What follows belongs to an exercise in optimizing a design on an open flow for small area; a production flow would make more cautious choices.
Only simulation tests tie the RTL to the original design; equivalence was not proved.
Some runs may be left out. An edit can pass the tests and still lose a function that they never use.
No activity file was given, so power comes from the tool's default toggle rates.

Fig. 1: run 1, IR drop map
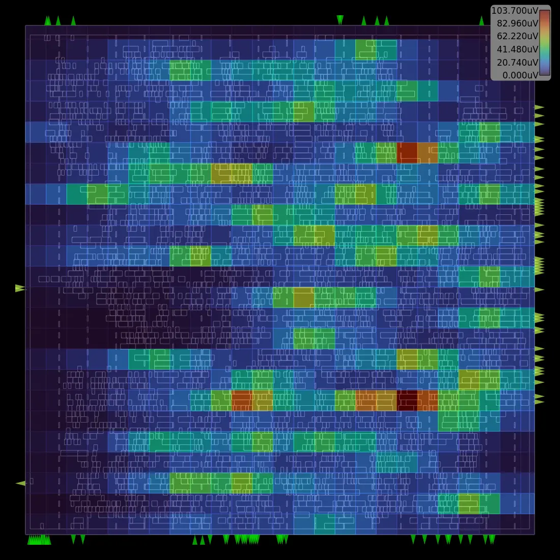
Fig. 2: run 1, selected gate families
Drawn at 2 px/um.
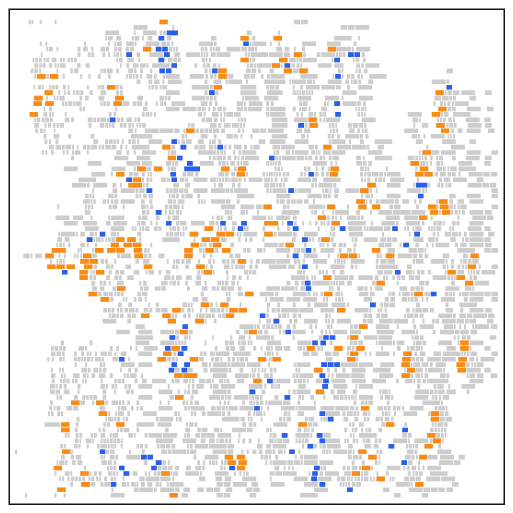
Fig. 3: run 1, cells by drive strength
Drawn at 1.5 px/um.
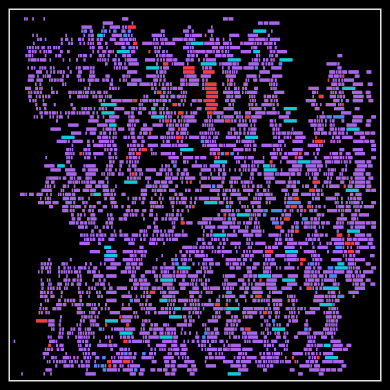
==> config.mk <==
export PLATFORM = sky130hd
export DESIGN_NAME = Brick_Escape
export DESIGN_NICKNAME = Brick_Escape
export VERILOG_FILES = /design/flow/design.v
export SDC_FILE = /design/flow/constraint.sdc
export NUM_CORES = 4
export LEC_CHECK = 0
export CAP_MARGIN = 40
export CORE_MARGIN = 2
export CORE_UTILIZATION = 40
export SLEW_MARGIN = 20
==> constraint.sdc <==
create_clock -name core_clock -period 10.0 [get_ports {CLOCK_50}]
set_input_delay 2.0000 -clock core_clock [delete_from_list [all_inputs] [get_ports {CLOCK_50}]]
set_output_delay 2.0000 -clock core_clock [all_outputs]
set_load 0.01 [all_outputs]
==> design.v <==
module Brick_Escape
	(
		CLOCK_50,
		rst,
		KEY,
		SW,
		HEX0,
		HEX1,
		HEX2,
		HEX3,
		HEX4,
		HEX5,
		HEX6,
		HEX7,
		fb_x,
		fb_y,
		fb_colour
	);
	input			CLOCK_50;
	input			rst;
	input   [9:0]   SW;
	input   [3:0]   KEY;
	output  [7:0]   HEX0;
	output  [7:0]   HEX1;
	output  [7:0]   HEX2;
	output  [7:0]   HEX3;
	output  [7:0]   HEX4;
	output  [7:0]   HEX5;
	output  [7:0]   HEX6;
	output  [7:0]   HEX7;
	output  [6:0]   fb_x;
	output  [6:0]   fb_y;
	output  [2:0]   fb_colour;
	wire clk = CLOCK_50;
	wire resetn = ~SW[0];
	reg [9:0] rcnt;
	reg update;
	always @(posedge clk)
		if (rst) begin rcnt <= 10'd0; update <= 1'b0; end
		else begin rcnt <= rcnt + 1'b1; update <= (rcnt == 10'd1023); end
	reg [6:0] playerx, playery;
	reg collided, wonGame, clear_screen;
	always @(posedge clk)
		if (rst || collided || ~resetn || wonGame) begin
			playerx <= 7'd15;
			playery <= 7'd2;
		end else if (update) begin
			playerx <= playerx - {6'd0, ~KEY[3]} + {6'd0, ~KEY[0]};
			playery <= playery - {6'd0, ~KEY[2]} + {6'd0, ~KEY[1]};
		end
	wire [49:0] tri_all;
	EnemyPhase phase(clk, rst, update, resetn, tri_all);
	reg [6:0] enemyIterator;
	reg [6:0] collisionIterator;
	wire [6:0] enemyx, enemyy, collisionx, collisiony;
	EnemyRead rd_draw(enemyIterator, tri_all, enemyx, enemyy);
	EnemyRead rd_coll(collisionIterator, tri_all, collisionx, collisiony);
	wire [6:0] px = playerx, py = playery;
	wire on_path =
			((7'd11 <= px && px <= 7'd21) && (py <= 7'd40)) ||
			((7'd11 <= px && px <= 7'd36) && (7'd40 <= py && py <= 7'd42)) ||
			((7'd26 <= px && px <= 7'd36) && (7'd10 <= py && py <= 7'd42)) ||
			((7'd36 <= px && px <= 7'd43) && (7'd10 <= py && py <= 7'd30)) ||
			((7'd43 <= px && px <= 7'd51) && (7'd10 <= py && py <= 7'd60)) ||
			((7'd11 <= px && px <= 7'd51) && (7'd60 <= py && py <= 7'd70)) ||
			((7'd11 <= px && px <= 7'd21) && (7'd70 <= py && py <= 7'd75)) ||
			((7'd11 <= px && px <= 7'd51) && (7'd75 <= py && py <= 7'd83)) ||
			((7'd41 <= px && px <= 7'd51) && (7'd83 <= py && py <= 7'd88)) ||
			((7'd11 <= px && px <= 7'd51) && (7'd88 <= py && py <= 7'd94)) ||
			((7'd11 <= px && px <= 7'd15) && (7'd95 <= py && py <= 7'd99)) ||
			((7'd11 <= px && px <= 7'd66) && (7'd96 <= py && py <= 7'd99)) ||
			((7'd56 <= px && px <= 7'd66) && (7'd10 <= py && py <= 7'd96)) ||
			((7'd66 <= px && px <= 7'd86) && (7'd10 <= py && py <= 7'd40)) ||
			((7'd76 <= px && px <= 7'd77) && (7'd40 <= py && py <= 7'd100)) ||
			((7'd11 <= px && px <= 7'd77) && (7'd101 <= py && py <= 7'd110)) ||
			((7'd11 <= px && px <= 7'd31) && (7'd110 <= py && py <= 7'd115)) ||
			((7'd11 <= px && px <= 7'd96) && (7'd115 <= py && py <= 7'd120)) ||
			((7'd86 <= px && px <= 7'd96) && (7'd50 <= py && py <= 7'd115)) ||
			((7'd96 <= px) && (7'd50 <= py && py <= 7'd54));
	always @(posedge clk)
		if (rst) begin
			collisionIterator <= 7'd0;
			collided <= 1'b0;
			wonGame <= 1'b0;
			clear_screen <= 1'b0;
		end else begin
			if (collisionIterator == 7'd66)
				collisionIterator <= 7'd0;
			else begin
				collisionIterator <= collisionIterator + 1'b1;
				if (px == collisionx && py == collisiony)
					collided <= 1'b1;
				else begin
					collided <= ~on_path;
					clear_screen <= ~on_path;
				end
			end
			wonGame <= (px == 7'd125) && (py > 7'd50) && (py < 7'd55);
		end
	reg [1:0] state;
	reg go_next;
	wire print_path    = (state == 2'd0);
	wire update_player = (state == 2'd1);
	wire update_enemy  = (state == 2'd2);
	wire wait_screen   = (state == 2'd3);
	always @(posedge clk)
		if (rst || ~resetn) state <= 2'd0;
		else if (go_next || wait_screen) state <= state + 1'b1;
	reg [6:0] csx, csy;
	reg cleared;
	reg [6:0] pathx, pathy;
	reg [4:0] pidx;
	reg get_new_path;
	reg [6:0] x, y;
	reg [2:0] colour;
	reg [6:0] begx, begy, endx, endy;
	always @(*) begin
		case (pidx)
			5'd0:  begin begx = 7'd10;  begy = 7'd0;   endx = 7'd20;  endy = 7'd40;  end
			5'd1:  begin begx = 7'd10;  begy = 7'd40;  endx = 7'd35;  endy = 7'd42;  end
			5'd2:  begin begx = 7'd25;  begy = 7'd10;  endx = 7'd35;  endy = 7'd42;  end
			5'd3:  begin begx = 7'd35;  begy = 7'd10;  endx = 7'd42;  endy = 7'd30;  end
			5'd4:  begin begx = 7'd42;  begy = 7'd10;  endx = 7'd50;  endy = 7'd60;  end
			5'd5:  begin begx = 7'd10;  begy = 7'd60;  endx = 7'd50;  endy = 7'd70;  end
			5'd6:  begin begx = 7'd10;  begy = 7'd70;  endx = 7'd20;  endy = 7'd75;  end
			5'd7:  begin begx = 7'd10;  begy = 7'd75;  endx = 7'd50;  endy = 7'd83;  end
			5'd8:  begin begx = 7'd40;  begy = 7'd83;  endx = 7'd50;  endy = 7'd88;  end
			5'd9:  begin begx = 7'd10;  begy = 7'd88;  endx = 7'd50;  endy = 7'd94;  end
			5'd10: begin begx = 7'd10;  begy = 7'd95;  endx = 7'd14;  endy = 7'd99;  end
			5'd11: begin begx = 7'd10;  begy = 7'd96;  endx = 7'd65;  endy = 7'd99;  end
			5'd12: begin begx = 7'd55;  begy = 7'd10;  endx = 7'd65;  endy = 7'd96;  end
			5'd13: begin begx = 7'd65;  begy = 7'd10;  endx = 7'd85;  endy = 7'd40;  end
			5'd14: begin begx = 7'd75;  begy = 7'd40;  endx = 7'd76;  endy = 7'd100; end
			5'd15: begin begx = 7'd10;  begy = 7'd101; endx = 7'd76;  endy = 7'd110; end
			5'd16: begin begx = 7'd10;  begy = 7'd110; endx = 7'd30;  endy = 7'd115; end
			5'd17: begin begx = 7'd10;  begy = 7'd115; endx = 7'd95;  endy = 7'd120; end
			5'd18: begin begx = 7'd85;  begy = 7'd50;  endx = 7'd95;  endy = 7'd115; end
			5'd19: begin begx = 7'd95;  begy = 7'd50;  endx = 7'd126; endy = 7'd54;  end
			default: begin begx = 7'd124; begy = 7'd50; endx = 7'd126; endy = 7'd54;  end
		endcase
	end
	wire clr_now = cleared & ~clear_screen;
	wire [6:0] csx1 = csx + 1'b1;
	wire row_end = (pathx > endx);
	wire path_end = (pathx == endx) && (pathy == endy);
	always @(posedge clk) begin
		if (rst) begin
			get_new_path <= 1'b1;
			go_next <= 1'b0;
			x <= 7'd15;
			y <= 7'd2;
			colour <= 3'b011;
			csx <= 7'd0;
			csy <= 7'd0;
			cleared <= 1'b0;
			pathx <= 7'd0;
			pathy <= 7'd0;
			pidx <= 5'd0;
			enemyIterator <= 7'd0;
		end else if (~resetn) begin
			go_next <= 1'b0;
			x <= 7'd15;
			y <= 7'd2;
			colour <= 3'b011;
		end else begin
			if (print_path) begin
				go_next <= 1'b0;
				cleared <= clr_now;
				if (!clr_now) begin
					x <= csx;
					y <= csy;
					colour <= 3'b000;
					if (csx1 > 7'd126) begin
						csx <= 7'd0;
						csy <= csy + 1'b1;
					end else if (csx1 == 7'd126 && csy == 7'd126) begin
						csx <= 7'd0;
						csy <= 7'd0;
						cleared <= 1'b1;
					end else
						csx <= csx1;
				end else begin
					colour <= (pidx == 5'd20) ? 3'b011 : 3'b111;
					if (get_new_path) begin
						get_new_path <= 1'b0;
						pathx <= begx + 1'b1;
						pathy <= begy;
						x <= begx + 1'b1;
						y <= begy;
					end else if (row_end) begin
						pathx <= begx + 1'b1;
						pathy <= pathy + 1'b1;
						x <= begx + 1'b1;
						y <= pathy + 1'b1;
					end else begin
						if (path_end) begin
							get_new_path <= 1'b1;
							if (pidx == 5'd20) begin
								go_next <= 1'b1;
								pidx <= 5'd0;
							end else
								pidx <= pidx + 1'b1;
						end
						pathx <= pathx + 1'b1;
						x <= pathx + 1'b1;
						y <= pathy;
					end
				end
			end
			if (update_player) begin
				x <= playerx;
				y <= playery;
				colour <= 3'b011;
				go_next <= 1'b1;
			end
			if (update_enemy) begin
				x <= enemyx;
				y <= enemyy;
				colour <= 3'b100;
				if (enemyIterator == 7'd65) begin
					go_next <= 1'b1;
					enemyIterator <= 7'd0;
				end else begin
					go_next <= 1'b0;
					enemyIterator <= enemyIterator + 1'b1;
				end
			end
			if (wait_screen)
				go_next <= 1'b1;
		end
	end
	Score score(clk, rst, resetn, collided, wonGame, HEX0, HEX1, HEX2, HEX3, HEX4, HEX5, HEX6, HEX7);
	assign fb_x = x;
	assign fb_y = y;
	assign fb_colour = colour;
endmodule
module Score(clk, rst, resetn, collided, wonGame, HEX0, HEX1, HEX2, HEX3, HEX4, HEX5, HEX6, HEX7);
	input clk, rst, resetn, collided, wonGame;
	output [7:0] HEX0, HEX1, HEX2, HEX3, HEX4, HEX5, HEX6, HEX7;
	reg [9:0] currentScore, bestScore;
	reg [3:0] d1, d2, d3, d4, h1, h2, h3, h4;
	reg highScoreExists, resetScore;
	reg [9:0] cs_n;
	reg [3:0] d1_n, d2_n, d3_n, d4_n;
	reg rs_n;
	always @(*) begin
		cs_n = currentScore; d1_n = d1; d2_n = d2; d3_n = d3; d4_n = d4; rs_n = resetScore;
		if (~resetn || resetScore) begin
			cs_n = 10'd0; d1_n = 4'd0; d2_n = 4'd0; d3_n = 4'd0; d4_n = 4'd0; rs_n = 1'b0;
		end else if (collided) begin
			cs_n = currentScore + 1'b1;
			d1_n = d1 + 1'b1;
			if (d1_n == 4'd10) begin d1_n = 4'd0; d2_n = d2 + 1'b1; end
			if (d2_n == 4'd10) begin d2_n = 4'd0; d3_n = d3 + 1'b1; end
			if (d3_n == 4'd10) begin d3_n = 4'd0; d4_n = d4 + 1'b1; end
		end
	end
	wire take = wonGame && !resetScore && (!highScoreExists || (cs_n < bestScore));
	always @(posedge clk)
		if (rst) begin
			currentScore <= 10'd0; bestScore <= 10'd0;
			d1 <= 4'd0; d2 <= 4'd0; d3 <= 4'd0; d4 <= 4'd0;
			h1 <= 4'd0; h2 <= 4'd0; h3 <= 4'd0; h4 <= 4'd0;
			highScoreExists <= 1'b0; resetScore <= 1'b0;
		end else begin
			currentScore <= cs_n;
			d1 <= d1_n; d2 <= d2_n; d3 <= d3_n; d4 <= d4_n;
			resetScore <= rs_n | take;
			if (take) begin
				h1 <= d1_n; h2 <= d2_n; h3 <= d3_n; h4 <= d4_n;
				bestScore <= cs_n;
				highScoreExists <= 1'b1;
			end
		end
	hex_display hex0(d1, HEX0);
	hex_display hex1(d2, HEX1);
	hex_display hex2(d3, HEX2);
	hex_display hex3(d4, HEX3);
	hex_display hex4(h1, HEX4);
	hex_display hex5(h2, HEX5);
	hex_display hex6(h3, HEX6);
	hex_display hex7(h4, HEX7);
endmodule
module hex_display(IN, OUT);
	input [3:0] IN;
	output reg [7:0] OUT;
	always @(*)
		case (IN)
			4'h0: OUT = 8'h40;
			4'h1: OUT = 8'h79;
			4'h2: OUT = 8'h24;
			4'h3: OUT = 8'h30;
			4'h4: OUT = 8'h19;
			4'h5: OUT = 8'h12;
			4'h6: OUT = 8'h02;
			4'h7: OUT = 8'h78;
			4'h8: OUT = 8'h00;
			4'h9: OUT = 8'h18;
			4'hA: OUT = 8'h08;
			4'hB: OUT = 8'h03;
			4'hC: OUT = 8'h46;
			4'hD: OUT = 8'h21;
			4'hE: OUT = 8'h06;
			default: OUT = 8'h0E;
		endcase
endmodule
module EnemyPhase(clk, rst, update, resetn, tri_all);
	input clk, rst, update, resetn;
	output [49:0] tri_all;
	reg einit;
	wire restart = update & (einit | ~resetn);
	wire step = update & ~einit & resetn;
	always @(posedge clk)
		if (rst) einit <= 1'b1;
		else if (update) einit <= 1'b0;
	reg [1:0] o2; reg f2;
	always @(posedge clk)
		if (rst | restart) begin o2 <= 0; f2 <= 1'b0; end
		else if (step) begin
			if (!f2) begin if (o2 == 2) begin f2 <= 1'b1; o2 <= 1; end else o2 <= o2 + 1'b1; end
			else begin if (o2 == 0) begin f2 <= 1'b0; o2 <= 1; end else o2 <= o2 - 1'b1; end
		end
	assign tri_all[4:0] = o2;
	reg [1:0] o3; reg f3;
	always @(posedge clk)
		if (rst | restart) begin o3 <= 0; f3 <= 1'b0; end
		else if (step) begin
			if (!f3) begin if (o3 == 3) begin f3 <= 1'b1; o3 <= 2; end else o3 <= o3 + 1'b1; end
			else begin if (o3 == 0) begin f3 <= 1'b0; o3 <= 1; end else o3 <= o3 - 1'b1; end
		end
	assign tri_all[9:5] = o3;
	reg [2:0] o4; reg f4;
	always @(posedge clk)
		if (rst | restart) begin o4 <= 0; f4 <= 1'b0; end
		else if (step) begin
			if (!f4) begin if (o4 == 4) begin f4 <= 1'b1; o4 <= 3; end else o4 <= o4 + 1'b1; end
			else begin if (o4 == 0) begin f4 <= 1'b0; o4 <= 1; end else o4 <= o4 - 1'b1; end
		end
	assign tri_all[14:10] = o4;
	reg [2:0] o5; reg f5;
	always @(posedge clk)
		if (rst | restart) begin o5 <= 0; f5 <= 1'b0; end
		else if (step) begin
			if (!f5) begin if (o5 == 5) begin f5 <= 1'b1; o5 <= 4; end else o5 <= o5 + 1'b1; end
			else begin if (o5 == 0) begin f5 <= 1'b0; o5 <= 1; end else o5 <= o5 - 1'b1; end
		end
	assign tri_all[19:15] = o5;
	reg [2:0] o6; reg f6;
	always @(posedge clk)
		if (rst | restart) begin o6 <= 0; f6 <= 1'b0; end
		else if (step) begin
			if (!f6) begin if (o6 == 6) begin f6 <= 1'b1; o6 <= 5; end else o6 <= o6 + 1'b1; end
			else begin if (o6 == 0) begin f6 <= 1'b0; o6 <= 1; end else o6 <= o6 - 1'b1; end
		end
	assign tri_all[24:20] = o6;
	reg [3:0] o8; reg f8;
	always @(posedge clk)
		if (rst | restart) begin o8 <= 0; f8 <= 1'b0; end
		else if (step) begin
			if (!f8) begin if (o8 == 8) begin f8 <= 1'b1; o8 <= 7; end else o8 <= o8 + 1'b1; end
			else begin if (o8 == 0) begin f8 <= 1'b0; o8 <= 1; end else o8 <= o8 - 1'b1; end
		end
	assign tri_all[29:25] = o8;
	reg [3:0] o9; reg f9;
	always @(posedge clk)
		if (rst | restart) begin o9 <= 0; f9 <= 1'b0; end
		else if (step) begin
			if (!f9) begin if (o9 == 9) begin f9 <= 1'b1; o9 <= 8; end else o9 <= o9 + 1'b1; end
			else begin if (o9 == 0) begin f9 <= 1'b0; o9 <= 1; end else o9 <= o9 - 1'b1; end
		end
	assign tri_all[34:30] = o9;
	reg [3:0] o10; reg f10;
	always @(posedge clk)
		if (rst | restart) begin o10 <= 0; f10 <= 1'b0; end
		else if (step) begin
			if (!f10) begin if (o10 == 10) begin f10 <= 1'b1; o10 <= 9; end else o10 <= o10 + 1'b1; end
			else begin if (o10 == 0) begin f10 <= 1'b0; o10 <= 1; end else o10 <= o10 - 1'b1; end
		end
	assign tri_all[39:35] = o10;
	reg [4:0] o20; reg f20;
	always @(posedge clk)
		if (rst | restart) begin o20 <= 0; f20 <= 1'b0; end
		else if (step) begin
			if (!f20) begin if (o20 == 20) begin f20 <= 1'b1; o20 <= 19; end else o20 <= o20 + 1'b1; end
			else begin if (o20 == 0) begin f20 <= 1'b0; o20 <= 1; end else o20 <= o20 - 1'b1; end
		end
	assign tri_all[44:40] = o20;
	reg [4:0] o25; reg f25;
	always @(posedge clk)
		if (rst | restart) begin o25 <= 0; f25 <= 1'b0; end
		else if (step) begin
			if (!f25) begin if (o25 == 25) begin f25 <= 1'b1; o25 <= 24; end else o25 <= o25 + 1'b1; end
			else begin if (o25 == 0) begin f25 <= 1'b0; o25 <= 1; end else o25 <= o25 - 1'b1; end
		end
	assign tri_all[49:45] = o25;
endmodule
module EnemyRead(idx, tri_all, ex, ey);
	input [6:0] idx;
	input [49:0] tri_all;
	output [6:0] ex, ey;
	reg ax, sg; reg [3:0] g; reg [6:0] base, fix;
	always @(*) begin
		case (idx)
			7'd0: begin ax = 1'b1; sg = 1'b0; g = 4'd7; base = 7'd11; fix = 7'd5; end
			7'd1: begin ax = 1'b1; sg = 1'b1; g = 4'd7; base = 7'd21; fix = 7'd15; end
			7'd2: begin ax = 1'b1; sg = 1'b0; g = 4'd7; base = 7'd11; fix = 7'd10; end
			7'd3: begin ax = 1'b1; sg = 1'b1; g = 4'd7; base = 7'd21; fix = 7'd20; end
			7'd4: begin ax = 1'b1; sg = 1'b0; g = 4'd7; base = 7'd11; fix = 7'd30; end
			7'd5: begin ax = 1'b1; sg = 1'b1; g = 4'd7; base = 7'd21; fix = 7'd35; end
			7'd6: begin ax = 1'b1; sg = 1'b0; g = 4'd7; base = 7'd41; fix = 7'd85; end
			7'd7: begin ax = 1'b1; sg = 1'b0; g = 4'd9; base = 7'd11; fix = 7'd41; end
			7'd8: begin ax = 1'b0; sg = 1'b0; g = 4'd0; base = 7'd40; fix = 7'd23; end
			7'd9: begin ax = 1'b0; sg = 1'b0; g = 4'd8; base = 7'd10; fix = 7'd38; end
			7'd10: begin ax = 1'b1; sg = 1'b0; g = 4'd5; base = 7'd43; fix = 7'd31; end
			7'd11: begin ax = 1'b1; sg = 1'b1; g = 4'd5; base = 7'd51; fix = 7'd41; end
			7'd12: begin ax = 1'b1; sg = 1'b0; g = 4'd5; base = 7'd43; fix = 7'd51; end
			7'd13: begin ax = 1'b1; sg = 1'b1; g = 4'd5; base = 7'd51; fix = 7'd59; end
			7'd14: begin ax = 1'b0; sg = 1'b0; g = 4'd7; base = 7'd60; fix = 7'd40; end
			7'd15: begin ax = 1'b0; sg = 1'b1; g = 4'd7; base = 7'd70; fix = 7'd35; end
			7'd16: begin ax = 1'b0; sg = 1'b0; g = 4'd7; base = 7'd60; fix = 7'd30; end
			7'd17: begin ax = 1'b0; sg = 1'b1; g = 4'd7; base = 7'd70; fix = 7'd25; end
			7'd18: begin ax = 1'b0; sg = 1'b0; g = 4'd7; base = 7'd60; fix = 7'd15; end
			7'd19: begin ax = 1'b1; sg = 1'b0; g = 4'd7; base = 7'd11; fix = 7'd72; end
			7'd20: begin ax = 1'b0; sg = 1'b0; g = 4'd5; base = 7'd75; fix = 7'd30; end
			7'd21: begin ax = 1'b0; sg = 1'b1; g = 4'd5; base = 7'd83; fix = 7'd38; end
			7'd22: begin ax = 1'b0; sg = 1'b0; g = 4'd4; base = 7'd88; fix = 7'd35; end
			7'd23: begin ax = 1'b0; sg = 1'b0; g = 4'd4; base = 7'd88; fix = 7'd19; end
			7'd24: begin ax = 1'b0; sg = 1'b1; g = 4'd1; base = 7'd99; fix = 7'd20; end
			7'd25: begin ax = 1'b0; sg = 1'b0; g = 4'd1; base = 7'd96; fix = 7'd23; end
			7'd26: begin ax = 1'b0; sg = 1'b1; g = 4'd1; base = 7'd99; fix = 7'd26; end
			7'd27: begin ax = 1'b0; sg = 1'b0; g = 4'd1; base = 7'd96; fix = 7'd29; end
			7'd28: begin ax = 1'b0; sg = 1'b1; g = 4'd1; base = 7'd99; fix = 7'd32; end
			7'd29: begin ax = 1'b0; sg = 1'b0; g = 4'd1; base = 7'd96; fix = 7'd35; end
			7'd30: begin ax = 1'b0; sg = 1'b1; g = 4'd1; base = 7'd99; fix = 7'd38; end
			7'd31: begin ax = 1'b0; sg = 1'b0; g = 4'd1; base = 7'd96; fix = 7'd41; end
			7'd32: begin ax = 1'b0; sg = 1'b1; g = 4'd1; base = 7'd99; fix = 7'd44; end
			7'd33: begin ax = 1'b0; sg = 1'b0; g = 4'd1; base = 7'd96; fix = 7'd47; end
			7'd34: begin ax = 1'b1; sg = 1'b0; g = 4'd7; base = 7'd56; fix = 7'd88; end
			7'd35: begin ax = 1'b1; sg = 1'b1; g = 4'd7; base = 7'd66; fix = 7'd80; end
			7'd36: begin ax = 1'b1; sg = 1'b0; g = 4'd7; base = 7'd56; fix = 7'd70; end
			7'd37: begin ax = 1'b1; sg = 1'b1; g = 4'd7; base = 7'd66; fix = 7'd65; end
			7'd38: begin ax = 1'b1; sg = 1'b0; g = 4'd7; base = 7'd56; fix = 7'd55; end
			7'd39: begin ax = 1'b1; sg = 1'b1; g = 4'd7; base = 7'd66; fix = 7'd50; end
			7'd40: begin ax = 1'b0; sg = 1'b1; g = 4'd2; base = 7'd40; fix = 7'd76; end
			7'd41: begin ax = 1'b1; sg = 1'b0; g = 4'd4; base = 7'd73; fix = 7'd40; end
			7'd42: begin ax = 1'b0; sg = 1'b0; g = 4'd6; base = 7'd101; fix = 7'd76; end
			7'd43: begin ax = 1'b0; sg = 1'b1; g = 4'd6; base = 7'd110; fix = 7'd65; end
			7'd44: begin ax = 1'b0; sg = 1'b1; g = 4'd6; base = 7'd110; fix = 7'd60; end
			7'd45: begin ax = 1'b0; sg = 1'b1; g = 4'd6; base = 7'd110; fix = 7'd55; end
			7'd46: begin ax = 1'b0; sg = 1'b1; g = 4'd6; base = 7'd110; fix = 7'd50; end
			7'd47: begin ax = 1'b0; sg = 1'b0; g = 4'd6; base = 7'd101; fix = 7'd45; end
			7'd48: begin ax = 1'b0; sg = 1'b0; g = 4'd6; base = 7'd101; fix = 7'd40; end
			7'd49: begin ax = 1'b0; sg = 1'b0; g = 4'd6; base = 7'd101; fix = 7'd35; end
			7'd50: begin ax = 1'b0; sg = 1'b0; g = 4'd6; base = 7'd101; fix = 7'd30; end
			7'd51: begin ax = 1'b0; sg = 1'b1; g = 4'd6; base = 7'd110; fix = 7'd25; end
			7'd52: begin ax = 1'b0; sg = 1'b0; g = 4'd6; base = 7'd101; fix = 7'd20; end
			7'd53: begin ax = 1'b0; sg = 1'b1; g = 4'd6; base = 7'd110; fix = 7'd15; end
			7'd54: begin ax = 1'b0; sg = 1'b0; g = 4'd6; base = 7'd101; fix = 7'd11; end
			7'd55: begin ax = 1'b1; sg = 1'b0; g = 4'd8; base = 7'd11; fix = 7'd112; end
			7'd56: begin ax = 1'b0; sg = 1'b0; g = 4'd3; base = 7'd115; fix = 7'd35; end
			7'd57: begin ax = 1'b0; sg = 1'b0; g = 4'd3; base = 7'd115; fix = 7'd40; end
			7'd58: begin ax = 1'b0; sg = 1'b1; g = 4'd3; base = 7'd120; fix = 7'd45; end
			7'd59: begin ax = 1'b0; sg = 1'b1; g = 4'd3; base = 7'd120; fix = 7'd50; end
			7'd60: begin ax = 1'b0; sg = 1'b0; g = 4'd3; base = 7'd115; fix = 7'd55; end
			7'd61: begin ax = 1'b0; sg = 1'b0; g = 4'd3; base = 7'd115; fix = 7'd60; end
			7'd62: begin ax = 1'b0; sg = 1'b1; g = 4'd3; base = 7'd120; fix = 7'd65; end
			7'd63: begin ax = 1'b0; sg = 1'b1; g = 4'd3; base = 7'd120; fix = 7'd70; end
			7'd64: begin ax = 1'b0; sg = 1'b0; g = 4'd3; base = 7'd115; fix = 7'd75; end
			7'd65: begin ax = 1'b0; sg = 1'b0; g = 4'd3; base = 7'd115; fix = 7'd80; end
			default: begin ax = 1'b0; sg = 1'b0; g = 4'd3; base = 7'd115; fix = 7'd80; end
		endcase
	end
	wire [4:0] t = tri_all[g*5 +: 5];
	wire [6:0] mv = sg ? base - {2'b00, t} : base + {2'b00, t};
	assign ex = ax ? mv : fix;
	assign ey = ax ? fix : mv;
endmodule
==> run.sh <==
#!/bin/bash
# synth_recipe.tcl (not shown) runs the flow's synth.tcl, then flattens the netlist and writes it again
# the make line also repeats each setting of config.mk as NAME=value (left out here)
make -C /OpenROAD-flow-scripts/flow DESIGN_CONFIG=/design/flow/config.mk WORK_HOME=/design/flow/orfs CLKGATE_MAP_FILE= SYNTH_SCRIPT=/design/flow/synth_recipe.tcl finish
==> impl_metrics.yaml, run 1 <==
yosys:
  synth_top_area_cell: "dfxtp_1"
  synth_xor_area_frac: 0.0425
  synthAdderAreaFrac: 0.107
  synth_area_mm2: 0.0236
  synth.distinct_cells: 114
  synthFlopType: "dfxtp_1"
  synth_mux_area_frac: 0.0456
  synth_top_cell_area_share: 0.272
  synthTopCellsByCount: "333 x nor2_1, 329 x nand2_1, 320 x dfxtp_1, 240 x a21oi_1, 231 x o21ai_0"
  synthSimpleGateAreaFrac: 0.215
  async_flop_share: 0
  ys_ff_latch: 320
  synth_compound_area_frac: 0.252
  synth.area.top_cells: "dfxtp_1 27%, ha_1 10%, nor2_1 5.3%"
  synth_edf_count: 0
  synth_top_family_by_area: "compound AO/OA/AOI/OAI gates"
  avgSynthCellArea_um2: 7.55
  synthCells: 3120
  synth_most_common_cell: "nor2_1"
  ys_warn_count: 5
  yosysSeqAreaShare: 0.272
clock_tree:
  root_buffer: "clkbuf_16"
  insertion_delay_ps: 570
  postCtsSetupBuffers: 0
  cts_buffers: 39
  clk_pin_slew_ps: 60
  clockBufferDepth: 3
  hold_buffers: 0
  cts_tree: "done"
  clkSinkCount: 320
  htreeDepth: 2
  cts.repair.resized: 0
sta:
  fmax_mhz: 157
  hold_violations: 0
  rsz0062_at_grt: "false"
  layout_setup_ws_ps: 3620
  finalSetupViolations: 0
  drv_slew: 0
  slew_headroom: 0.406
  whs_ps: 440
  tns_ps: 0
  skew_ps: 34.5
  tightest_slew_ps: 887
  fin_crit_ps: 6380
  finalCritPeriodShare: 0.638
global_routing:
  grt_max_degree: 66
  antenna_found_initial: 1
  grt_pass1_wl_um: 115000
  grt_pass1_vias: 21200
  grtUsageTotal: 0.232
  grt_overflow: 0
setup_path:
  required_ps: 10510
  r2r-start: "rd_coll.g[0]"
  cp_data_arrival_time_ps: 6880
  endpoint: "HEX4[3]"
  r2r_slack_ps: 4850
  worstRegToRegCells: 17
  path_max_fanout: 39
  criticalPathCategory: "in -> reg"
  critPathCaptureType: "flip-flop"
  critPathLaunchType: "primary input"
  startpoint: "SW[0]"
  rr_endpoint: "clear_screen"
routing:
  avgViaCountPerCell: 5.96
  wirelength_um: 73100
  wire_per_inst_um: 18.8
  ant_nets: 0
  num_vias: 23200
  firstDrtPassIters: 7
  drtIter0Drc: 2188
  route.detailed.drc: 0
floorplan:
  io_pins: 97
  start_util: 0.407
  die_x_um: 247
  die_area_mm2: 0.0609
  core_area_mm2: 0.0579
  num_rows: 88
  dieHeight_um: 247
placed_design:
  placed_area_mm2: 0.0248
  dp_hpwl_um: 52100
  portBuffers: 79
  post-place-ws_ps: 3010
  gp_congestion: 0.976
  place_inst: 3806
pwr:
  p_sw_uw: 733
  powerComb_uw: 214
  clock_power_uw: 1440
  seqPwrFrac: 0.441
  pg_seq_uw: 1300
  pwr-share-clk: 0.486
  comb_power_share: 0.072
  switching_share: 0.248
  peakVddDrop_mv: 0.0964
  top_power_group: "the clock network"
  leakage_uw: 0.0101
run_status:
  status: "timing/DRC/antenna clean"
finish:
  num-fill-cells: 5766
  num_antenna_cells: 0
  post-route-util: 0.451
  drive_gt1_frac: 0.0606
  multi_input_area_mm2: 0.0157
  syn_to_final_growth_pct: 10.9
  nNetsFinal: 3302
  reg_top3: "rcnt x10, score.bestScore x10, score.currentScore x10"
  design_area_mm2: 0.0261
  seq_area_mm2: 0.00641
hold_path:
  min_to: "rcnt[0]"
  hold_depth: 1
  min_path_type: "reg -> reg"
  hold_start: "rcnt[0]"
job:
  max-cap-violations: 0
About Fig. 1:
Pwr Total: 2960 uW
Internal: 2220 uW
pwr/cell area: 113 mW/mm^2

About Fig. 2:
- XOR/XNOR gates: blue (cells 112)
- adder and majority cells: orange (cells 199; where all over the die)
multi-input combinational area share: 0.599
fin cells: 3883
commonest non-fill, non-tap cell in the layout: nor2_1

About Fig. 3:
- _0 and _1 cells: purple (cells 2929; most used nor2_1)
- _2 cells: red (cells 87; most used clkinv_2)
- _6 and larger: cyan (cells 55; most used clkbuf_16)
- _3 and _4 cells: blue (cells 47; most used buf_4)

-- run 1: critical path: stages --
cell	delay, ps
clkdlybuf4s50_1	840
or2_2	730
nor2_1	170
ha_1	360
a211oi_1	210
a21oi_1	90
a31oi_1	220
a22o_1	170
buf_4	400
mux2i_1	170
nor2_1	300
inv_1	140
ha_1	380
and3_1	200
a2111oi_0	340
a21o_1	130
-- run 1: placed cells by master (no fill, tap or decap), types with 71 or more instances in the layout --
cell	synthesis	routed
a21oi_1	240	240
clkdlybuf4s50_1	0	78
dfxtp_1	320	320
ha_1	195	195
inv_1	174	174
mux2i_1	71	71
nand2_1	329	329
nand3_1	110	110
nor2_1	333	332
nor3_1	78	78
o21ai_0	231	230
-- run 1: area by class of cell --
class                      count  area share
clock buffer                  55      0.0428
clock inverter                17     0.00690
inverter                     184      0.0267
multi-input combinational   2423       0.599
sequential                   320       0.245
tap                          765      0.0366
timing repair buffer         119      0.0423
-- run 1: metal layers --
metal,up-vias,global-route usage,part of all wire,routed length [um]
met5,-,0,0.00022,16
met4,2,0.0755,0.029,2150
met3,154,0.0283,0.062,4530
met2,920,0.387,0.47,34200
met1,11000,0.310,0.44,32200
li1,11100,-,-,-
==> run 2: a larger rewrite; changed files in full <==
removed: run.sh
==> design.v <==
module Brick_Escape
	(
		CLOCK_50,
		rst,
		KEY,
		SW,
		HEX0,
		HEX1,
		HEX2,
		HEX3,
		HEX4,
		HEX5,
		HEX6,
		HEX7,
		fb_x,
		fb_y,
		fb_colour
	);
	input			CLOCK_50;
	input			rst;
	input   [9:0]   SW;
	input   [3:0]   KEY;
	output  [7:0]   HEX0;
	output  [7:0]   HEX1;
	output  [7:0]   HEX2;
	output  [7:0]   HEX3;
	output  [7:0]   HEX4;
	output  [7:0]   HEX5;
	output  [7:0]   HEX6;
	output  [7:0]   HEX7;
	output  [6:0]   fb_x;
	output  [6:0]   fb_y;
	output  [2:0]   fb_colour;
	wire clk = CLOCK_50;
	wire resetn = ~SW[0];
	reg [9:0] rcnt;
	reg update;
	always @(posedge clk)
		if (rst) begin rcnt <= 10'd0; update <= 1'b0; end
		else begin rcnt <= rcnt + 1'b1; update <= (rcnt == 10'd1023); end
	reg [6:0] playerx, playery;
	reg collided, wonGame, clear_screen;
	always @(posedge clk)
		if (rst || collided || ~resetn || wonGame) begin
			playerx <= 7'd15;
			playery <= 7'd2;
		end else if (update) begin
			playerx <= playerx - {6'd0, ~KEY[3]} + {6'd0, ~KEY[0]};
			playery <= playery - {6'd0, ~KEY[2]} + {6'd0, ~KEY[1]};
		end
	wire [49:0] tri_all;
	EnemyPhase phase(clk, rst, update, resetn, tri_all);
	reg [6:0] enemyIterator;
	reg [6:0] collisionIterator;
	wire [6:0] enemyx, enemyy, collisionx, collisiony;
	EnemyRead rd_draw(enemyIterator, tri_all, enemyx, enemyy);
	EnemyRead rd_coll(collisionIterator, tri_all, collisionx, collisiony);
	wire [6:0] px = playerx, py = playery;
	wire on_path =
			((7'd11 <= px && px <= 7'd21) && (py <= 7'd40)) ||
			((7'd11 <= px && px <= 7'd36) && (7'd40 <= py && py <= 7'd42)) ||
			((7'd26 <= px && px <= 7'd36) && (7'd10 <= py && py <= 7'd42)) ||
			((7'd36 <= px && px <= 7'd43) && (7'd10 <= py && py <= 7'd30)) ||
			((7'd43 <= px && px <= 7'd51) && (7'd10 <= py && py <= 7'd60)) ||
			((7'd11 <= px && px <= 7'd51) && (7'd60 <= py && py <= 7'd70)) ||
			((7'd11 <= px && px <= 7'd21) && (7'd70 <= py && py <= 7'd75)) ||
			((7'd11 <= px && px <= 7'd51) && (7'd75 <= py && py <= 7'd83)) ||
			((7'd41 <= px && px <= 7'd51) && (7'd83 <= py && py <= 7'd88)) ||
			((7'd11 <= px && px <= 7'd51) && (7'd88 <= py && py <= 7'd94)) ||
			((7'd11 <= px && px <= 7'd15) && (7'd95 <= py && py <= 7'd99)) ||
			((7'd11 <= px && px <= 7'd66) && (7'd96 <= py && py <= 7'd99)) ||
			((7'd56 <= px && px <= 7'd66) && (7'd10 <= py && py <= 7'd96)) ||
			((7'd66 <= px && px <= 7'd86) && (7'd10 <= py && py <= 7'd40)) ||
			((7'd76 <= px && px <= 7'd77) && (7'd40 <= py && py <= 7'd100)) ||
			((7'd11 <= px && px <= 7'd77) && (7'd101 <= py && py <= 7'd110)) ||
			((7'd11 <= px && px <= 7'd31) && (7'd110 <= py && py <= 7'd115)) ||
			((7'd11 <= px && px <= 7'd96) && (7'd115 <= py && py <= 7'd120)) ||
			((7'd86 <= px && px <= 7'd96) && (7'd50 <= py && py <= 7'd115)) ||
			((7'd96 <= px) && (7'd50 <= py && py <= 7'd54));
	always @(posedge clk)
		if (rst) begin
			collisionIterator <= 7'd0;
			collided <= 1'b0;
			wonGame <= 1'b0;
			clear_screen <= 1'b0;
		end else begin
			if (collisionIterator == 7'd66)
				collisionIterator <= 7'd0;
			else begin
				collisionIterator <= collisionIterator + 1'b1;
				if (px == collisionx && py == collisiony)
					collided <= 1'b1;
				else begin
					collided <= ~on_path;
					clear_screen <= ~on_path;
				end
			end
			wonGame <= (px == 7'd125) && (py > 7'd50) && (py < 7'd55);
		end
	reg [1:0] state;
	reg go_next;
	wire print_path    = (state == 2'd0);
	wire update_player = (state == 2'd1);
	wire update_enemy  = (state == 2'd2);
	wire wait_screen   = (state == 2'd3);
	always @(posedge clk)
		if (rst || ~resetn) state <= 2'd0;
		else if (go_next || wait_screen) state <= state + 1'b1;
	reg [6:0] csx, csy;
	reg cleared;
	reg [6:0] pathx, pathy;
	reg [4:0] pidx;
	reg get_new_path;
	reg [6:0] x, y;
	reg [2:0] colour;
	wire [6:0] begx, begy, endx, endy;
	assign {begx, begy, endx, endy} =
		(pidx == 5'd0) ? {7'd10, 7'd0, 7'd20, 7'd40} :
		(pidx == 5'd1) ? {7'd10, 7'd40, 7'd35, 7'd42} :
		(pidx == 5'd2) ? {7'd25, 7'd10, 7'd35, 7'd42} :
		(pidx == 5'd3) ? {7'd35, 7'd10, 7'd42, 7'd30} :
		(pidx == 5'd4) ? {7'd42, 7'd10, 7'd50, 7'd60} :
		(pidx == 5'd5) ? {7'd10, 7'd60, 7'd50, 7'd70} :
		(pidx == 5'd6) ? {7'd10, 7'd70, 7'd20, 7'd75} :
		(pidx == 5'd7) ? {7'd10, 7'd75, 7'd50, 7'd83} :
		(pidx == 5'd8) ? {7'd40, 7'd83, 7'd50, 7'd88} :
		(pidx == 5'd9) ? {7'd10, 7'd88, 7'd50, 7'd94} :
		(pidx == 5'd10) ? {7'd10, 7'd95, 7'd14, 7'd99} :
		(pidx == 5'd11) ? {7'd10, 7'd96, 7'd65, 7'd99} :
		(pidx == 5'd12) ? {7'd55, 7'd10, 7'd65, 7'd96} :
		(pidx == 5'd13) ? {7'd65, 7'd10, 7'd85, 7'd40} :
		(pidx == 5'd14) ? {7'd75, 7'd40, 7'd76, 7'd100} :
		(pidx == 5'd15) ? {7'd10, 7'd101, 7'd76, 7'd110} :
		(pidx == 5'd16) ? {7'd10, 7'd110, 7'd30, 7'd115} :
		(pidx == 5'd17) ? {7'd10, 7'd115, 7'd95, 7'd120} :
		(pidx == 5'd18) ? {7'd85, 7'd50, 7'd95, 7'd115} :
		(pidx == 5'd19) ? {7'd95, 7'd50, 7'd126, 7'd54} :
		{7'd124, 7'd50, 7'd126, 7'd54};
	wire clr_now = cleared & ~clear_screen;
	wire [6:0] csx1 = csx + 1'b1;
	wire row_end = (pathx > endx);
	wire path_end = (pathx == endx) && (pathy == endy);
	always @(posedge clk) begin
		if (rst) begin
			get_new_path <= 1'b1;
			go_next <= 1'b0;
			x <= 7'd15;
			y <= 7'd2;
			colour <= 3'b011;
			csx <= 7'd0;
			csy <= 7'd0;
			cleared <= 1'b0;
			pathx <= 7'd0;
			pathy <= 7'd0;
			pidx <= 5'd0;
			enemyIterator <= 7'd0;
		end else if (~resetn) begin
			go_next <= 1'b0;
			x <= 7'd15;
			y <= 7'd2;
			colour <= 3'b011;
		end else begin
			if (print_path) begin
				go_next <= 1'b0;
				cleared <= clr_now;
				if (!clr_now) begin
					x <= csx;
					y <= csy;
					colour <= 3'b000;
					if (csx1 > 7'd126) begin
						csx <= 7'd0;
						csy <= csy + 1'b1;
					end else if (csx1 == 7'd126 && csy == 7'd126) begin
						csx <= 7'd0;
						csy <= 7'd0;
						cleared <= 1'b1;
					end else
						csx <= csx1;
				end else begin
					colour <= (pidx == 5'd20) ? 3'b011 : 3'b111;
					if (get_new_path) begin
						get_new_path <= 1'b0;
						pathx <= begx + 1'b1;
						pathy <= begy;
						x <= begx + 1'b1;
						y <= begy;
					end else if (row_end) begin
						pathx <= begx + 1'b1;
						pathy <= pathy + 1'b1;
						x <= begx + 1'b1;
						y <= pathy + 1'b1;
					end else begin
						if (path_end) begin
							get_new_path <= 1'b1;
							if (pidx == 5'd20) begin
								go_next <= 1'b1;
								pidx <= 5'd0;
							end else
								pidx <= pidx + 1'b1;
						end
						pathx <= pathx + 1'b1;
						x <= pathx + 1'b1;
						y <= pathy;
					end
				end
			end
			if (update_player) begin
				x <= playerx;
				y <= playery;
				colour <= 3'b011;
				go_next <= 1'b1;
			end
			if (update_enemy) begin
				x <= enemyx;
				y <= enemyy;
				colour <= 3'b100;
				if (enemyIterator == 7'd65) begin
					go_next <= 1'b1;
					enemyIterator <= 7'd0;
				end else begin
					go_next <= 1'b0;
					enemyIterator <= enemyIterator + 1'b1;
				end
			end
			if (wait_screen)
				go_next <= 1'b1;
		end
	end
	Score score(clk, rst, resetn, collided, wonGame, HEX0, HEX1, HEX2, HEX3, HEX4, HEX5, HEX6, HEX7);
	assign fb_x = x;
	assign fb_y = y;
	assign fb_colour = colour;
endmodule
module Score(clk, rst, resetn, collided, wonGame, HEX0, HEX1, HEX2, HEX3, HEX4, HEX5, HEX6, HEX7);
	input clk, rst, resetn, collided, wonGame;
	output [7:0] HEX0, HEX1, HEX2, HEX3, HEX4, HEX5, HEX6, HEX7;
	reg [9:0] currentScore, bestScore;
	reg [3:0] d1, d2, d3, d4, h1, h2, h3, h4;
	reg highScoreExists, resetScore;
	reg [9:0] cs_n;
	reg [3:0] d1_n, d2_n, d3_n, d4_n;
	reg rs_n;
	always @(*) begin
		cs_n = currentScore; d1_n = d1; d2_n = d2; d3_n = d3; d4_n = d4; rs_n = resetScore;
		if (~resetn || resetScore) begin
			cs_n = 10'd0; d1_n = 4'd0; d2_n = 4'd0; d3_n = 4'd0; d4_n = 4'd0; rs_n = 1'b0;
		end else if (collided) begin
			cs_n = currentScore + 1'b1;
			d1_n = d1 + 1'b1;
			if (d1_n == 4'd10) begin d1_n = 4'd0; d2_n = d2 + 1'b1; end
			if (d2_n == 4'd10) begin d2_n = 4'd0; d3_n = d3 + 1'b1; end
			if (d3_n == 4'd10) begin d3_n = 4'd0; d4_n = d4 + 1'b1; end
		end
	end
	wire take = wonGame && !resetScore && (!highScoreExists || (cs_n < bestScore));
	always @(posedge clk)
		if (rst) begin
			currentScore <= 10'd0; bestScore <= 10'd0;
			d1 <= 4'd0; d2 <= 4'd0; d3 <= 4'd0; d4 <= 4'd0;
			h1 <= 4'd0; h2 <= 4'd0; h3 <= 4'd0; h4 <= 4'd0;
			highScoreExists <= 1'b0; resetScore <= 1'b0;
		end else begin
			currentScore <= cs_n;
			d1 <= d1_n; d2 <= d2_n; d3 <= d3_n; d4 <= d4_n;
			resetScore <= rs_n | take;
			if (take) begin
				h1 <= d1_n; h2 <= d2_n; h3 <= d3_n; h4 <= d4_n;
				bestScore <= cs_n;
				highScoreExists <= 1'b1;
			end
		end
	hex_display hex0(d1, HEX0);
	hex_display hex1(d2, HEX1);
	hex_display hex2(d3, HEX2);
	hex_display hex3(d4, HEX3);
	hex_display hex4(h1, HEX4);
	hex_display hex5(h2, HEX5);
	hex_display hex6(h3, HEX6);
	hex_display hex7(h4, HEX7);
endmodule
module hex_display(IN, OUT);
	input [3:0] IN;
	output [7:0] OUT;
	assign OUT =
		(IN == 4'h0) ? 8'h40 :
		(IN == 4'h1) ? 8'h79 :
		(IN == 4'h2) ? 8'h24 :
		(IN == 4'h3) ? 8'h30 :
		(IN == 4'h4) ? 8'h19 :
		(IN == 4'h5) ? 8'h12 :
		(IN == 4'h6) ? 8'h02 :
		(IN == 4'h7) ? 8'h78 :
		(IN == 4'h8) ? 8'h00 :
		(IN == 4'h9) ? 8'h18 :
		(IN == 4'hA) ? 8'h08 :
		(IN == 4'hB) ? 8'h03 :
		(IN == 4'hC) ? 8'h46 :
		(IN == 4'hD) ? 8'h21 :
		(IN == 4'hE) ? 8'h06 :
		8'h0E;
endmodule
module EnemyPhase(clk, rst, update, resetn, tri_all);
	input clk, rst, update, resetn;
	output [49:0] tri_all;
	reg einit;
	reg [3:0] p16;		 
	reg [3:0] a;		 
	reg [1:0] b;		 
	reg [2:0] e;		 
	reg [2:0] c;		 
	reg d2;				 
	reg [1:0] d3;		 
	wire restart = update & (einit | ~resetn);
	wire step = update & ~einit & resetn;
	wire a9 = (a == 4'd9);
	wire c5 = (c == 3'd5);
	always @(posedge clk) begin
		if (rst) einit <= 1'b1;
		else if (update) einit <= 1'b0;
		if (rst | restart) begin
			p16 <= 4'd0; a <= 4'd0; b <= 2'd0; e <= 3'd0; c <= 3'd0; d2 <= 1'b0; d3 <= 2'd0;
		end else if (step) begin
			p16 <= p16 + 1'b1;
			a <= a9 ? 4'd0 : a + 1'b1;
			if (a9) begin
				b <= b + 1'b1;
				e <= (e == 3'd4) ? 3'd0 : e + 1'b1;
			end
			c <= c5 ? 3'd0 : c + 1'b1;
			if (c5) begin
				d2 <= ~d2;
				d3 <= (d3 == 2'd2) ? 2'd0 : d3 + 1'b1;
			end
		end
	end
	wire [4:0] a5 = {1'b0, a};
	wire [4:0] c5b = {2'b00, c};
	wire [4:0] t2  = {3'b000, p16[1] & ~p16[0], p16[0]};
	wire [4:0] t4  = p16[2] ? 5'd8 - {2'b00, p16[2:0]} : {2'b00, p16[2:0]};
	wire [4:0] t8  = p16[3] ? 5'd16 - {1'b0, p16} : {1'b0, p16};
	wire [4:0] t3  = (c > 3'd3) ? 5'd6 - c5b : c5b;
	wire [4:0] t6  = d2 ? 5'd6 - c5b : c5b;
	wire [4:0] t9  = (d3 == 2'd0) ? c5b : (d3 == 2'd1) ? ((c > 3'd3) ? 5'd12 - c5b : 5'd6 + c5b) : 5'd6 - c5b;
	wire [4:0] t5  = (a > 4'd5) ? 5'd10 - a5 : a5;
	wire [4:0] t10 = b[0] ? 5'd10 - a5 : a5;
	wire [4:0] t20 = (b == 2'd0) ? a5 : (b == 2'd1) ? 5'd10 + a5 : (b == 2'd2) ? 5'd20 - a5 : 5'd10 - a5;
	wire [4:0] t25 = (e == 3'd0) ? a5 : (e == 3'd1) ? 5'd10 + a5 : (e == 3'd2) ? ((a > 4'd5) ? 5'd30 - a5 : 5'd20 + a5) :
	                 (e == 3'd3) ? 5'd20 - a5 : 5'd10 - a5;
	assign tri_all = {t25, t20, t10, t9, t8, t6, t5, t4, t3, t2};
endmodule
module EnemyRead(idx, tri_all, ex, ey);
	input [6:0] idx;
	input [49:0] tri_all;
	output [6:0] ex, ey;
	wire ax, sg; wire [3:0] g; wire [6:0] base, fix;
	assign {ax, sg, g, base, fix} =
		(idx == 7'd0) ? {1'b1, 1'b0, 4'd7, 7'd11, 7'd5} :
		(idx == 7'd1) ? {1'b1, 1'b1, 4'd7, 7'd106, 7'd15} :
		(idx == 7'd2) ? {1'b1, 1'b0, 4'd7, 7'd11, 7'd10} :
		(idx == 7'd3) ? {1'b1, 1'b1, 4'd7, 7'd106, 7'd20} :
		(idx == 7'd4) ? {1'b1, 1'b0, 4'd7, 7'd11, 7'd30} :
		(idx == 7'd5) ? {1'b1, 1'b1, 4'd7, 7'd106, 7'd35} :
		(idx == 7'd6) ? {1'b1, 1'b0, 4'd7, 7'd41, 7'd85} :
		(idx == 7'd7) ? {1'b1, 1'b0, 4'd9, 7'd11, 7'd41} :
		(idx == 7'd8) ? {1'b0, 1'b0, 4'd0, 7'd40, 7'd23} :
		(idx == 7'd9) ? {1'b0, 1'b0, 4'd8, 7'd10, 7'd38} :
		(idx == 7'd10) ? {1'b1, 1'b0, 4'd5, 7'd43, 7'd31} :
		(idx == 7'd11) ? {1'b1, 1'b1, 4'd5, 7'd76, 7'd41} :
		(idx == 7'd12) ? {1'b1, 1'b0, 4'd5, 7'd43, 7'd51} :
		(idx == 7'd13) ? {1'b1, 1'b1, 4'd5, 7'd76, 7'd59} :
		(idx == 7'd14) ? {1'b0, 1'b0, 4'd7, 7'd60, 7'd40} :
		(idx == 7'd15) ? {1'b0, 1'b1, 4'd7, 7'd57, 7'd35} :
		(idx == 7'd16) ? {1'b0, 1'b0, 4'd7, 7'd60, 7'd30} :
		(idx == 7'd17) ? {1'b0, 1'b1, 4'd7, 7'd57, 7'd25} :
		(idx == 7'd18) ? {1'b0, 1'b0, 4'd7, 7'd60, 7'd15} :
		(idx == 7'd19) ? {1'b1, 1'b0, 4'd7, 7'd11, 7'd72} :
		(idx == 7'd20) ? {1'b0, 1'b0, 4'd5, 7'd75, 7'd30} :
		(idx == 7'd21) ? {1'b0, 1'b1, 4'd5, 7'd44, 7'd38} :
		(idx == 7'd22) ? {1'b0, 1'b0, 4'd4, 7'd88, 7'd35} :
		(idx == 7'd23) ? {1'b0, 1'b0, 4'd4, 7'd88, 7'd19} :
		(idx == 7'd24) ? {1'b0, 1'b1, 4'd1, 7'd28, 7'd20} :
		(idx == 7'd25) ? {1'b0, 1'b0, 4'd1, 7'd96, 7'd23} :
		(idx == 7'd26) ? {1'b0, 1'b1, 4'd1, 7'd28, 7'd26} :
		(idx == 7'd27) ? {1'b0, 1'b0, 4'd1, 7'd96, 7'd29} :
		(idx == 7'd28) ? {1'b0, 1'b1, 4'd1, 7'd28, 7'd32} :
		(idx == 7'd29) ? {1'b0, 1'b0, 4'd1, 7'd96, 7'd35} :
		(idx == 7'd30) ? {1'b0, 1'b1, 4'd1, 7'd28, 7'd38} :
		(idx == 7'd31) ? {1'b0, 1'b0, 4'd1, 7'd96, 7'd41} :
		(idx == 7'd32) ? {1'b0, 1'b1, 4'd1, 7'd28, 7'd44} :
		(idx == 7'd33) ? {1'b0, 1'b0, 4'd1, 7'd96, 7'd47} :
		(idx == 7'd34) ? {1'b1, 1'b0, 4'd7, 7'd56, 7'd88} :
		(idx == 7'd35) ? {1'b1, 1'b1, 4'd7, 7'd61, 7'd80} :
		(idx == 7'd36) ? {1'b1, 1'b0, 4'd7, 7'd56, 7'd70} :
		(idx == 7'd37) ? {1'b1, 1'b1, 4'd7, 7'd61, 7'd65} :
		(idx == 7'd38) ? {1'b1, 1'b0, 4'd7, 7'd56, 7'd55} :
		(idx == 7'd39) ? {1'b1, 1'b1, 4'd7, 7'd61, 7'd50} :
		(idx == 7'd40) ? {1'b0, 1'b1, 4'd2, 7'd87, 7'd76} :
		(idx == 7'd41) ? {1'b1, 1'b0, 4'd4, 7'd73, 7'd40} :
		(idx == 7'd42) ? {1'b0, 1'b0, 4'd6, 7'd101, 7'd76} :
		(idx == 7'd43) ? {1'b0, 1'b1, 4'd6, 7'd17, 7'd65} :
		(idx == 7'd44) ? {1'b0, 1'b1, 4'd6, 7'd17, 7'd60} :
		(idx == 7'd45) ? {1'b0, 1'b1, 4'd6, 7'd17, 7'd55} :
		(idx == 7'd46) ? {1'b0, 1'b1, 4'd6, 7'd17, 7'd50} :
		(idx == 7'd47) ? {1'b0, 1'b0, 4'd6, 7'd101, 7'd45} :
		(idx == 7'd48) ? {1'b0, 1'b0, 4'd6, 7'd101, 7'd40} :
		(idx == 7'd49) ? {1'b0, 1'b0, 4'd6, 7'd101, 7'd35} :
		(idx == 7'd50) ? {1'b0, 1'b0, 4'd6, 7'd101, 7'd30} :
		(idx == 7'd51) ? {1'b0, 1'b1, 4'd6, 7'd17, 7'd25} :
		(idx == 7'd52) ? {1'b0, 1'b0, 4'd6, 7'd101, 7'd20} :
		(idx == 7'd53) ? {1'b0, 1'b1, 4'd6, 7'd17, 7'd15} :
		(idx == 7'd54) ? {1'b0, 1'b0, 4'd6, 7'd101, 7'd11} :
		(idx == 7'd55) ? {1'b1, 1'b0, 4'd8, 7'd11, 7'd112} :
		(idx == 7'd56) ? {1'b0, 1'b0, 4'd3, 7'd115, 7'd35} :
		(idx == 7'd57) ? {1'b0, 1'b0, 4'd3, 7'd115, 7'd40} :
		(idx == 7'd58) ? {1'b0, 1'b1, 4'd3, 7'd7, 7'd45} :
		(idx == 7'd59) ? {1'b0, 1'b1, 4'd3, 7'd7, 7'd50} :
		(idx == 7'd60) ? {1'b0, 1'b0, 4'd3, 7'd115, 7'd55} :
		(idx == 7'd61) ? {1'b0, 1'b0, 4'd3, 7'd115, 7'd60} :
		(idx == 7'd62) ? {1'b0, 1'b1, 4'd3, 7'd7, 7'd65} :
		(idx == 7'd63) ? {1'b0, 1'b1, 4'd3, 7'd7, 7'd70} :
		(idx == 7'd64) ? {1'b0, 1'b0, 4'd3, 7'd115, 7'd75} :
		{1'b0, 1'b0, 4'd3, 7'd115, 7'd80};
	wire [4:0] t = tri_all[g*5 +: 5];
	wire [6:0] mv = (base + {2'b00, t}) ^ {7{sg}};    
	assign ex = ax ? mv : fix;
	assign ey = ax ? fix : mv;
endmodule
==> flow/run.sh <==
#!/bin/bash
bash standard.sh > standard.log 2>&1
==> standard.sh <==
#!/bin/bash
# synth_recipe.tcl (not shown) runs the flow's synth.tcl, then flattens the netlist and writes it again
# the make line also repeats each setting of config.mk as NAME=value (left out here)
make -C /OpenROAD-flow-scripts/flow DESIGN_CONFIG=/design/flow/config.mk WORK_HOME=/design/flow/orfs CLKGATE_MAP_FILE= SYNTH_SCRIPT=/design/flow/synth_recipe.tcl "${@:-finish}"
==> config.mk <==
export PLATFORM = sky130hd
export DESIGN_NAME = Brick_Escape
export DESIGN_NICKNAME = Brick_Escape
export VERILOG_FILES = /design/flow/design.v
export SDC_FILE = /design/flow/constraint.sdc
export NUM_CORES = 4
export LEC_CHECK = 0
export ABC_AREA = 1
export CAP_MARGIN = 40
export CORE_MARGIN = 2
export CORE_UTILIZATION = 40
export SLEW_MARGIN = 20
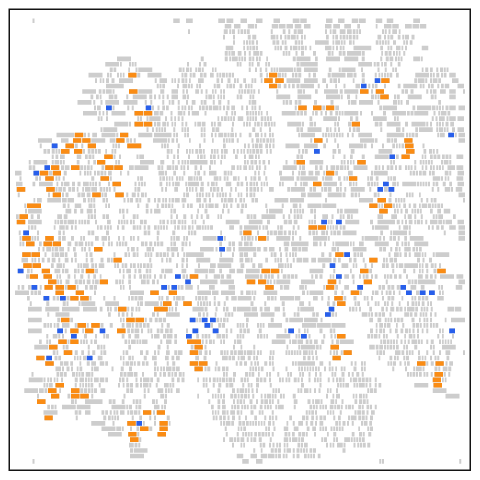
Fig. 4. Selected gate families (run 2).
Drawn at 2 px/um.
- adder and majority cells: orange (cells 157)
- XOR/XNOR gates: blue (cells 52)
multi-input combinational area share: 0.644
commonest non-fill, non-tap cell in the layout: nand2_1
fin cells: 4304

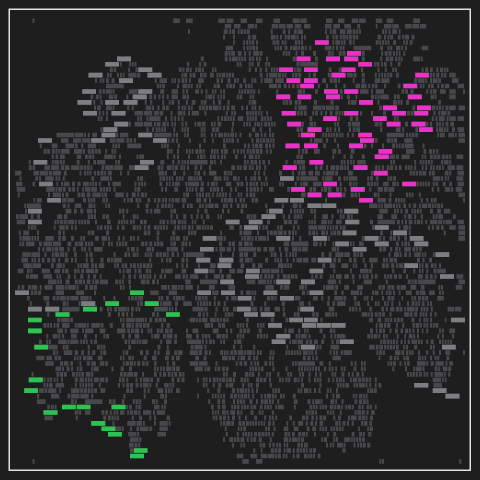
Fig. 5. Flops by top-level scope (run 2).
Drawn at 2 px/um. Other sequential cells in the stronger gray, the rest of the logic in the fainter gray.
- `score`: magenta (sequential cells 54; where top right)
- `phase`: green (sequential cells 20; where bottom left)
- not colored: 96

==> impl_metrics.yaml, run 2 <==
yosys:
  synth_edf_count: 0
  synthAdderAreaFrac: 0.0978
  synth.distinct_cells: 66
  synth_compound_area_frac: 0.237
  ys_ff_latch: 170
  synth_top_family_by_area: "simple AND/OR/NAND/NOR gates"
  synth_mux_area_frac: 0.000491
  synthCells: 3592
  synthFlopType: "dfxtp_1"
  synth_most_common_cell: "nand2_1"
setup_path:
  crit_cells: 35
  worstRegToRegCells: 35
  startpoint: "collisionIterator[4]"
  required_ps: 10430
  critPathLaunchType: "flip-flop"
  r2r_slack_ps: 3720
  critPathCaptureType: "flip-flop"
  endpoint: "clear_screen"
clock_tree:
  cts_tree: "done"
  clk_pin_slew_ps: 80
  clkSinkCount: 170
  cts.repair.resized: 0
  root_buffer: "clkbuf_16"
  postCtsSetupBuffers: 0
sta:
  rsz0062_at_grt: "false"
  fin_crit_ps: 6280
  skew_ps: 14.4
  fmax_mhz: 159
  drv_slew: 0
  tightest_slew_ps: 799
finish:
  reg_top3: "rcnt x10, score.bestScore x10, score.currentScore x10"
  post-route-util: 0.444
  num_antenna_cells: 0
  num-fill-cells: 5500
placed_design:
  portBuffers: 79
hold_path:
  hold_start: "phase.einit"
  hold_depth: 2
  min_to: "phase.einit"
job:
  max-cap-violations: 0
global_routing:
  grt_pass1_wl_um: 104000
  antenna_found_initial: 0
  grtUsageMet2: 0.371
  grt_pass1_vias: 20900
  grt-busiest-layer: "met2"
  grt_util_met1: 0.329
routing:
  met2_length_um: 27600
  wl_met3_um: 4720
  drtIter0Drc: 2445
  firstDrtPassIters: 8
  route.detailed.drc: 0
  avgViaCountPerCell: 5.44
floorplan:
  die_x_um: 230
  core_area_mm2: 0.0503
  dieHeight_um: 230
  io_pins: 97
  start_util: 0.406
pwr:
  powerComb_uw: 215
  pwr-share-clk: 0.427
  leakage_uw: 0.0104
run_status:
  status: "timing/DRC/antenna clean"
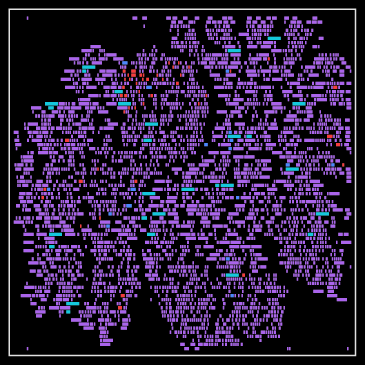
Fig. 6. Cells by drive strength (run 2).
Drawn at 1.5 px/um.
setup ws final: 3720 ps
area growth from synthesis to layout: 9.51%
number of non-clock buffers in the layout: 89

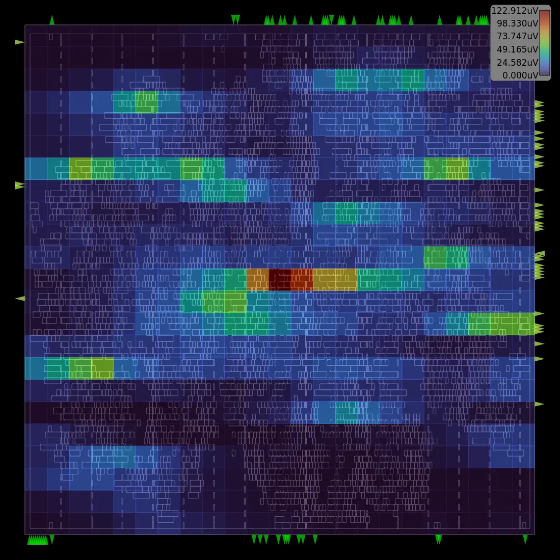
Fig. 7. IR drop map (run 2).
Internal: 1080 uW
Pwr Total: 1580 uW
Sw Pwr: 498 uW

## run 2: through the flow
| stage | setup WS [ps] | hold slack (ps) | cell area, um^2 | std cells | power [uW] |
|---|---|---|---|---|---|
| after floorplan | 5150 | 418 | 20400 | 3599 | 865 |
| after global placement | 3850 | 431 | 21700 | 4271 | 919 |
| after detailed placement | 3890 | 433 | 21700 | 4272 | 919 |
| after CTS | 3850 | 450 | 22300 | 4304 | 1600 |
| after global routing | 3130 | 464 | 22300 | 4304 | 1650 |
| final | 3720 | 449 | 22300 | 4304 | 1580 |
## run 2: layout make-up
class	instances	area [um^2]	share of cell area
Clock buffer	17	425	0.0190
Clock inverter	15	158	0.00706
Inverter	600	2250	0.101
Multi-Input combinational cell	2741	14400	0.644
Sequential cell	170	3400	0.152
Tap cell	672	841	0.0377
Timing Repair Buffer	89	865	0.0387
## run 2: cells by family (layout without fill, tap and decap cells)
group,after synthesis,after routing
AND/OR/NAND/NOR,1694,1694
buffers and inverters,688,721
adder cells (fa/ha/maj),157,157
multiplexers,1,1
XOR/XNOR,52,52
flip-flops,170,170
AO/OA/AOI/OAI,829,829
other,1,8
## Run 3: what changed since run 2
==> flow/run.sh (replaced) <==
#!/bin/bash
# Own flow: the standard ORFS flow (standard.sh), with two changes to synthesis only:
#  - ABC maps the combinational logic with flow/abc_area.script (deep AIG synthesis, then
#    area-oriented mapping) instead of ORFS's abc_area.script;
#  - no full/half-adder extraction (ADDER_MAP_FILE empty), so ABC sees the adders as logic.
# Registers are untouched: Yosys creates and names them before ABC runs.
set -euo pipefail
rm -rf scripts_local
cp -r "$FLOW_HOME/scripts" scripts_local
cp flow/abc_area.script scripts_local/abc_area.script
export SCRIPTS_DIR="$PWD/scripts_local"
bash standard.sh ADDER_MAP_FILE= finish > flow_make.log 2>&1
==> flow/abc_area.script (new file) <==
strash
&get -n
&fraig -x
&put
scorr
dc2
strash
&get -n
&deepsyn -T 180
&put
&get -n
&dch -f
&nf
&put
--- a/config.mk
+++ b/config.mk
@@ -8,5 +8,5 @@
 export ABC_AREA = 1
 export CAP_MARGIN = 40
 export CORE_MARGIN = 2
-export CORE_UTILIZATION = 40
+export CORE_UTILIZATION = 75
 export SLEW_MARGIN = 20
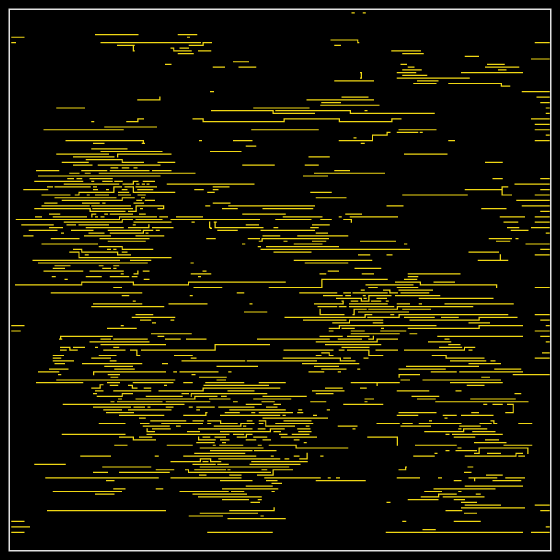
Fig. 8. Signal wires on met3 (run 3).
Drawn at 4 px/um.
- share of all routed wire: 12%
- main direction: horizontal
- longest straight run: 37.0 um
- nets with wire on the layer: 460
- wire length on this layer: 5040 um

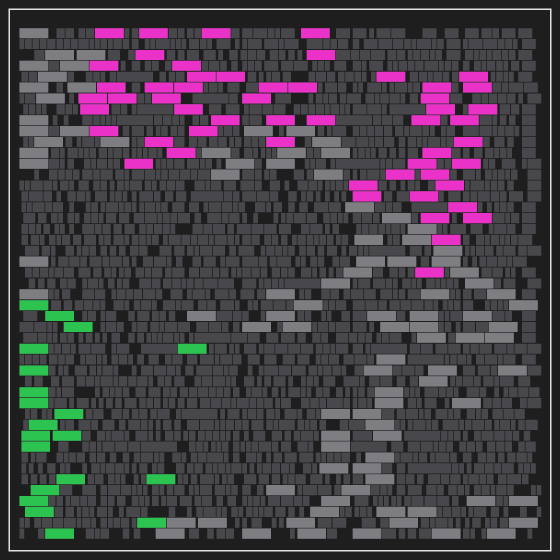
Fig. 9. Flops by top-level scope (run 3).
Drawn at 4 px/um. Other sequential cells in the stronger gray, the rest of the logic in the fainter gray.
- `phase`: green (sequential cells 20; where bottom left)
- `score`: magenta (sequential cells 54)
- not colored: 96

==> impl_metrics.yaml, run 3 <==
clock_tree:
  cts_tree: "done"
  clkSinkCount: 170
  cts_buffers: 17
  hold_buffers: 0
  root_buffer: "clkbuf_16"
  htreeDepth: 4
  cts.repair.resized: 0
  postCtsSetupBuffers: 0
  clk_pin_slew_ps: 70
  insertion_delay_ps: 440
finish:
  syn_to_final_growth_pct: 13.2
  drive_gt1_frac: 0.0223
  nNetsFinal: 1976
  layout_common_cells: "250 x nor2_1, 237 x nand2_1, 172 x a21oi_1"
  num_antenna_cells: 0
  post-route-util: 0.872
yosys:
  synth_most_common_cell: "nor2_1"
  synth_top_cell_area_share: 0.264
  yosysSeqAreaShare: 0.264
  synth.distinct_cells: 68
  synth_mux_area_frac: 0.0195
  ys_warn_count: 3
  synthTopCellsByCount: "251 x nor2_1, 237 x nand2_1, 172 x a21oi_1, 170 x dfxtp_1, 158 x o21ai_0"
  synthFlopType: "dfxtp_1"
  synthCells: 1852
  synthSimpleGateAreaFrac: 0.326
  synthAdderAreaFrac: 0.00156
  synth_edf_count: 0
  synth_top_family_by_area: "simple AND/OR/NAND/NOR gates"
  ys_ff_latch: 170
  synth.area.top_cells: "dfxtp_1 26%, nor2_1 7.3%, nand2_1 6.9%"
floorplan:
  num_rows: 47
  core_area_mm2: 0.0167
  die_area_mm2: 0.0182
  start_util: 0.771
  die_x_um: 135
routing:
  ant_nets: 0
  firstDrtPassIters: 17
  drtIter0Drc: 2625
  highest_layer: "met4"
  met2_length_um: 18600
  wire_per_inst_um: 18.8
  wl_met3_um: 5040
global_routing:
  grt_pass1_wl_um: 66800
  grtUsageMet2: 0.708
  grtUsageMet3: 0.102
  grt-busiest-layer: "met2"
  grt_overflow: 0
  grt_max_degree: 53
  grt_util_met1: 0.552
  antenna_found_initial: 0
pwr:
  p_sw_uw: 383
  peakVddDrop_mv: 0.133
  top_power_group: "registers"
  seqPwrFrac: 0.468
  pwr-share-clk: 0.449
  clock_power_uw: 671
  pg_seq_uw: 699
  powerComb_uw: 122
  switching_share: 0.257
run_status:
  status: "timing/DRC/antenna clean"
setup_path:
  crit_slowest_cell: "dfxtp_1"
  cp_data_arrival_time_ps: 7930
  cp.buffers_inverters: 0
  critPathCaptureType: "flip-flop"
  required_ps: 10360
  criticalPathCategory: "reg -> reg"
  critPathLaunchType: "flip-flop"
  path_max_fanout: 21
sta:
  finalCritPeriodShare: 0.758
  whs_ps: 454
  skew_ps: 9.80
  fmax_mhz: 132
  finalSetupViolations: 0
  tightest_slew_ps: 855
  fin_crit_ps: 7580
  hold_violations: 0
  layout_setup_ws_ps: 2420
placed_design:
  post-place-ws_ps: 2760
  dp_hpwl_um: 28500
  gp_congestion: 1.20
  placed_area_mm2: 0.0140
job:
  max-cap-violations: 0
hold_path:
  min_path_type: "reg -> reg"
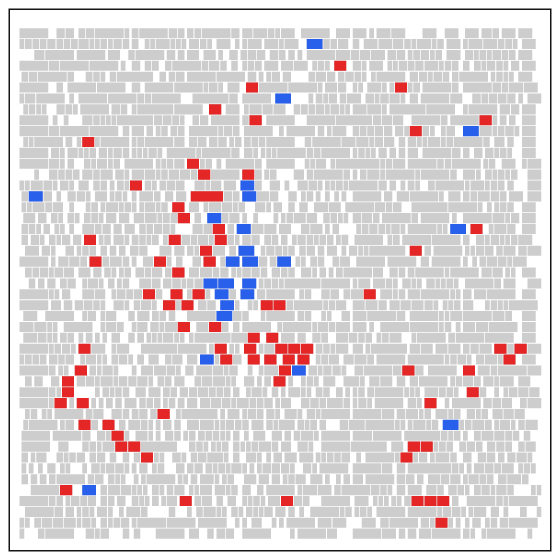
Fig. 10. Selected gate families (run 3).
Drawn at 4 px/um.
- XOR/XNOR gates: red (cells 80)
- multiplexers: blue (cells 24)
commonest non-fill, non-tap cell in the layout: nor2_1
fin cells: 2193
multi-input combinational area share: 0.635

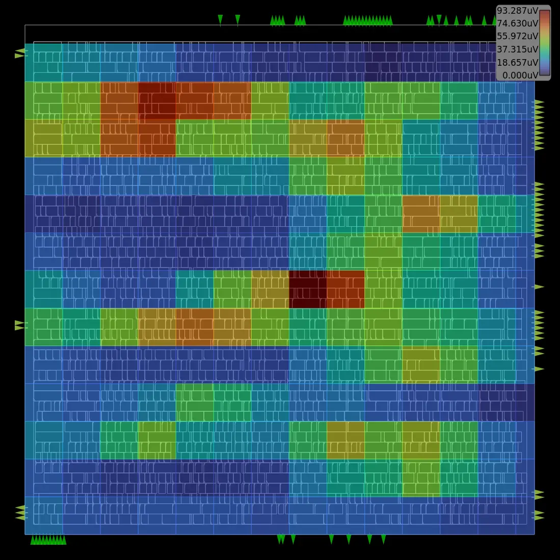
Fig. 11. IR drop map (run 3).
Internal: 1110 uW
Pwr Total: 1490 uW
pwr/cell area: 102 mW/mm^2

## run 3: cell count changes in the layout (fill, tap and decap cells not counted), moves of 117 or more
cell / before / now
inv_1: 565 / 0
nand2_1: 703 / 237
nor2_1: 563 / 250
nand3_1: 232 / 69
ha_1: 153 / 0
o21ai_0: 286 / 158
a21oi_1: 289 / 172
## run 3: path summary, 6_finish.rpt
kind                        start      endpoint  slack, ps  cells after the start
max          collisionIterator[4]  clear_screen       2420                     22
min                       rcnt[9]        update        450                      2
max reg2reg  collisionIterator[4]  clear_screen       2420                     22
min reg2reg               rcnt[9]        update        450                      2
## run 3: cells by family (layout without fill, tap and decap cells)
kind of cell | Yosys count | in the layout
adder cells (fa/ha/maj) | 2 | 2
buffers and inverters | 56 | 170
flip-flops | 170 | 170
AO/OA/AOI/OAI | 632 | 632
AND/OR/NAND/NOR | 887 | 887
other | 1 | 8
XOR/XNOR | 80 | 80
multiplexers | 24 | 24
## run 3: layout make-up
class                   count  area, um^2
inverters                  47         176
flip-flops and latches    170        3400
clock inverters            12         138
clock buffers              20         447
multi-input cells        1633        9250
well taps                 220         275
fillers                  1004        2130
repair buffers             91         877
## Run 4: what changed since run 3
--- a/config.mk
+++ b/config.mk
@@ -8,5 +8,5 @@
 export ABC_AREA = 1
 export CAP_MARGIN = 40
 export CORE_MARGIN = 2
-export CORE_UTILIZATION = 75
+export CORE_UTILIZATION = 60
 export SLEW_MARGIN = 20
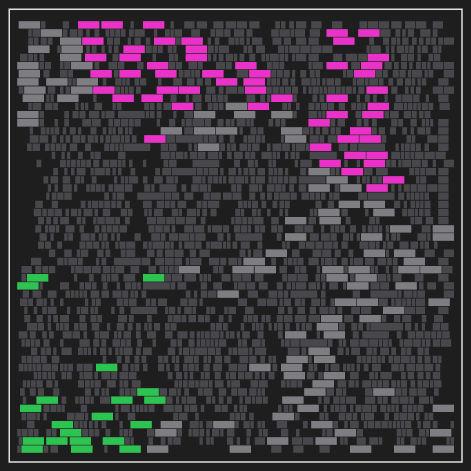
Fig. 12. Flops by top-level scope (run 4).
Drawn at 3 px/um. Other sequential cells in the stronger gray, the rest of the logic in the fainter gray.
- `phase`: green (sequential cells 20)
- `score`: magenta (sequential cells 54)
- not colored: 96

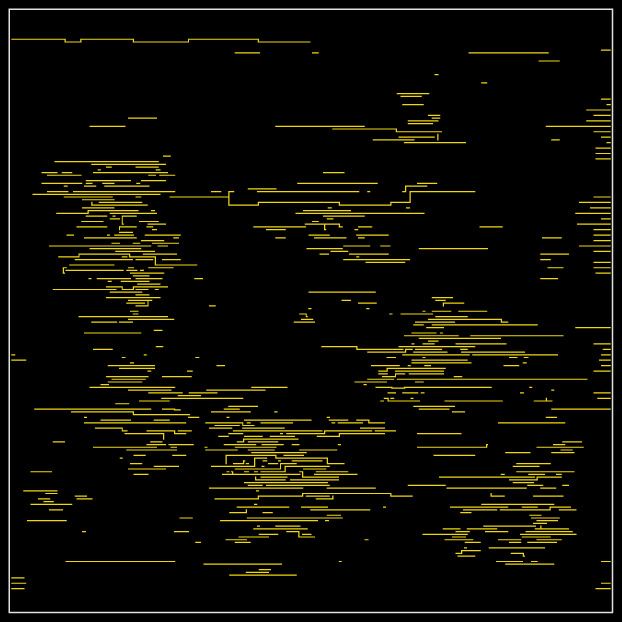
Fig. 13. Signal wires on met3 (run 4).
Drawn at 4 px/um.
- share of all routed wire: 9.6%
- nets with wire on the layer: 329
- longest straight run: 47.4 um
- wire length on this layer: 3850 um
- main direction: horizontal

==> impl_metrics.yaml, run 4 <==
run_status:
  status: "timing/DRC/antenna clean"
floorplan:
  die_area_mm2: 0.0226
  die_x_um: 150
  start_util: 0.612
  tap-cell-count: 275
  dieHeight_um: 150
  core_area_mm2: 0.0210
  num_rows: 53
  io_pins: 97
yosys:
  synthSimpleGateAreaFrac: 0.326
  synth.area.top_cells: "dfxtp_1 26%, nor2_1 7.3%, nand2_1 6.9%"
  ys_warn_count: 3
  synth_compound_area_frac: 0.314
  synth_xor_area_frac: 0.0555
  synth_top_family_by_area: "simple AND/OR/NAND/NOR gates"
  synthTopCellsByCount: "251 x nor2_1, 237 x nand2_1, 172 x a21oi_1, 170 x dfxtp_1, 158 x o21ai_0"
  synthCells: 1852
  synth.distinct_cells: 68
  synth_top_cell_area_share: 0.264
  synth_most_common_cell: "nor2_1"
  yosysSeqAreaShare: 0.264
  synth_area_mm2: 0.0129
  ys_ff_latch: 170
  synth_edf_count: 0
  synthAdderAreaFrac: 0.00156
  avgSynthCellArea_um2: 6.95
  async_flop_share: 0
  synth_top_area_cell: "dfxtp_1"
  synthFlopType: "dfxtp_1"
  synth_mux_area_frac: 0.0195
placed_design:
  dp_hpwl_um: 29200
  gp_congestion: 1.06
  portBuffers: 79
finish:
  post-route-util: 0.697
  seq_share: 0.232
  top_area_cell_class: "multi-input gates"
  clock_buffers: 17
  multi_input_area_mm2: 0.00925
  area_share_nonclk_buffers: 0.0606
  reg_top3: "rcnt x10, score.bestScore x10, score.currentScore x10"
  drive_gt1_frac: 0.0243
  final_common_cell: "nor2_1"
  clockNetworkAreaShare: 0.0400
  inv_count: 47
  nNetsFinal: 1978
  multi_input_area_share: 0.632
  syn_to_final_growth_pct: 13.8
  seq_area_mm2: 0.00340
  num_antenna_cells: 0
  layout_common_cells: "250 x nor2_1, 237 x nand2_1, 172 x a21oi_1"
  seq_cells: 170
  num-multi-input-gates: 1633
  num-fill-cells: 1844
clock_tree:
  clockBufferDepth: 2
  cts_tree: "done"
  clkSinkCount: 170
  cts.repair.resized: 0
  postCtsSetupBuffers: 0
  hold_buffers: 0
  cts_buffers: 17
  insertion_delay_ps: 450
  clk_pin_slew_ps: 70
  root_buffer: "clkbuf_16"
  htreeDepth: 4
hold_path:
  min_path_type: "reg -> reg"
  hold_start: "rcnt[9]"
setup_path:
  max_stage_delay_ps: 820
  required_ps: 10350
  startpoint: "collisionIterator[4]"
  crit_slowest_cell: "dfxtp_1"
  r2r-start: "collisionIterator[4]"
  critPathCaptureType: "flip-flop"
  path_cells: "nor2_1 > nor3_1 > a2bb2oi_1 > o211ai_1 > a31oi_1 > nor3_1 > xnor2_1 > o21ai_0 > o22ai_1 > or2_0 > xnor2_1 > nor2_1 > or3b_1 > a21oi_1 > o21ai_0 > a31oi_1 > nor3b_1 > o21a_1 > o31a_1 > a2111oi_0 > a211oi_1 > a211oi_1"
  cp_data_arrival_time_ps: 8050
  path_max_fanout: 21
  critPathLaunchType: "flip-flop"
  criticalPathCategory: "reg -> reg"
pwr:
  leakage_uw: 0.00519
  peakVddDrop_mv: 0.0922
routing:
  avgViaCountPerCell: 6.66
  drtIter0Drc: 1575
  highest_layer: "met4"
  wirelength_um: 40100
  met2_length_um: 17900
  firstDrtPassIters: 8
  ant_nets: 0
  wl_met1_um: 16900
  wire_per_inst_um: 17.8
  route.detailed.drc: 0
  num_vias: 15000
  wl_met3_um: 3850
global_routing:
  grt_pass1_wl_um: 64700
  grtUsageMet3: 0.0567
  grt-busiest-layer: "met2"
  grtUsageMet2: 0.556
  grt_util_met1: 0.464
  grt_pass1_vias: 13200
  grt_max_degree: 53
  grt_overflow: 0
  grtUsageTotal: 0.347
  antenna_found_initial: 1
sta:
  rsz0062_at_grt: "false"
  skew_ps: 16.4
  tns_ps: 0
  fmax_mhz: 130
  slew_headroom: 0.412
  drv_slew: 0
  fin_crit_ps: 7700
  finalCritPeriodShare: 0.770
  tightest_slew_ps: 875
  finalSetupViolations: 0
  hold_violations: 0
  whs_ps: 448
job:
  max-cap-violations: 0
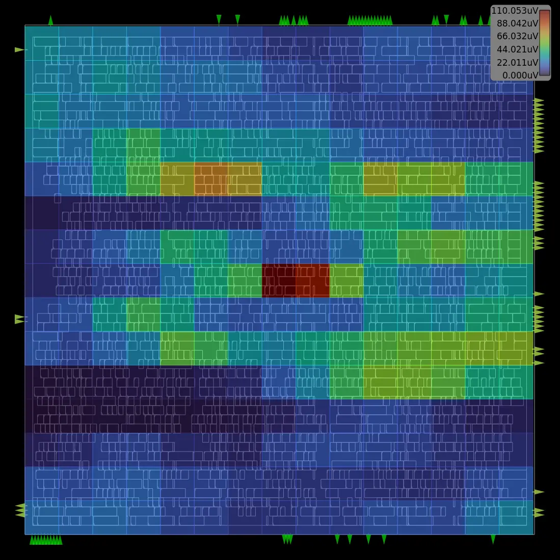
Fig. 14. IR drop map (run 4).
Pwr Total: 1500 uW
Sw Pwr: 414 uW
pwr/cell area: 102 mW/mm^2

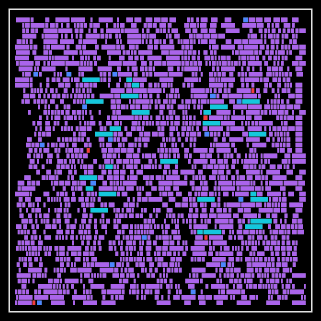
Fig. 15. Cells by drive strength (run 4).
Drawn at 2 px/um.
- _2 cells: red (cells 5)
- _0 and _1 cells: purple (cells 1927; most used nor2_1)
- _6 and larger: cyan (cells 26; most used clkbuf_16)
- _3 and _4 cells: blue (cells 17; most used buf_4)
Final Cell Area: 0.0146 mm^2
setup ws final: 2300 ps
number of non-clock buffers in the layout: 93

-- run 4: cell counts after synthesis --
No cell type changed its count.
-- run 4: worst max-delay path, delay by kind of cell (launching register included) --
kind / cells / cell delay, ps
XOR/XNOR: 2 / 420
AND/OR/NAND/NOR: 7 / 2340
AO/OA/AOI/OAI: 13 / 4000
flip-flops: 1 / 820
-- run 4: stage by stage --
step	cells	total power, uW	worst slack (ps)	instance area, um^2
4_1_cts	2249	1500	2520	14600
5_1_grt	2250	1540	1700	14600
3_3_place_gp	2216	830	2710	14100
6_report	2250	1500	2300	14600
3_5_place_dp	2217	833	2650	14100
2_1_floorplan	1859	790	3780	12900
-- run 4: final timing paths --
kind | to | slack [ps] | depth (start not counted)
min reg2reg | update | 450 | 2
max | clear_screen | 2300 | 22
min | update | 450 | 2
max reg2reg | clear_screen | 2300 | 22
-- run 4: where the power goes --
group          switching [uW]  leakage [uW]  total (uW)  internal, uW
combinational            77.0       0.00353         126          48.5
sequential               12.5       0.00137         696           683
clock                     324      0.000285         678           354
total                     414       0.00519        1500          1090
## Run 5: files that changed since run 4, shown whole
==> design.v <==
module Brick_Escape
	(
		CLOCK_50,
		rst,
		KEY,
		SW,
		HEX0,
		HEX1,
		HEX2,
		HEX3,
		HEX4,
		HEX5,
		HEX6,
		HEX7,
		fb_x,
		fb_y,
		fb_colour
	);
	input			CLOCK_50;
	input			rst;
	input   [9:0]   SW;
	input   [3:0]   KEY;
	output  [7:0]   HEX0;
	output  [7:0]   HEX1;
	output  [7:0]   HEX2;
	output  [7:0]   HEX3;
	output  [7:0]   HEX4;
	output  [7:0]   HEX5;
	output  [7:0]   HEX6;
	output  [7:0]   HEX7;
	output  [6:0]   fb_x;
	output  [6:0]   fb_y;
	output  [2:0]   fb_colour;
	wire clk = CLOCK_50;
	wire resetn = ~SW[0];
	reg [9:0] rcnt;
	reg update;
	always @(posedge clk)
		if (rst) begin rcnt <= 10'd0; update <= 1'b0; end
		else begin rcnt <= rcnt + 1'b1; update <= (rcnt == 10'd1023); end
	reg [6:0] playerx, playery;
	reg collided, wonGame, clear_screen;
	always @(posedge clk)
		if (rst || collided || ~resetn || wonGame) begin
			playerx <= 7'd15;
			playery <= 7'd2;
		end else if (update) begin
			playerx <= playerx + {{6{~KEY[3] & KEY[0]}}, KEY[3] ^ KEY[0]};	 
			playery <= playery + {{6{~KEY[2] & KEY[1]}}, KEY[2] ^ KEY[1]};
		end
	wire [49:0] tri_all;
	EnemyPhase phase(clk, rst, update, resetn, tri_all);
	reg [6:0] enemyIterator;
	reg [6:0] collisionIterator;
	wire [6:0] enemyx, enemyy, collisionx, collisiony;
	EnemyRead rd_draw(enemyIterator, tri_all, enemyx, enemyy);
	EnemyRead rd_coll(collisionIterator, tri_all, collisionx, collisiony);
	wire [6:0] px = playerx, py = playery;
	wire on_path =
			((7'd11 <= px && px <= 7'd21) && (py <= 7'd40)) ||
			((7'd11 <= px && px <= 7'd36) && (7'd40 <= py && py <= 7'd42)) ||
			((7'd26 <= px && px <= 7'd36) && (7'd10 <= py && py <= 7'd42)) ||
			((7'd36 <= px && px <= 7'd43) && (7'd10 <= py && py <= 7'd30)) ||
			((7'd43 <= px && px <= 7'd51) && (7'd10 <= py && py <= 7'd60)) ||
			((7'd11 <= px && px <= 7'd51) && (7'd60 <= py && py <= 7'd70)) ||
			((7'd11 <= px && px <= 7'd21) && (7'd70 <= py && py <= 7'd75)) ||
			((7'd11 <= px && px <= 7'd51) && (7'd75 <= py && py <= 7'd83)) ||
			((7'd41 <= px && px <= 7'd51) && (7'd83 <= py && py <= 7'd88)) ||
			((7'd11 <= px && px <= 7'd51) && (7'd88 <= py && py <= 7'd94)) ||
			((7'd11 <= px && px <= 7'd15) && (7'd95 <= py && py <= 7'd99)) ||
			((7'd11 <= px && px <= 7'd66) && (7'd96 <= py && py <= 7'd99)) ||
			((7'd56 <= px && px <= 7'd66) && (7'd10 <= py && py <= 7'd96)) ||
			((7'd66 <= px && px <= 7'd86) && (7'd10 <= py && py <= 7'd40)) ||
			((7'd76 <= px && px <= 7'd77) && (7'd40 <= py && py <= 7'd100)) ||
			((7'd11 <= px && px <= 7'd77) && (7'd101 <= py && py <= 7'd110)) ||
			((7'd11 <= px && px <= 7'd31) && (7'd110 <= py && py <= 7'd115)) ||
			((7'd11 <= px && px <= 7'd96) && (7'd115 <= py && py <= 7'd120)) ||
			((7'd86 <= px && px <= 7'd96) && (7'd50 <= py && py <= 7'd115)) ||
			((7'd96 <= px) && (7'd50 <= py && py <= 7'd54));
	always @(posedge clk)
		if (rst) begin
			collisionIterator <= 7'd0;
			collided <= 1'b0;
			wonGame <= 1'b0;
			clear_screen <= 1'b0;
		end else begin
			if (collisionIterator[6] & collisionIterator[1])	 
				collisionIterator <= 7'd0;
			else begin
				collisionIterator <= collisionIterator + 1'b1;
				if (px == collisionx && py == collisiony)
					collided <= 1'b1;
				else begin
					collided <= ~on_path;
					clear_screen <= ~on_path;
				end
			end
			wonGame <= (px == 7'd125) && (py > 7'd50) && (py < 7'd55);
		end
	reg [1:0] state;
	reg go_next;
	wire print_path    = (state == 2'd0);
	wire update_player = (state == 2'd1);
	wire update_enemy  = (state == 2'd2);
	wire wait_screen   = (state == 2'd3);
	always @(posedge clk)
		if (rst || ~resetn) state <= 2'd0;
		else if (go_next || wait_screen) state <= state + 1'b1;
	reg [6:0] csx, csy;
	reg cleared;
	reg [6:0] pathx, pathy;
	reg [4:0] pidx;
	reg get_new_path;
	reg [6:0] x, y;
	reg [2:0] colour;
	wire [6:0] begx1, begy, endx, endx1, endy;
	wire [34:0] prom_lo =
		(pidx[3:0] == 4'd0) ? {7'd11, 7'd0, 7'd20, 7'd21, 7'd40} :
		(pidx[3:0] == 4'd1) ? {7'd11, 7'd40, 7'd35, 7'd36, 7'd42} :
		(pidx[3:0] == 4'd2) ? {7'd26, 7'd10, 7'd35, 7'd36, 7'd42} :
		(pidx[3:0] == 4'd3) ? {7'd36, 7'd10, 7'd42, 7'd43, 7'd30} :
		(pidx[3:0] == 4'd4) ? {7'd43, 7'd10, 7'd50, 7'd51, 7'd60} :
		(pidx[3:0] == 4'd5) ? {7'd11, 7'd60, 7'd50, 7'd51, 7'd70} :
		(pidx[3:0] == 4'd6) ? {7'd11, 7'd70, 7'd20, 7'd21, 7'd75} :
		(pidx[3:0] == 4'd7) ? {7'd11, 7'd75, 7'd50, 7'd51, 7'd83} :
		(pidx[3:0] == 4'd8) ? {7'd41, 7'd83, 7'd50, 7'd51, 7'd88} :
		(pidx[3:0] == 4'd9) ? {7'd11, 7'd88, 7'd50, 7'd51, 7'd94} :
		(pidx[3:0] == 4'd10) ? {7'd11, 7'd95, 7'd14, 7'd15, 7'd99} :
		(pidx[3:0] == 4'd11) ? {7'd11, 7'd96, 7'd65, 7'd66, 7'd99} :
		(pidx[3:0] == 4'd12) ? {7'd56, 7'd10, 7'd65, 7'd66, 7'd96} :
		(pidx[3:0] == 4'd13) ? {7'd66, 7'd10, 7'd85, 7'd86, 7'd40} :
		(pidx[3:0] == 4'd14) ? {7'd76, 7'd40, 7'd76, 7'd77, 7'd100} :
		{7'd11, 7'd101, 7'd76, 7'd77, 7'd110};
	wire [34:0] prom_hi =
		(pidx[2:0] == 3'd0) ? {7'd11, 7'd110, 7'd30, 7'd31, 7'd115} :
		(pidx[2:0] == 3'd1) ? {7'd11, 7'd115, 7'd95, 7'd96, 7'd120} :
		(pidx[2:0] == 3'd2) ? {7'd86, 7'd50, 7'd95, 7'd96, 7'd115} :
		(pidx[2:0] == 3'd3) ? {7'd96, 7'd50, 7'd126, 7'd127, 7'd54} :
		{7'd125, 7'd50, 7'd126, 7'd127, 7'd54};
	assign {begx1, begy, endx, endx1, endy} = pidx[4] ? prom_hi : prom_lo;
	wire clr_now = cleared & ~clear_screen;
	wire [6:0] csx1 = csx + 1'b1;
	wire row_end = (pathx == endx1);
	wire path_end = (pathx == endx) && (pathy == endy);
	wire [6:0] pathx1 = pathx + 1'b1;
	wire [6:0] pathy1 = pathy + 1'b1;
	wire [6:0] pathx_n = (get_new_path | row_end) ? begx1 : pathx1;
	wire [6:0] pathy_n = get_new_path ? begy : row_end ? pathy1 : pathy;
	wire draw_step = print_path & clr_now;
	wire clear_step = print_path & ~clr_now;
	wire path_done = draw_step & ~get_new_path & ~row_end & path_end;
	wire last_path = pidx[4] & pidx[2];		 
	wire last_enemy = enemyIterator[6] & enemyIterator[0];	 
	always @(posedge clk) begin
		if (rst) begin
			get_new_path <= 1'b1;
			go_next <= 1'b0;
			x <= 7'd15;
			y <= 7'd2;
			colour <= 3'b011;
			csx <= 7'd0;
			csy <= 7'd0;
			cleared <= 1'b0;
			pidx <= 5'd0;
			enemyIterator <= 7'd0;
		end else if (~resetn) begin
			go_next <= 1'b0;
			x <= 7'd15;
			y <= 7'd2;
			colour <= 3'b011;
		end else begin
			go_next <= update_player | wait_screen | (update_enemy & last_enemy) | (path_done & last_path);
			if (print_path)
				cleared <= clr_now;
			if (clear_step) begin
				x <= csx;
				y <= csy;
				colour <= 3'b000;
				if (&csx[6:1]) begin		 
					csx <= 7'd0;
					csy <= csy + 1'b1;
				end else if (csx == 7'd125 && csy == 7'd126) begin
					csx <= 7'd0;
					csy <= 7'd0;
					cleared <= 1'b1;
				end else
					csx <= csx1;
			end
			if (draw_step) begin
				colour <= last_path ? 3'b011 : 3'b111;
				pathx <= pathx_n;
				pathy <= pathy_n;
				x <= pathx_n;
				y <= pathy_n;
				get_new_path <= path_done;
				if (path_done)
					pidx <= last_path ? 5'd0 : pidx + 1'b1;
			end
			if (update_player) begin
				x <= playerx;
				y <= playery;
				colour <= 3'b011;
			end
			if (update_enemy) begin
				x <= enemyx;
				y <= enemyy;
				colour <= 3'b100;
				enemyIterator <= last_enemy ? 7'd0 : enemyIterator + 1'b1;
			end
		end
	end
	Score score(clk, rst, resetn, collided, wonGame, HEX0, HEX1, HEX2, HEX3, HEX4, HEX5, HEX6, HEX7);
	assign fb_x = x;
	assign fb_y = y;
	assign fb_colour = colour;
endmodule
module Score(clk, rst, resetn, collided, wonGame, HEX0, HEX1, HEX2, HEX3, HEX4, HEX5, HEX6, HEX7);
	input clk, rst, resetn, collided, wonGame;
	output [7:0] HEX0, HEX1, HEX2, HEX3, HEX4, HEX5, HEX6, HEX7;
	reg [9:0] currentScore, bestScore;
	reg [3:0] d1, d2, d3, d4, h1, h2, h3, h4;	 
	reg highScoreExists, resetScore;
	wire clr = ~resetn | resetScore;
	wire c1 = collided & d1[3] & d1[0];		 
	wire c2 = c1 & d2[3] & d2[0];
	wire c3 = c2 & d3[3] & d3[0];
	wire [9:0] cs_n = clr ? 10'd0 : currentScore + {9'd0, collided};
	wire [3:0] d1_n = (clr | c1) ? 4'd0 : d1 + {3'd0, collided};
	wire [3:0] d2_n = (clr | c2) ? 4'd0 : d2 + {3'd0, c1};
	wire [3:0] d3_n = (clr | c3) ? 4'd0 : d3 + {3'd0, c2};
	wire [3:0] d4_n = clr ? 4'd0 : d4 + {3'd0, c3};
	wire take = wonGame && !resetScore && (!highScoreExists || (cs_n < bestScore));
	always @(posedge clk)
		if (rst) begin
			currentScore <= 10'd0;	 
			d1 <= 4'd0; d2 <= 4'd0; d3 <= 4'd0; d4 <= 4'd0;
			h1 <= 4'd0; h2 <= 4'd0; h3 <= 4'd0; h4 <= 4'd0;
			highScoreExists <= 1'b0; resetScore <= 1'b0;
		end else begin
			currentScore <= cs_n;
			d1 <= d1_n; d2 <= d2_n; d3 <= d3_n; d4 <= d4_n;
			resetScore <= take;
			if (take) begin
				h1 <= d1_n; h2 <= d2_n; h3 <= d3_n; h4 <= d4_n;
				bestScore <= cs_n;
				highScoreExists <= 1'b1;
			end
		end
	digit_display hex0(d1, HEX0);
	digit_display hex1(d2, HEX1);
	digit_display hex2(d3, HEX2);
	hex_display hex3(d4, HEX3);
	digit_display hex4(h1, HEX4);
	digit_display hex5(h2, HEX5);
	digit_display hex6(h3, HEX6);
	hex_display hex7(h4, HEX7);
endmodule
module hex_display(IN, OUT);
	input [3:0] IN;
	output [7:0] OUT;
	assign OUT =
		(IN == 4'h0) ? 8'h40 :
		(IN == 4'h1) ? 8'h79 :
		(IN == 4'h2) ? 8'h24 :
		(IN == 4'h3) ? 8'h30 :
		(IN == 4'h4) ? 8'h19 :
		(IN == 4'h5) ? 8'h12 :
		(IN == 4'h6) ? 8'h02 :
		(IN == 4'h7) ? 8'h78 :
		(IN == 4'h8) ? 8'h00 :
		(IN == 4'h9) ? 8'h18 :
		(IN == 4'hA) ? 8'h08 :
		(IN == 4'hB) ? 8'h03 :
		(IN == 4'hC) ? 8'h46 :
		(IN == 4'hD) ? 8'h21 :
		(IN == 4'hE) ? 8'h06 :
		8'h0E;
endmodule
module digit_display(IN, OUT);
	input [3:0] IN;
	output [7:0] OUT;
	wire A = IN[3], B = IN[2], C = IN[1], D = IN[0];
	wire sa = A | C | (B & D) | (~B & ~D);
	wire sb = ~B | (~C & ~D) | (C & D);
	wire sc = B | ~C | D;
	wire sd = (~B & ~D) | (~B & C) | (C & ~D) | (B & ~C & D);	 
	wire se = (~B & ~D) | (C & ~D);
	wire sf = A | (~C & ~D) | (B & ~C) | (B & ~D);
	wire sg = A | (~B & C) | (B & ~C) | (C & ~D);
	assign OUT = {1'b0, ~sg, ~sf, ~se, ~sd, ~sc, ~sb, ~sa};
endmodule
module EnemyPhase(clk, rst, update, resetn, tri_all);
	input clk, rst, update, resetn;
	output [49:0] tri_all;
	reg einit;
	reg [3:0] p16;		 
	reg [3:0] a;		 
	reg [1:0] b;		 
	reg [2:0] e;		 
	reg [2:0] c;		 
	reg d2;				 
	reg [1:0] d3;		 
	wire restart = update & (einit | ~resetn);
	wire step = update & ~einit & resetn;
	wire a9 = a[3] & a[0];		 
	wire c5 = c[2] & c[0];		 
	always @(posedge clk) begin
		if (rst) einit <= 1'b1;
		else if (update) einit <= 1'b0;
		if (rst | restart) begin
			p16 <= 4'd0; a <= 4'd0; b <= 2'd0; e <= 3'd0; c <= 3'd0; d2 <= 1'b0; d3 <= 2'd0;
		end else if (step) begin
			p16 <= p16 + 1'b1;
			a <= a9 ? 4'd0 : a + 1'b1;
			if (a9) begin
				b <= b + 1'b1;
				e <= e[2] ? 3'd0 : e + 1'b1;		 
			end
			c <= c5 ? 3'd0 : c + 1'b1;
			if (c5) begin
				d2 <= ~d2;
				d3 <= d3[1] ? 2'd0 : d3 + 1'b1;		 
			end
		end
	end
	wire [4:0] a5 = {1'b0, a};
	wire [4:0] c5b = {2'b00, c};
	wire a_hi = a[3] | (a[2] & a[1]);		 
	wire c_hi = c[2];						 
	wire [4:0] t2  = {3'b000, p16[1] & ~p16[0], p16[0]};
	wire [4:0] t4  = p16[2] ? 5'd8 - {2'b00, p16[2:0]} : {2'b00, p16[2:0]};
	wire [4:0] t8  = p16[3] ? 5'd16 - {1'b0, p16} : {1'b0, p16};
	wire [4:0] t3  = c_hi ? 5'd6 - c5b : c5b;
	wire [4:0] t6  = d2 ? 5'd6 - c5b : c5b;
	wire [4:0] t9  = d3[1] ? 5'd6 - c5b : ~d3[0] ? c5b : c_hi ? 5'd12 - c5b : 5'd6 + c5b;
	wire [4:0] t5  = a_hi ? 5'd10 - a5 : a5;
	wire [4:0] t10 = b[0] ? 5'd10 - a5 : a5;
	wire [4:0] t20 = b[1] ? (b[0] ? 5'd10 - a5 : 5'd20 - a5) : (b[0] ? 5'd10 + a5 : a5);
	wire [4:0] t25 = e[2] ? 5'd10 - a5 : e[1] ? (e[0] ? 5'd20 - a5 : (a_hi ? 5'd30 - a5 : 5'd20 + a5)) :
	                 (e[0] ? 5'd10 + a5 : a5);
	assign tri_all = {t25, t20, t10, t9, t8, t6, t5, t4, t3, t2};
endmodule
module EnemyRead(idx, tri_all, ex, ey);
	input [6:0] idx;
	input [49:0] tri_all;
	output [6:0] ex, ey;
	wire ax, sg; wire [3:0] g; wire [6:0] base, fix;
	assign {ax, sg, g, base, fix} =
		(idx == 7'd0) ? {1'b1, 1'b0, 4'd7, 7'd11, 7'd5} :
		(idx == 7'd1) ? {1'b1, 1'b1, 4'd7, 7'd106, 7'd15} :
		(idx == 7'd2) ? {1'b1, 1'b0, 4'd7, 7'd11, 7'd10} :
		(idx == 7'd3) ? {1'b1, 1'b1, 4'd7, 7'd106, 7'd20} :
		(idx == 7'd4) ? {1'b1, 1'b0, 4'd7, 7'd11, 7'd30} :
		(idx == 7'd5) ? {1'b1, 1'b1, 4'd7, 7'd106, 7'd35} :
		(idx == 7'd6) ? {1'b1, 1'b0, 4'd7, 7'd41, 7'd85} :
		(idx == 7'd7) ? {1'b1, 1'b0, 4'd9, 7'd11, 7'd41} :
		(idx == 7'd8) ? {1'b0, 1'b0, 4'd0, 7'd40, 7'd23} :
		(idx == 7'd9) ? {1'b0, 1'b0, 4'd8, 7'd10, 7'd38} :
		(idx == 7'd10) ? {1'b1, 1'b0, 4'd5, 7'd43, 7'd31} :
		(idx == 7'd11) ? {1'b1, 1'b1, 4'd5, 7'd76, 7'd41} :
		(idx == 7'd12) ? {1'b1, 1'b0, 4'd5, 7'd43, 7'd51} :
		(idx == 7'd13) ? {1'b1, 1'b1, 4'd5, 7'd76, 7'd59} :
		(idx == 7'd14) ? {1'b0, 1'b0, 4'd7, 7'd60, 7'd40} :
		(idx == 7'd15) ? {1'b0, 1'b1, 4'd7, 7'd57, 7'd35} :
		(idx == 7'd16) ? {1'b0, 1'b0, 4'd7, 7'd60, 7'd30} :
		(idx == 7'd17) ? {1'b0, 1'b1, 4'd7, 7'd57, 7'd25} :
		(idx == 7'd18) ? {1'b0, 1'b0, 4'd7, 7'd60, 7'd15} :
		(idx == 7'd19) ? {1'b1, 1'b0, 4'd7, 7'd11, 7'd72} :
		(idx == 7'd20) ? {1'b0, 1'b0, 4'd5, 7'd75, 7'd30} :
		(idx == 7'd21) ? {1'b0, 1'b1, 4'd5, 7'd44, 7'd38} :
		(idx == 7'd22) ? {1'b0, 1'b0, 4'd4, 7'd88, 7'd35} :
		(idx == 7'd23) ? {1'b0, 1'b0, 4'd4, 7'd88, 7'd19} :
		(idx == 7'd24) ? {1'b0, 1'b1, 4'd1, 7'd28, 7'd20} :
		(idx == 7'd25) ? {1'b0, 1'b0, 4'd1, 7'd96, 7'd23} :
		(idx == 7'd26) ? {1'b0, 1'b1, 4'd1, 7'd28, 7'd26} :
		(idx == 7'd27) ? {1'b0, 1'b0, 4'd1, 7'd96, 7'd29} :
		(idx == 7'd28) ? {1'b0, 1'b1, 4'd1, 7'd28, 7'd32} :
		(idx == 7'd29) ? {1'b0, 1'b0, 4'd1, 7'd96, 7'd35} :
		(idx == 7'd30) ? {1'b0, 1'b1, 4'd1, 7'd28, 7'd38} :
		(idx == 7'd31) ? {1'b0, 1'b0, 4'd1, 7'd96, 7'd41} :
		(idx == 7'd32) ? {1'b0, 1'b1, 4'd1, 7'd28, 7'd44} :
		(idx == 7'd33) ? {1'b0, 1'b0, 4'd1, 7'd96, 7'd47} :
		(idx == 7'd34) ? {1'b1, 1'b0, 4'd7, 7'd56, 7'd88} :
		(idx == 7'd35) ? {1'b1, 1'b1, 4'd7, 7'd61, 7'd80} :
		(idx == 7'd36) ? {1'b1, 1'b0, 4'd7, 7'd56, 7'd70} :
		(idx == 7'd37) ? {1'b1, 1'b1, 4'd7, 7'd61, 7'd65} :
		(idx == 7'd38) ? {1'b1, 1'b0, 4'd7, 7'd56, 7'd55} :
		(idx == 7'd39) ? {1'b1, 1'b1, 4'd7, 7'd61, 7'd50} :
		(idx == 7'd40) ? {1'b0, 1'b1, 4'd2, 7'd87, 7'd76} :
		(idx == 7'd41) ? {1'b1, 1'b0, 4'd4, 7'd73, 7'd40} :
		(idx == 7'd42) ? {1'b0, 1'b0, 4'd6, 7'd101, 7'd76} :
		(idx == 7'd43) ? {1'b0, 1'b1, 4'd6, 7'd17, 7'd65} :
		(idx == 7'd44) ? {1'b0, 1'b1, 4'd6, 7'd17, 7'd60} :
		(idx == 7'd45) ? {1'b0, 1'b1, 4'd6, 7'd17, 7'd55} :
		(idx == 7'd46) ? {1'b0, 1'b1, 4'd6, 7'd17, 7'd50} :
		(idx == 7'd47) ? {1'b0, 1'b0, 4'd6, 7'd101, 7'd45} :
		(idx == 7'd48) ? {1'b0, 1'b0, 4'd6, 7'd101, 7'd40} :
		(idx == 7'd49) ? {1'b0, 1'b0, 4'd6, 7'd101, 7'd35} :
		(idx == 7'd50) ? {1'b0, 1'b0, 4'd6, 7'd101, 7'd30} :
		(idx == 7'd51) ? {1'b0, 1'b1, 4'd6, 7'd17, 7'd25} :
		(idx == 7'd52) ? {1'b0, 1'b0, 4'd6, 7'd101, 7'd20} :
		(idx == 7'd53) ? {1'b0, 1'b1, 4'd6, 7'd17, 7'd15} :
		(idx == 7'd54) ? {1'b0, 1'b0, 4'd6, 7'd101, 7'd11} :
		(idx == 7'd55) ? {1'b1, 1'b0, 4'd8, 7'd11, 7'd112} :
		(idx == 7'd56) ? {1'b0, 1'b0, 4'd3, 7'd115, 7'd35} :
		(idx == 7'd57) ? {1'b0, 1'b0, 4'd3, 7'd115, 7'd40} :
		(idx == 7'd58) ? {1'b0, 1'b1, 4'd3, 7'd7, 7'd45} :
		(idx == 7'd59) ? {1'b0, 1'b1, 4'd3, 7'd7, 7'd50} :
		(idx == 7'd60) ? {1'b0, 1'b0, 4'd3, 7'd115, 7'd55} :
		(idx == 7'd61) ? {1'b0, 1'b0, 4'd3, 7'd115, 7'd60} :
		(idx == 7'd62) ? {1'b0, 1'b1, 4'd3, 7'd7, 7'd65} :
		(idx == 7'd63) ? {1'b0, 1'b1, 4'd3, 7'd7, 7'd70} :
		(idx == 7'd64) ? {1'b0, 1'b0, 4'd3, 7'd115, 7'd75} :
		{1'b0, 1'b0, 4'd3, 7'd115, 7'd80};
	wire [4:0] t = tri_all[g*5 +: 5];
	wire [6:0] mv = (base + {2'b00, t}) ^ {7{sg}};    
	assign ex = ax ? mv : fix;
	assign ey = ax ? fix : mv;
endmodule
==> flow/run.sh <==
#!/bin/bash
# Own flow: the standard ORFS flow (standard.sh), with these changes:
#  - synthesis: ABC maps the combinational logic with flow/abc_area.script (deep AIG
#    synthesis, then mapping with the delay target relaxed, for area) instead of ORFS's abc_area.script, and without
#    the full/half-adder extraction (ADDER_MAP_FILE empty), so ABC sees adders as logic.
#    The deep synthesis is randomised: it runs with three seeds at once (the main run in
#    standard.sh's folder, two more in side folders) and the smallest netlist is kept.
#    Registers are untouched: Yosys creates and names them before ABC runs.
#  - every port still gets its buffer, but the smallest one (buf_1);
#  - clock tree from clkbuf_8 cells, without dummy loads.
set -euo pipefail
here=$PWD
mk_scripts() {  # mk_scripts DIR SEED
  rm -rf "$1"; cp -r "$FLOW_HOME/scripts" "$1"
  sed "s/@SEED@/$2/" flow/abc_area.script > "$1/abc_area.script"
}
mk_scripts scripts_s1 1
mk_scripts scripts_s2 2
mk_scripts scripts_s3 3
# side synthesis runs: standard.sh's make command with another WORK_HOME
for s in 2 3; do
  mkdir -p side_s$s
  grep '^make ' standard.sh | sed -e "s#WORK_HOME=[^ ]*#WORK_HOME=$here/side_s$s/orfs#" \
    -e 's#"${@:-finish}"#ADDER_MAP_FILE= synth#' > side_s$s/synth.sh
  ( export SCRIPTS_DIR="$here/scripts_s$s"; bash side_s$s/synth.sh > side_s$s/synth_make.log 2>&1 ) &
done
SCRIPTS_DIR="$here/scripts_s1" bash standard.sh ADDER_MAP_FILE= synth > synth_make_s1.log 2>&1
wait
res=orfs/results/sky130hd/Brick_Escape/base
rep=orfs/reports/sky130hd/Brick_Escape/base
area() { grep "Chip area" "$1" | awk '{print $NF}'; }
best=1; best_a=$(area $rep/synth_stat.txt)
for s in 2 3; do
  f=side_s$s/$rep/synth_stat.txt
  if [[ -f side_s$s/$res/1_2_yosys.v && -f $f ]]; then
    a=$(area $f)
    if awk -v a="$a" -v b="$best_a" 'BEGIN{exit !(a < b)}'; then best=$s; best_a=$a; fi
  fi
done
echo "synthesis areas: s1 $(area $rep/synth_stat.txt) s2 $(area side_s2/$rep/synth_stat.txt 2>/dev/null) s3 $(area side_s3/$rep/synth_stat.txt 2>/dev/null); kept s$best" > synth_choice.log
if [[ $best != 1 ]]; then
  cp side_s$best/$res/1_2_yosys.v $res/1_2_yosys.v
  cp side_s$best/$rep/synth_stat.txt $rep/synth_stat.txt
  rm -f $res/1_synth.odb $res/1_synth.v
fi
SCRIPTS_DIR="$here/scripts_s1" bash standard.sh ADDER_MAP_FILE= \
  "BUFFER_PORTS_ARGS=-buffer_cell sky130_fd_sc_hd__buf_1" \
  "CTS_ARGS=-sink_clustering_enable -repair_clock_nets -dont_use_dummy_load -buf_list sky130_fd_sc_hd__clkbuf_8" \
  finish > flow_make.log 2>&1
==> flow/abc_area.script <==
strash
&get -n
&fraig -x
&put
scorr
dc2
strash
&get -n
&deepsyn -T 240 -S @SEED@
&put
&get -n
&dch
&nf -R 1000
&put
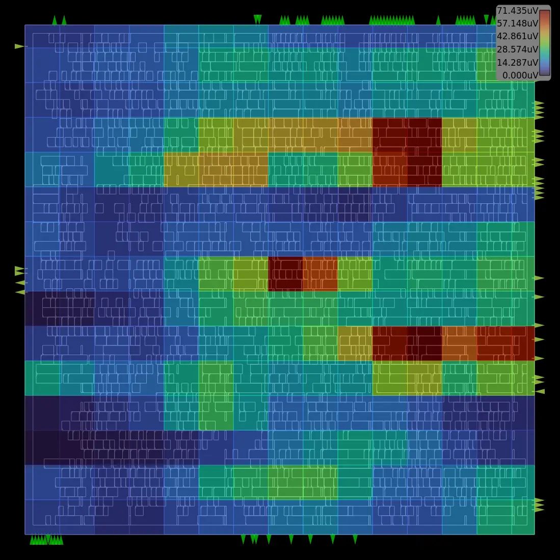
Fig. 16. IR drop map (run 5).
Internal: 892 uW
Sw Pwr: 315 uW

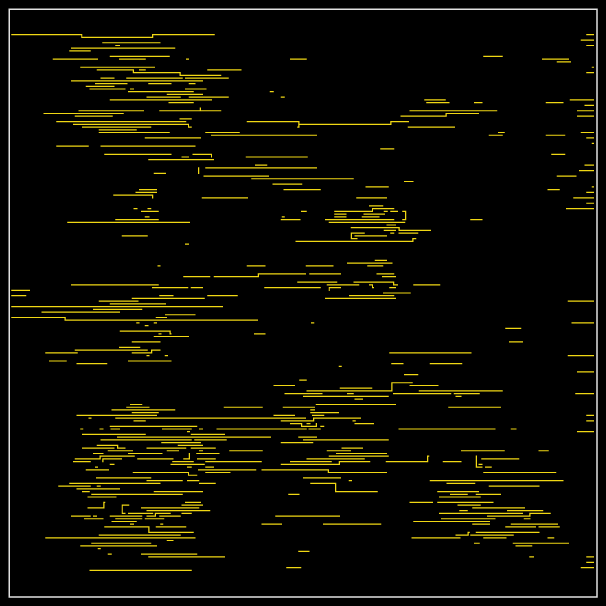
Fig. 17. Signal wires on met3 (run 5).
Drawn at 4 px/um.
- nets with wire on the layer: 271
- longest straight run: 52.7 um
- share of all routed wire: 9.6%

==> impl_metrics.yaml, run 5 <==
run_status:
  status: "timing/DRC/antenna clean"
pwr:
  comb_power_share: 0.115
  p_per_area_mw_per_mm2: 91.5
  leakage_uw: 0.00463
  peakVddDrop_mv: 0.0698
  clock_power_uw: 369
  top_power_group: "registers"
finish:
  num_antenna_cells: 0
  drive_gt1_frac: 0.0220
  final_common_cell: "nor2_1"
  syn_to_final_growth_pct: 8.14
  reg_top3: "rcnt x10, score.bestScore x10, score.currentScore x10"
global_routing:
  grt-busiest-layer: "met2"
  grtUsageTotal: 0.330
  grt_max_degree: 43
  antenna_found_initial: 0
  grt_pass1_wl_um: 59000
  grtUsageMet3: 0.0653
  grtUsageMet2: 0.527
clock_tree:
  insertion_delay_ps: 470
  clkSinkCount: 170
  postCtsSetupBuffers: 0
  hold_buffers: 0
  cts_buffers: 17
  cts.repair.resized: 0
  cts_tree: "done"
  clockBufferDepth: 2
  htreeDepth: 4
  clk_pin_slew_ps: 70
yosys:
  async_flop_share: 0
  synth.area.top_cells: "dfxtp_1 24%, nor2_1 7.8%, a21oi_1 6.6%"
  synth_mux_area_frac: 0.0232
  synthAdderAreaFrac: 0.00492
  synthFlopType: "dfxtp_1"
  ys_warn_count: 3
  synthSimpleGateAreaFrac: 0.311
  yosysSeqAreaShare: 0.299
  synth_xor_area_frac: 0.0546
  synth.distinct_cells: 66
  synth_top_cell_area_share: 0.240
  synthCells: 1701
  synth_top_family_by_area: "simple AND/OR/NAND/NOR gates"
  ys_ff_latch: 170
  avgSynthCellArea_um2: 7.17
  synth_area_mm2: 0.0122
  synth_top_area_cell: "dfxtp_1"
  synthTopCellsByCount: "253 x nor2_1, 207 x nand2_1, 160 x a21oi_1, 146 x dfxtp_1, 143 x o21ai_0"
  synth_most_common_cell: "nor2_1"
routing:
  ant_nets: 0
  num_vias: 13500
  wirelength_um: 36300
  wl_met3_um: 3480
  met2_length_um: 16200
  highest_layer: "met4"
  wl_met1_um: 15600
  wire_per_inst_um: 17.4
  avgViaCountPerCell: 6.49
  drtIter0Drc: 1507
sta:
  finalCritPeriodShare: 0.775
  fmax_mhz: 129
  finalSetupViolations: 0
  tightest_slew_ps: 902
  fin_crit_ps: 7750
  hold_violations: 0
  skew_ps: 35.6
  drv_slew: 0
  slew_headroom: 0.394
floorplan:
  core_area_mm2: 0.0201
  die_x_um: 147
  start_util: 0.607
  num_rows: 52
  dieHeight_um: 147
setup_path:
  cp_common_cell: "nor2_1"
  path_max_fanout: 20
  rr_endpoint: "x[6]"
  crit_slowest_cell: "dfxtp_1"
  required_ps: 10330
  startpoint: "enemyIterator[5]"
  worstRegToRegCells: 31
  max_stage_delay_ps: 770
  critPathLaunchType: "flip-flop"
  r2r-start: "enemyIterator[5]"
  cp_data_arrival_time_ps: 8080
  critPathCaptureType: "flip-flop"
job:
  max-cap-violations: 0
hold_path:
  min_path_type: "reg -> reg"
  min_to: "score.highScoreExists"
  hold_depth: 2
placed_design:
  place_inst: 2068
  gp_congestion: 0.991
  dp_hpwl_um: 26800
  portBuffers: 79
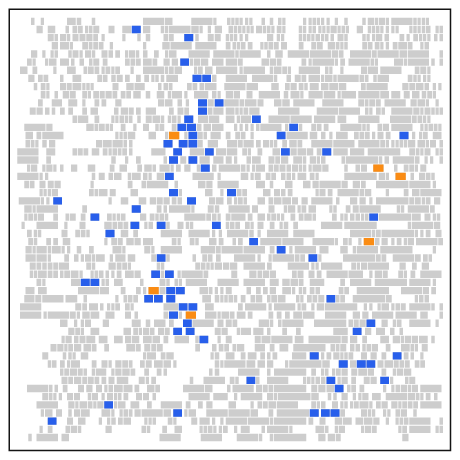
Fig. 18. Selected gate families (run 5).
Drawn at 3 px/um.
- XOR/XNOR gates: blue (cells 76)
- adder and majority cells: orange (cells 6)
multi-input combinational area share: 0.631
fin cells: 2087

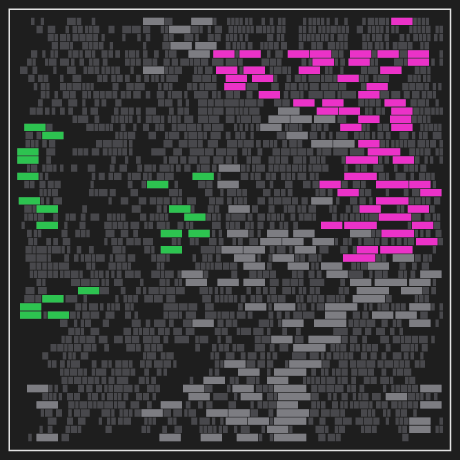
Fig. 19. Flops by top-level scope (run 5).
Drawn at 3 px/um. Other sequential cells in the stronger gray, the rest of the logic in the fainter gray.
- `score`: magenta (sequential cells 54)
- `phase`: green (sequential cells 20)
- not colored: 96
die area: 0.0215 mm^2
final core utilization: 0.656

## run 5: per-stage QoR
stage	setup WS, ps	area [um^2]	hold WS [ps]	power (uW)	utilization
floorplan	3550	12200	415	811	-
global placement	2380	12900	432	846	0.643
detailed placement	2470	12900	438	848	0.644
CTS	2420	13200	448	1210	0.655
global route	1600	13200	488	1250	0.656
finish	2250	13200	444	1210	0.656
## run 5: critical path, delay by kind of cell (launching register included)
kind                     cells  cell delay, ps
AND/OR/NAND/NOR             15            2900
XOR/XNOR                     2             360
flip-flops                   1             770
adder cells (fa/ha/maj)      1             380
AO/OA/AOI/OAI               13            3230
## run 5: cells by family after synthesis
family          after synthesis
flops                       170
xor+xnor                     76
mux                          27
fa+ha+maj                     6
buf+inv                      58
compound gates              554
simple gates                809
other cells                   1
## run 5: layout make-up
| class | instances | area (um^2) |
|---|---|---|
| Clock buffer | 17 | 234 |
| Fill cell | 1818 | 6920 |
| Inverter | 49 | 184 |
| Multi-Input combinational cell | 1480 | 8330 |
| Sequential cell | 170 | 3640 |
| Tap cell | 270 | 338 |
| Timing Repair Buffer | 101 | 462 |
## Run 6: what changed since run 5
--- a/flow/run.sh
+++ b/flow/run.sh
@@ -3,8 +3,8 @@
 #  - synthesis: ABC maps the combinational logic with flow/abc_area.script (deep AIG
 #    synthesis, then mapping with the delay target relaxed, for area) instead of ORFS's abc_area.script, and without
 #    the full/half-adder extraction (ADDER_MAP_FILE empty), so ABC sees adders as logic.
-#    The deep synthesis is randomised: it runs with three seeds at once (the main run in
-#    standard.sh's folder, two more in side folders) and the smallest netlist is kept.
+#    The deep synthesis is randomised: it runs with four seeds at once (the main run in
+#    standard.sh's folder, three more in side folders) and the smallest netlist is kept.
 #    Registers are untouched: Yosys creates and names them before ABC runs.
 #  - every port still gets its buffer, but the smallest one (buf_1);
 #  - clock tree from clkbuf_8 cells, without dummy loads.
@@ -17,8 +17,9 @@
 mk_scripts scripts_s1 1
 mk_scripts scripts_s2 2
 mk_scripts scripts_s3 3
+mk_scripts scripts_s4 4
 # side synthesis runs: standard.sh's make command with another WORK_HOME
-for s in 2 3; do
+for s in 2 3 4; do
   mkdir -p side_s$s
   grep '^make ' standard.sh | sed -e "s#WORK_HOME=[^ ]*#WORK_HOME=$here/side_s$s/orfs#" \
     -e 's#"${@:-finish}"#ADDER_MAP_FILE= synth#' > side_s$s/synth.sh
@@ -30,14 +31,14 @@
 rep=orfs/reports/sky130hd/Brick_Escape/base
 area() { grep "Chip area" "$1" | awk '{print $NF}'; }
 best=1; best_a=$(area $rep/synth_stat.txt)
-for s in 2 3; do
+for s in 2 3 4; do
   f=side_s$s/$rep/synth_stat.txt
   if [[ -f side_s$s/$res/1_2_yosys.v && -f $f ]]; then
     a=$(area $f)
     if awk -v a="$a" -v b="$best_a" 'BEGIN{exit !(a < b)}'; then best=$s; best_a=$a; fi
   fi
 done
-echo "synthesis areas: s1 $(area $rep/synth_stat.txt) s2 $(area side_s2/$rep/synth_stat.txt 2>/dev/null) s3 $(area side_s3/$rep/synth_stat.txt 2>/dev/null); kept s$best" > synth_choice.log
+echo "synthesis areas: s1 $(area $rep/synth_stat.txt) s2 $(area side_s2/$rep/synth_stat.txt 2>/dev/null) s3 $(area side_s3/$rep/synth_stat.txt 2>/dev/null) s4 $(area side_s4/$rep/synth_stat.txt 2>/dev/null); kept s$best" > synth_choice.log
 if [[ $best != 1 ]]; then
   cp side_s$best/$res/1_2_yosys.v $res/1_2_yosys.v
   cp side_s$best/$rep/synth_stat.txt $rep/synth_stat.txt
==> flow/abc_area.script (replaced) <==
strash
&get -n
&fraig -x
&put
scorr
dc2
strash
&get -n
&deepsyn -T 300 -S @SEED@
&put
&get -n
&dch
&nf -R 1000
&put
--- a/config.mk
+++ b/config.mk
@@ -9,4 +9,5 @@
 export CAP_MARGIN = 40
 export CORE_MARGIN = 2
 export CORE_UTILIZATION = 60
+export GPL_TIMING_DRIVEN = 0
 export SLEW_MARGIN = 20
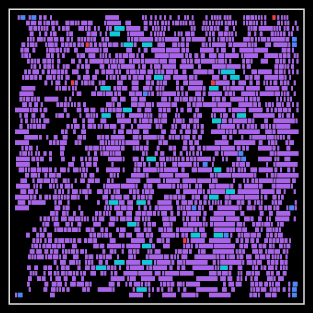
Fig. 20. Cells by drive strength (run 6).
Drawn at 2 px/um.
- _6 and larger: cyan (cells 28; most used clkbuf_8)
- _3 and _4 cells: blue (cells 15; most used buf_4)
- _2 cells: red (cells 5; most used buf_2)
- _0 and _1 cells: purple (cells 1776; most used nor2_1)

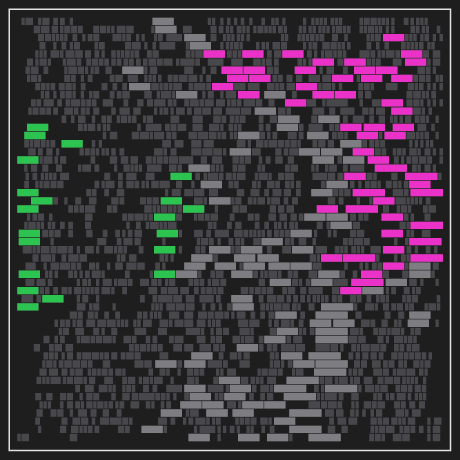
Fig. 21. Flops by top-level scope (run 6).
Drawn at 3 px/um. Other sequential cells in the stronger gray, the rest of the logic in the fainter gray.
- `phase`: green (sequential cells 20)
- `score`: magenta (sequential cells 54)
- not colored: 96
final core utilization: 0.662
fin cells: 2094

==> impl_metrics.yaml, run 6 <==
run_status:
  status: "timing/DRC/antenna clean"
yosys:
  synth_area_mm2: 0.0122
  async_flop_share: 0
  synthTopCellsByCount: "253 x nor2_1, 207 x nand2_1, 160 x a21oi_1, 146 x dfxtp_1, 143 x o21ai_0"
  synth_edf_count: 24
  synthFlopType: "dfxtp_1"
  synth.distinct_cells: 66
  avgSynthCellArea_um2: 7.17
  ys_ff_latch: 170
  synth_top_cell_area_share: 0.240
  synth.area.top_cells: "dfxtp_1 24%, nor2_1 7.8%, a21oi_1 6.6%"
  synthCells: 1701
  synth_most_common_cell: "nor2_1"
  ys_warn_count: 3
  yosysSeqAreaShare: 0.299
  synth_top_area_cell: "dfxtp_1"
placed_design:
  placed_area_mm2: 0.0130
  dp_hpwl_um: 27000
  portBuffers: 79
  gp_congestion: 1.02
pwr:
  top_power_group: "registers"
  seqPwrFrac: 0.580
  peakVddDrop_mv: 0.0780
  intPower_uw: 896
  switching_share: 0.259
  pg_seq_uw: 701
  finalPower_uw: 1210
  clock_power_uw: 366
  leakage_uw: 0.00469
  powerComb_uw: 142
  comb_power_share: 0.117
  pwr-share-clk: 0.303
  p_per_area_mw_per_mm2: 90.8
  p_sw_uw: 313
setup_path:
  crit_cells: 32
  startpoint: "enemyIterator[2]"
  cp.buffers_inverters: 0
  crit_slowest_cell: "dfxtp_1"
  max_stage_delay_ps: 900
  cp_data_arrival_time_ps: 8820
  cp_top_family: "compound AO/OA/AOI/OAI gates"
  criticalPathCategory: "reg -> reg"
  path_max_fanout: 24
  required_ps: 10390
  cp_common_cell: "nor2_1"
  r2r_slack_ps: 1560
  endpoint: "y[6]"
  rr_endpoint: "y[6]"
  r2r-start: "enemyIterator[2]"
  critPathCaptureType: "flip-flop"
  critPathLaunchType: "flip-flop"
  worstRegToRegCells: 32
clock_tree:
  htreeDepth: 4
  cts.repair.resized: 0
  insertion_delay_ps: 480
  postCtsSetupBuffers: 0
  clockBufferDepth: 2
  cts_buffers: 17
  root_buffer: "clkbuf_8"
  clk_pin_slew_ps: 70
  clkSinkCount: 170
  cts_tree: "done"
  hold_buffers: 0
floorplan:
  die_x_um: 147
  die_area_mm2: 0.0215
  start_util: 0.607
  num_rows: 52
  core_area_mm2: 0.0201
  io_pins: 97
  dieHeight_um: 147
finish:
  num-fill-cells: 1821
  final_common_cell: "nor2_1"
  syn_to_final_growth_pct: 9.19
  reg_top3: "rcnt x10, score.bestScore x10, score.currentScore x10"
  num_antenna_cells: 0
  drive_gt1_frac: 0.0263
  nNetsFinal: 1842
  design_area_mm2: 0.0133
  layout_common_cells: "252 x nor2_1, 207 x nand2_1, 160 x a21oi_1"
sta:
  rsz0062_at_grt: "false"
  tightest_slew_ps: 881
  finalCritPeriodShare: 0.844
  tns_ps: 0
  slew_headroom: 0.408
  skew_ps: 35.3
  drv_slew: 0
  fin_crit_ps: 8440
  hold_violations: 0
  fmax_mhz: 119
  finalSetupViolations: 0
routing:
  drtIter0Drc: 1283
  met2_length_um: 16800
  num_vias: 13600
  avgViaCountPerCell: 6.47
  firstDrtPassIters: 7
  wirelength_um: 36400
  highest_layer: "met4"
  wl_met1_um: 15600
  ant_nets: 0
  route.detailed.drc: 0
  wire_per_inst_um: 17.4
  wl_met3_um: 3120
global_routing:
  grtUsageTotal: 0.329
  grtUsageMet2: 0.537
  grt_pass1_wl_um: 59000
  grt-busiest-layer: "met2"
  grt_util_met1: 0.445
  grtUsageMet3: 0.0606
  grt_overflow: 0
  grt_max_degree: 35
  antenna_found_initial: 0
  grt_pass1_vias: 12000
hold_path:
  hold_start: "score.highScoreExists"
  min_to: "score.highScoreExists"
  min_path_type: "reg -> reg"
  hold_depth: 2
job:
  max-cap-violations: 0
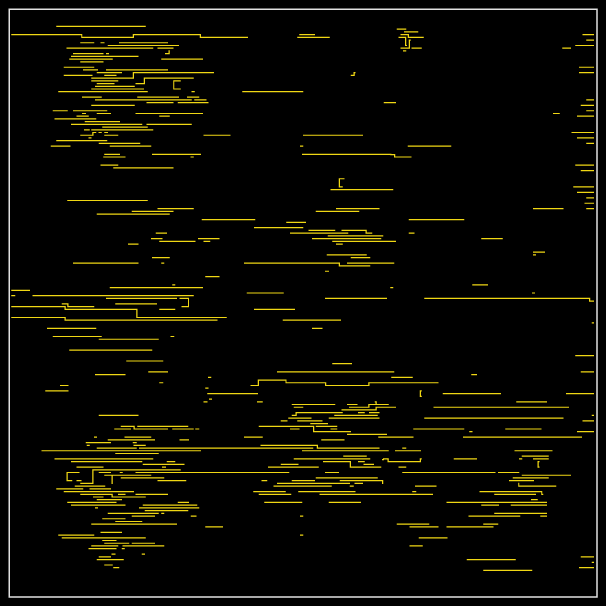
Fig. 22. Signal wires on met3 (run 6).
Drawn at 4 px/um.
- nets with wire on the layer: 254
- main direction: horizontal
- wire length on this layer: 3120 um
- longest straight run: 43.2 um
- share of all routed wire: 8.6%

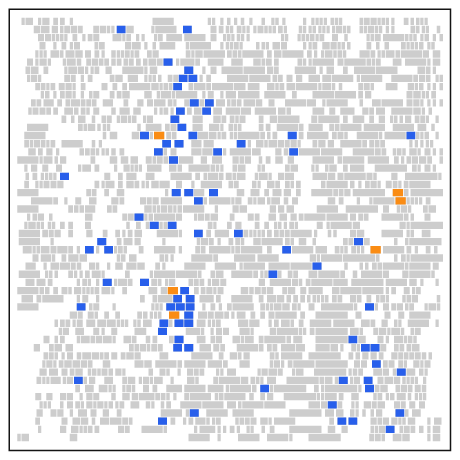
Fig. 23. Selected gate families (run 6).
Drawn at 3 px/um.
- adder and majority cells: orange (cells 6)
- XOR/XNOR gates: blue (cells 76)

## run 6: cell types whose count changed in the layout (fill, tap and decap cells not counted), sizes merged
cell    previous run  this run
clkbuf            18        19
buf              100       106
## run 6: layout make-up
cell class	instances	area [um^2]	share of cell area
plain buffers	9	67.6	0.00507
well taps	270	338	0.0254
repair buffers	99	520	0.0391
clock buffers	17	234	0.0176
multi-input cells	1480	8330	0.625
flip-flops and latches	170	3640	0.274
inverters	49	184	0.0138
## run 6: per-stage QoR
stage,hold slack [ps],std cells,setup slack [ps],utilization
after CTS,450,2084,1860,0.657
after floorplan,415,1708,3550,-
after detailed placement,440,2067,1910,0.645
final,450,2094,1560,0.662
after global placement,429,2057,1680,0.639
after global routing,478,2094,912,0.662
## run 6: cells by family (layout without fill, tap and decap cells)
| kind of cell | Yosys count | after routing | share of synthesized area |
|---|---|---|---|
| buffers and inverters | 58 | 174 | 0.0206 |
| adders and majority gates | 6 | 6 | 0.00492 |
| other | 1 | 8 | 0.000307 |
| AOI/OAI and AO/OA | 554 | 554 | 0.287 |
| muxes | 27 | 27 | 0.0232 |
| and+or+nand+nor | 809 | 809 | 0.311 |
| DFF | 170 | 170 | 0.299 |
| xor gates and xnor gates | 76 | 76 | 0.0546 |
## Run 7: what changed since run 6
--- a/flow/run.sh
+++ b/flow/run.sh
@@ -3,8 +3,8 @@
 #  - synthesis: ABC maps the combinational logic with flow/abc_area.script (deep AIG
 #    synthesis, then mapping with the delay target relaxed, for area) instead of ORFS's abc_area.script, and without
 #    the full/half-adder extraction (ADDER_MAP_FILE empty), so ABC sees adders as logic.
-#    The deep synthesis is randomised: it runs with four seeds at once (the main run in
-#    standard.sh's folder, three more in side folders) and the smallest netlist is kept.
+#    The deep synthesis is randomised: it runs with seven seeds at once (the main run in
+#    standard.sh's folder, six more in side folders) and the smallest netlist is kept.
 #    Registers are untouched: Yosys creates and names them before ABC runs.
 #  - every port still gets its buffer, but the smallest one (buf_1);
 #  - clock tree from clkbuf_8 cells, without dummy loads.
@@ -18,8 +18,11 @@
 mk_scripts scripts_s2 2
 mk_scripts scripts_s3 3
 mk_scripts scripts_s4 4
+mk_scripts scripts_s5 5
+mk_scripts scripts_s6 6
+mk_scripts scripts_s7 7
 # side synthesis runs: standard.sh's make command with another WORK_HOME
-for s in 2 3 4; do
+for s in 2 3 4 5 6 7; do
   mkdir -p side_s$s
   grep '^make ' standard.sh | sed -e "s#WORK_HOME=[^ ]*#WORK_HOME=$here/side_s$s/orfs#" \
     -e 's#"${@:-finish}"#ADDER_MAP_FILE= synth#' > side_s$s/synth.sh
@@ -31,14 +34,16 @@
 rep=orfs/reports/sky130hd/Brick_Escape/base
 area() { grep "Chip area" "$1" | awk '{print $NF}'; }
 best=1; best_a=$(area $rep/synth_stat.txt)
-for s in 2 3 4; do
+for s in 2 3 4 5 6 7; do
   f=side_s$s/$rep/synth_stat.txt
   if [[ -f side_s$s/$res/1_2_yosys.v && -f $f ]]; then
     a=$(area $f)
     if awk -v a="$a" -v b="$best_a" 'BEGIN{exit !(a < b)}'; then best=$s; best_a=$a; fi
   fi
 done
-echo "synthesis areas: s1 $(area $rep/synth_stat.txt) s2 $(area side_s2/$rep/synth_stat.txt 2>/dev/null) s3 $(area side_s3/$rep/synth_stat.txt 2>/dev/null) s4 $(area side_s4/$rep/synth_stat.txt 2>/dev/null); kept s$best" > synth_choice.log
+{ echo "synthesis areas (kept s$best):"; for s in 1 2 3 4 5 6 7; do
+    if [[ $s == 1 ]]; then f=$rep/synth_stat.txt; else f=side_s$s/$rep/synth_stat.txt; fi
+    echo "  s$s $(area $f 2>/dev/null)"; done; } > synth_choice.log
 if [[ $best != 1 ]]; then
   cp side_s$best/$res/1_2_yosys.v $res/1_2_yosys.v
   cp side_s$best/$rep/synth_stat.txt $rep/synth_stat.txt
--- a/config.mk
+++ b/config.mk
@@ -9,5 +9,4 @@
 export CAP_MARGIN = 40
 export CORE_MARGIN = 2
 export CORE_UTILIZATION = 60
-export GPL_TIMING_DRIVEN = 0
 export SLEW_MARGIN = 20
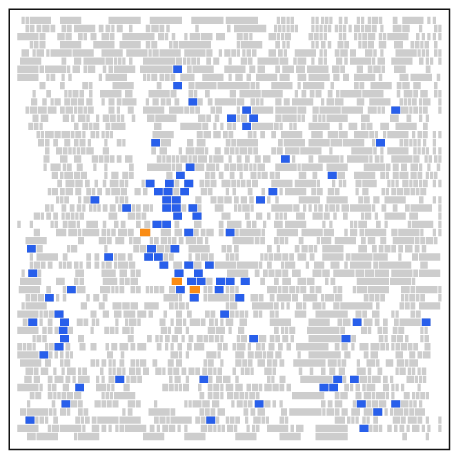
Fig. 24. Selected gate families (run 7).
Drawn at 3 px/um.
- XOR/XNOR gates: blue (cells 85)
- adder and majority cells: orange (cells 3)

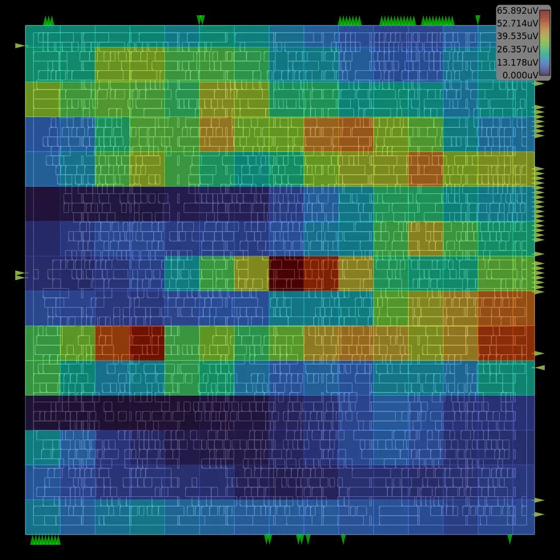
Fig. 25. IR drop map (run 7).
Sw Pwr: 307 uW
Pwr Total: 1190 uW
Internal: 883 uW
pwr/cell area: 90.9 mW/mm^2

==> impl_metrics.yaml, run 7 <==
yosys:
  synthFlopType: "dfxtp_1"
  ys_ff_latch: 170
  synth_edf_count: 24
  synthTopCellsByCount: "249 x nor2_1, 204 x nand2_1, 152 x a21oi_1, 152 x o21ai_0, 146 x dfxtp_1"
pwr:
  peakVddDrop_mv: 0.0718
routing:
  wire_per_inst_um: 17.5
  avgViaCountPerCell: 6.49
  ant_nets: 0
  wl_met1_um: 15500
  route.detailed.drc: 0
  met2_length_um: 16500
floorplan:
  core_area_mm2: 0.0200
  start_util: 0.606
job:
  max-cap-violations: 0
sta:
  fin_crit_ps: 7850
  fmax_mhz: 127
  finalCritPeriodShare: 0.785
  slew_headroom: 0.386
  drv_slew: 0
  tightest_slew_ps: 898
finish:
  drive_gt1_frac: 0.0198
  seq_area_mm2: 0.00364
  num-fill-cells: 1866
setup_path:
  critPathCaptureType: "flip-flop"
  critPathLaunchType: "flip-flop"
  r2r-start: "collisionIterator[1]"
  rr_endpoint: "collided"
  crit_cells: 31
  cp_top_family: "compound AO/OA/AOI/OAI gates"
clock_tree:
  clockBufferDepth: 2
  cts.repair.resized: 0
  cts_buffers: 17
run_status:
  status: "timing/DRC/antenna clean"
hold_path:
  min_to: "update"
global_routing:
  grtUsageMet2: 0.537
placed_design:
  post-place-ws_ps: 2480
  gp_congestion: 1.01
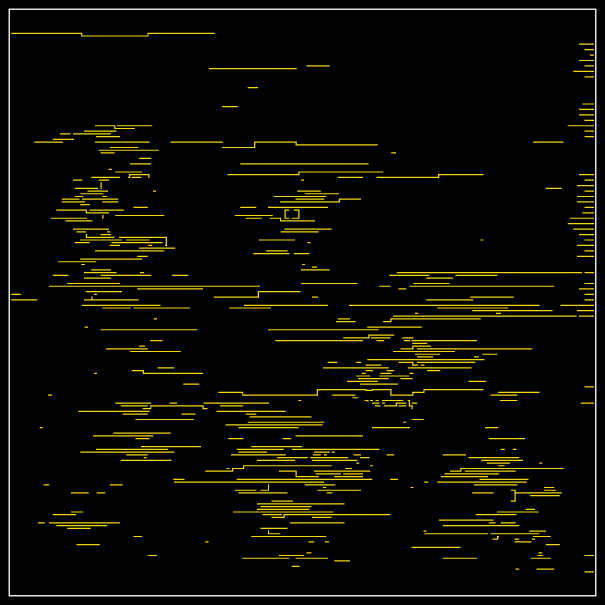
Fig. 26. Signal wires on met3 (run 7).
Drawn at 4 px/um.
- longest straight run: 52.4 um
- main direction: horizontal
- nets with wire on the layer: 284
- wire length on this layer: 3190 um
- share of all routed wire: 8.8%
Detailed Route WL: 36400 um
routed via count: 13500

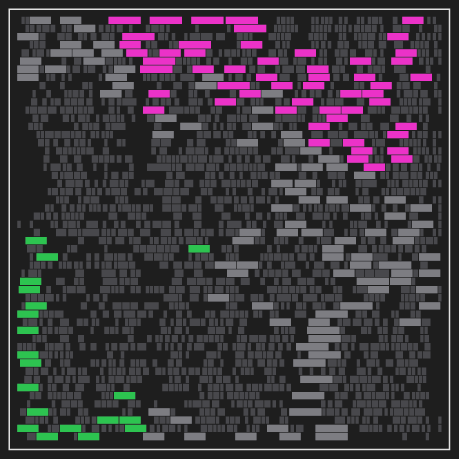
Fig. 27. Flops by top-level scope (run 7).
Drawn at 3 px/um. Other sequential cells in the stronger gray, the rest of the logic in the fainter gray.
fin cells: 2085
final core utilization: 0.653
die area: 0.0214 mm^2

run 7: cell types whose count changed in the layout (fill, tap and decap cells not counted), moves of 6 or more:
cell      previous run  this run
nor2b_1             36        30
a221oi_1            15         9
o21ai_0            142       152
xor2_1              23        32
a21oi_1            160       152
a21o_1              11        20
nor3_1              78        84
nand2b_1            46        36
clkinv_1            49        66
buf_8                8         0
mux2i_1             17         6
o22ai_1             25        33
run 7: cell type report:
class / count / share of cell area
multi-input combinational: 1468 / 0.628
inverter: 66 / 0.0189
timing repair buffer: 94 / 0.0310
clock buffer: 17 / 0.0179
sequential: 170 / 0.278
tap: 270 / 0.0258
run 7: cells by family (layout without fill, tap and decap cells):
kind of cell / count (synthesis) / count (layout) / synth area share
AO/OA/AOI/OAI: 561 / 561 / 0.291
XOR/XNOR: 85 / 85 / 0.0613
adder cells (fa/ha/maj): 3 / 3 / 0.00247
buffers and inverters: 75 / 177 / 0.0260
flip-flops: 170 / 170 / 0.300
multiplexers: 12 / 12 / 0.0114
other: 1 / 8 / 0.000309
AND/OR/NAND/NOR: 799 / 799 / 0.308

Setup slack of run 7, layout unchanged: 2.145 ns with ideal ports, 2.145 ns with driving cells assumed (clock clkbuf_16, inputs buf_2), 2.145 ns with port delays also shifted by the 0.493 ns mid clock arrival.
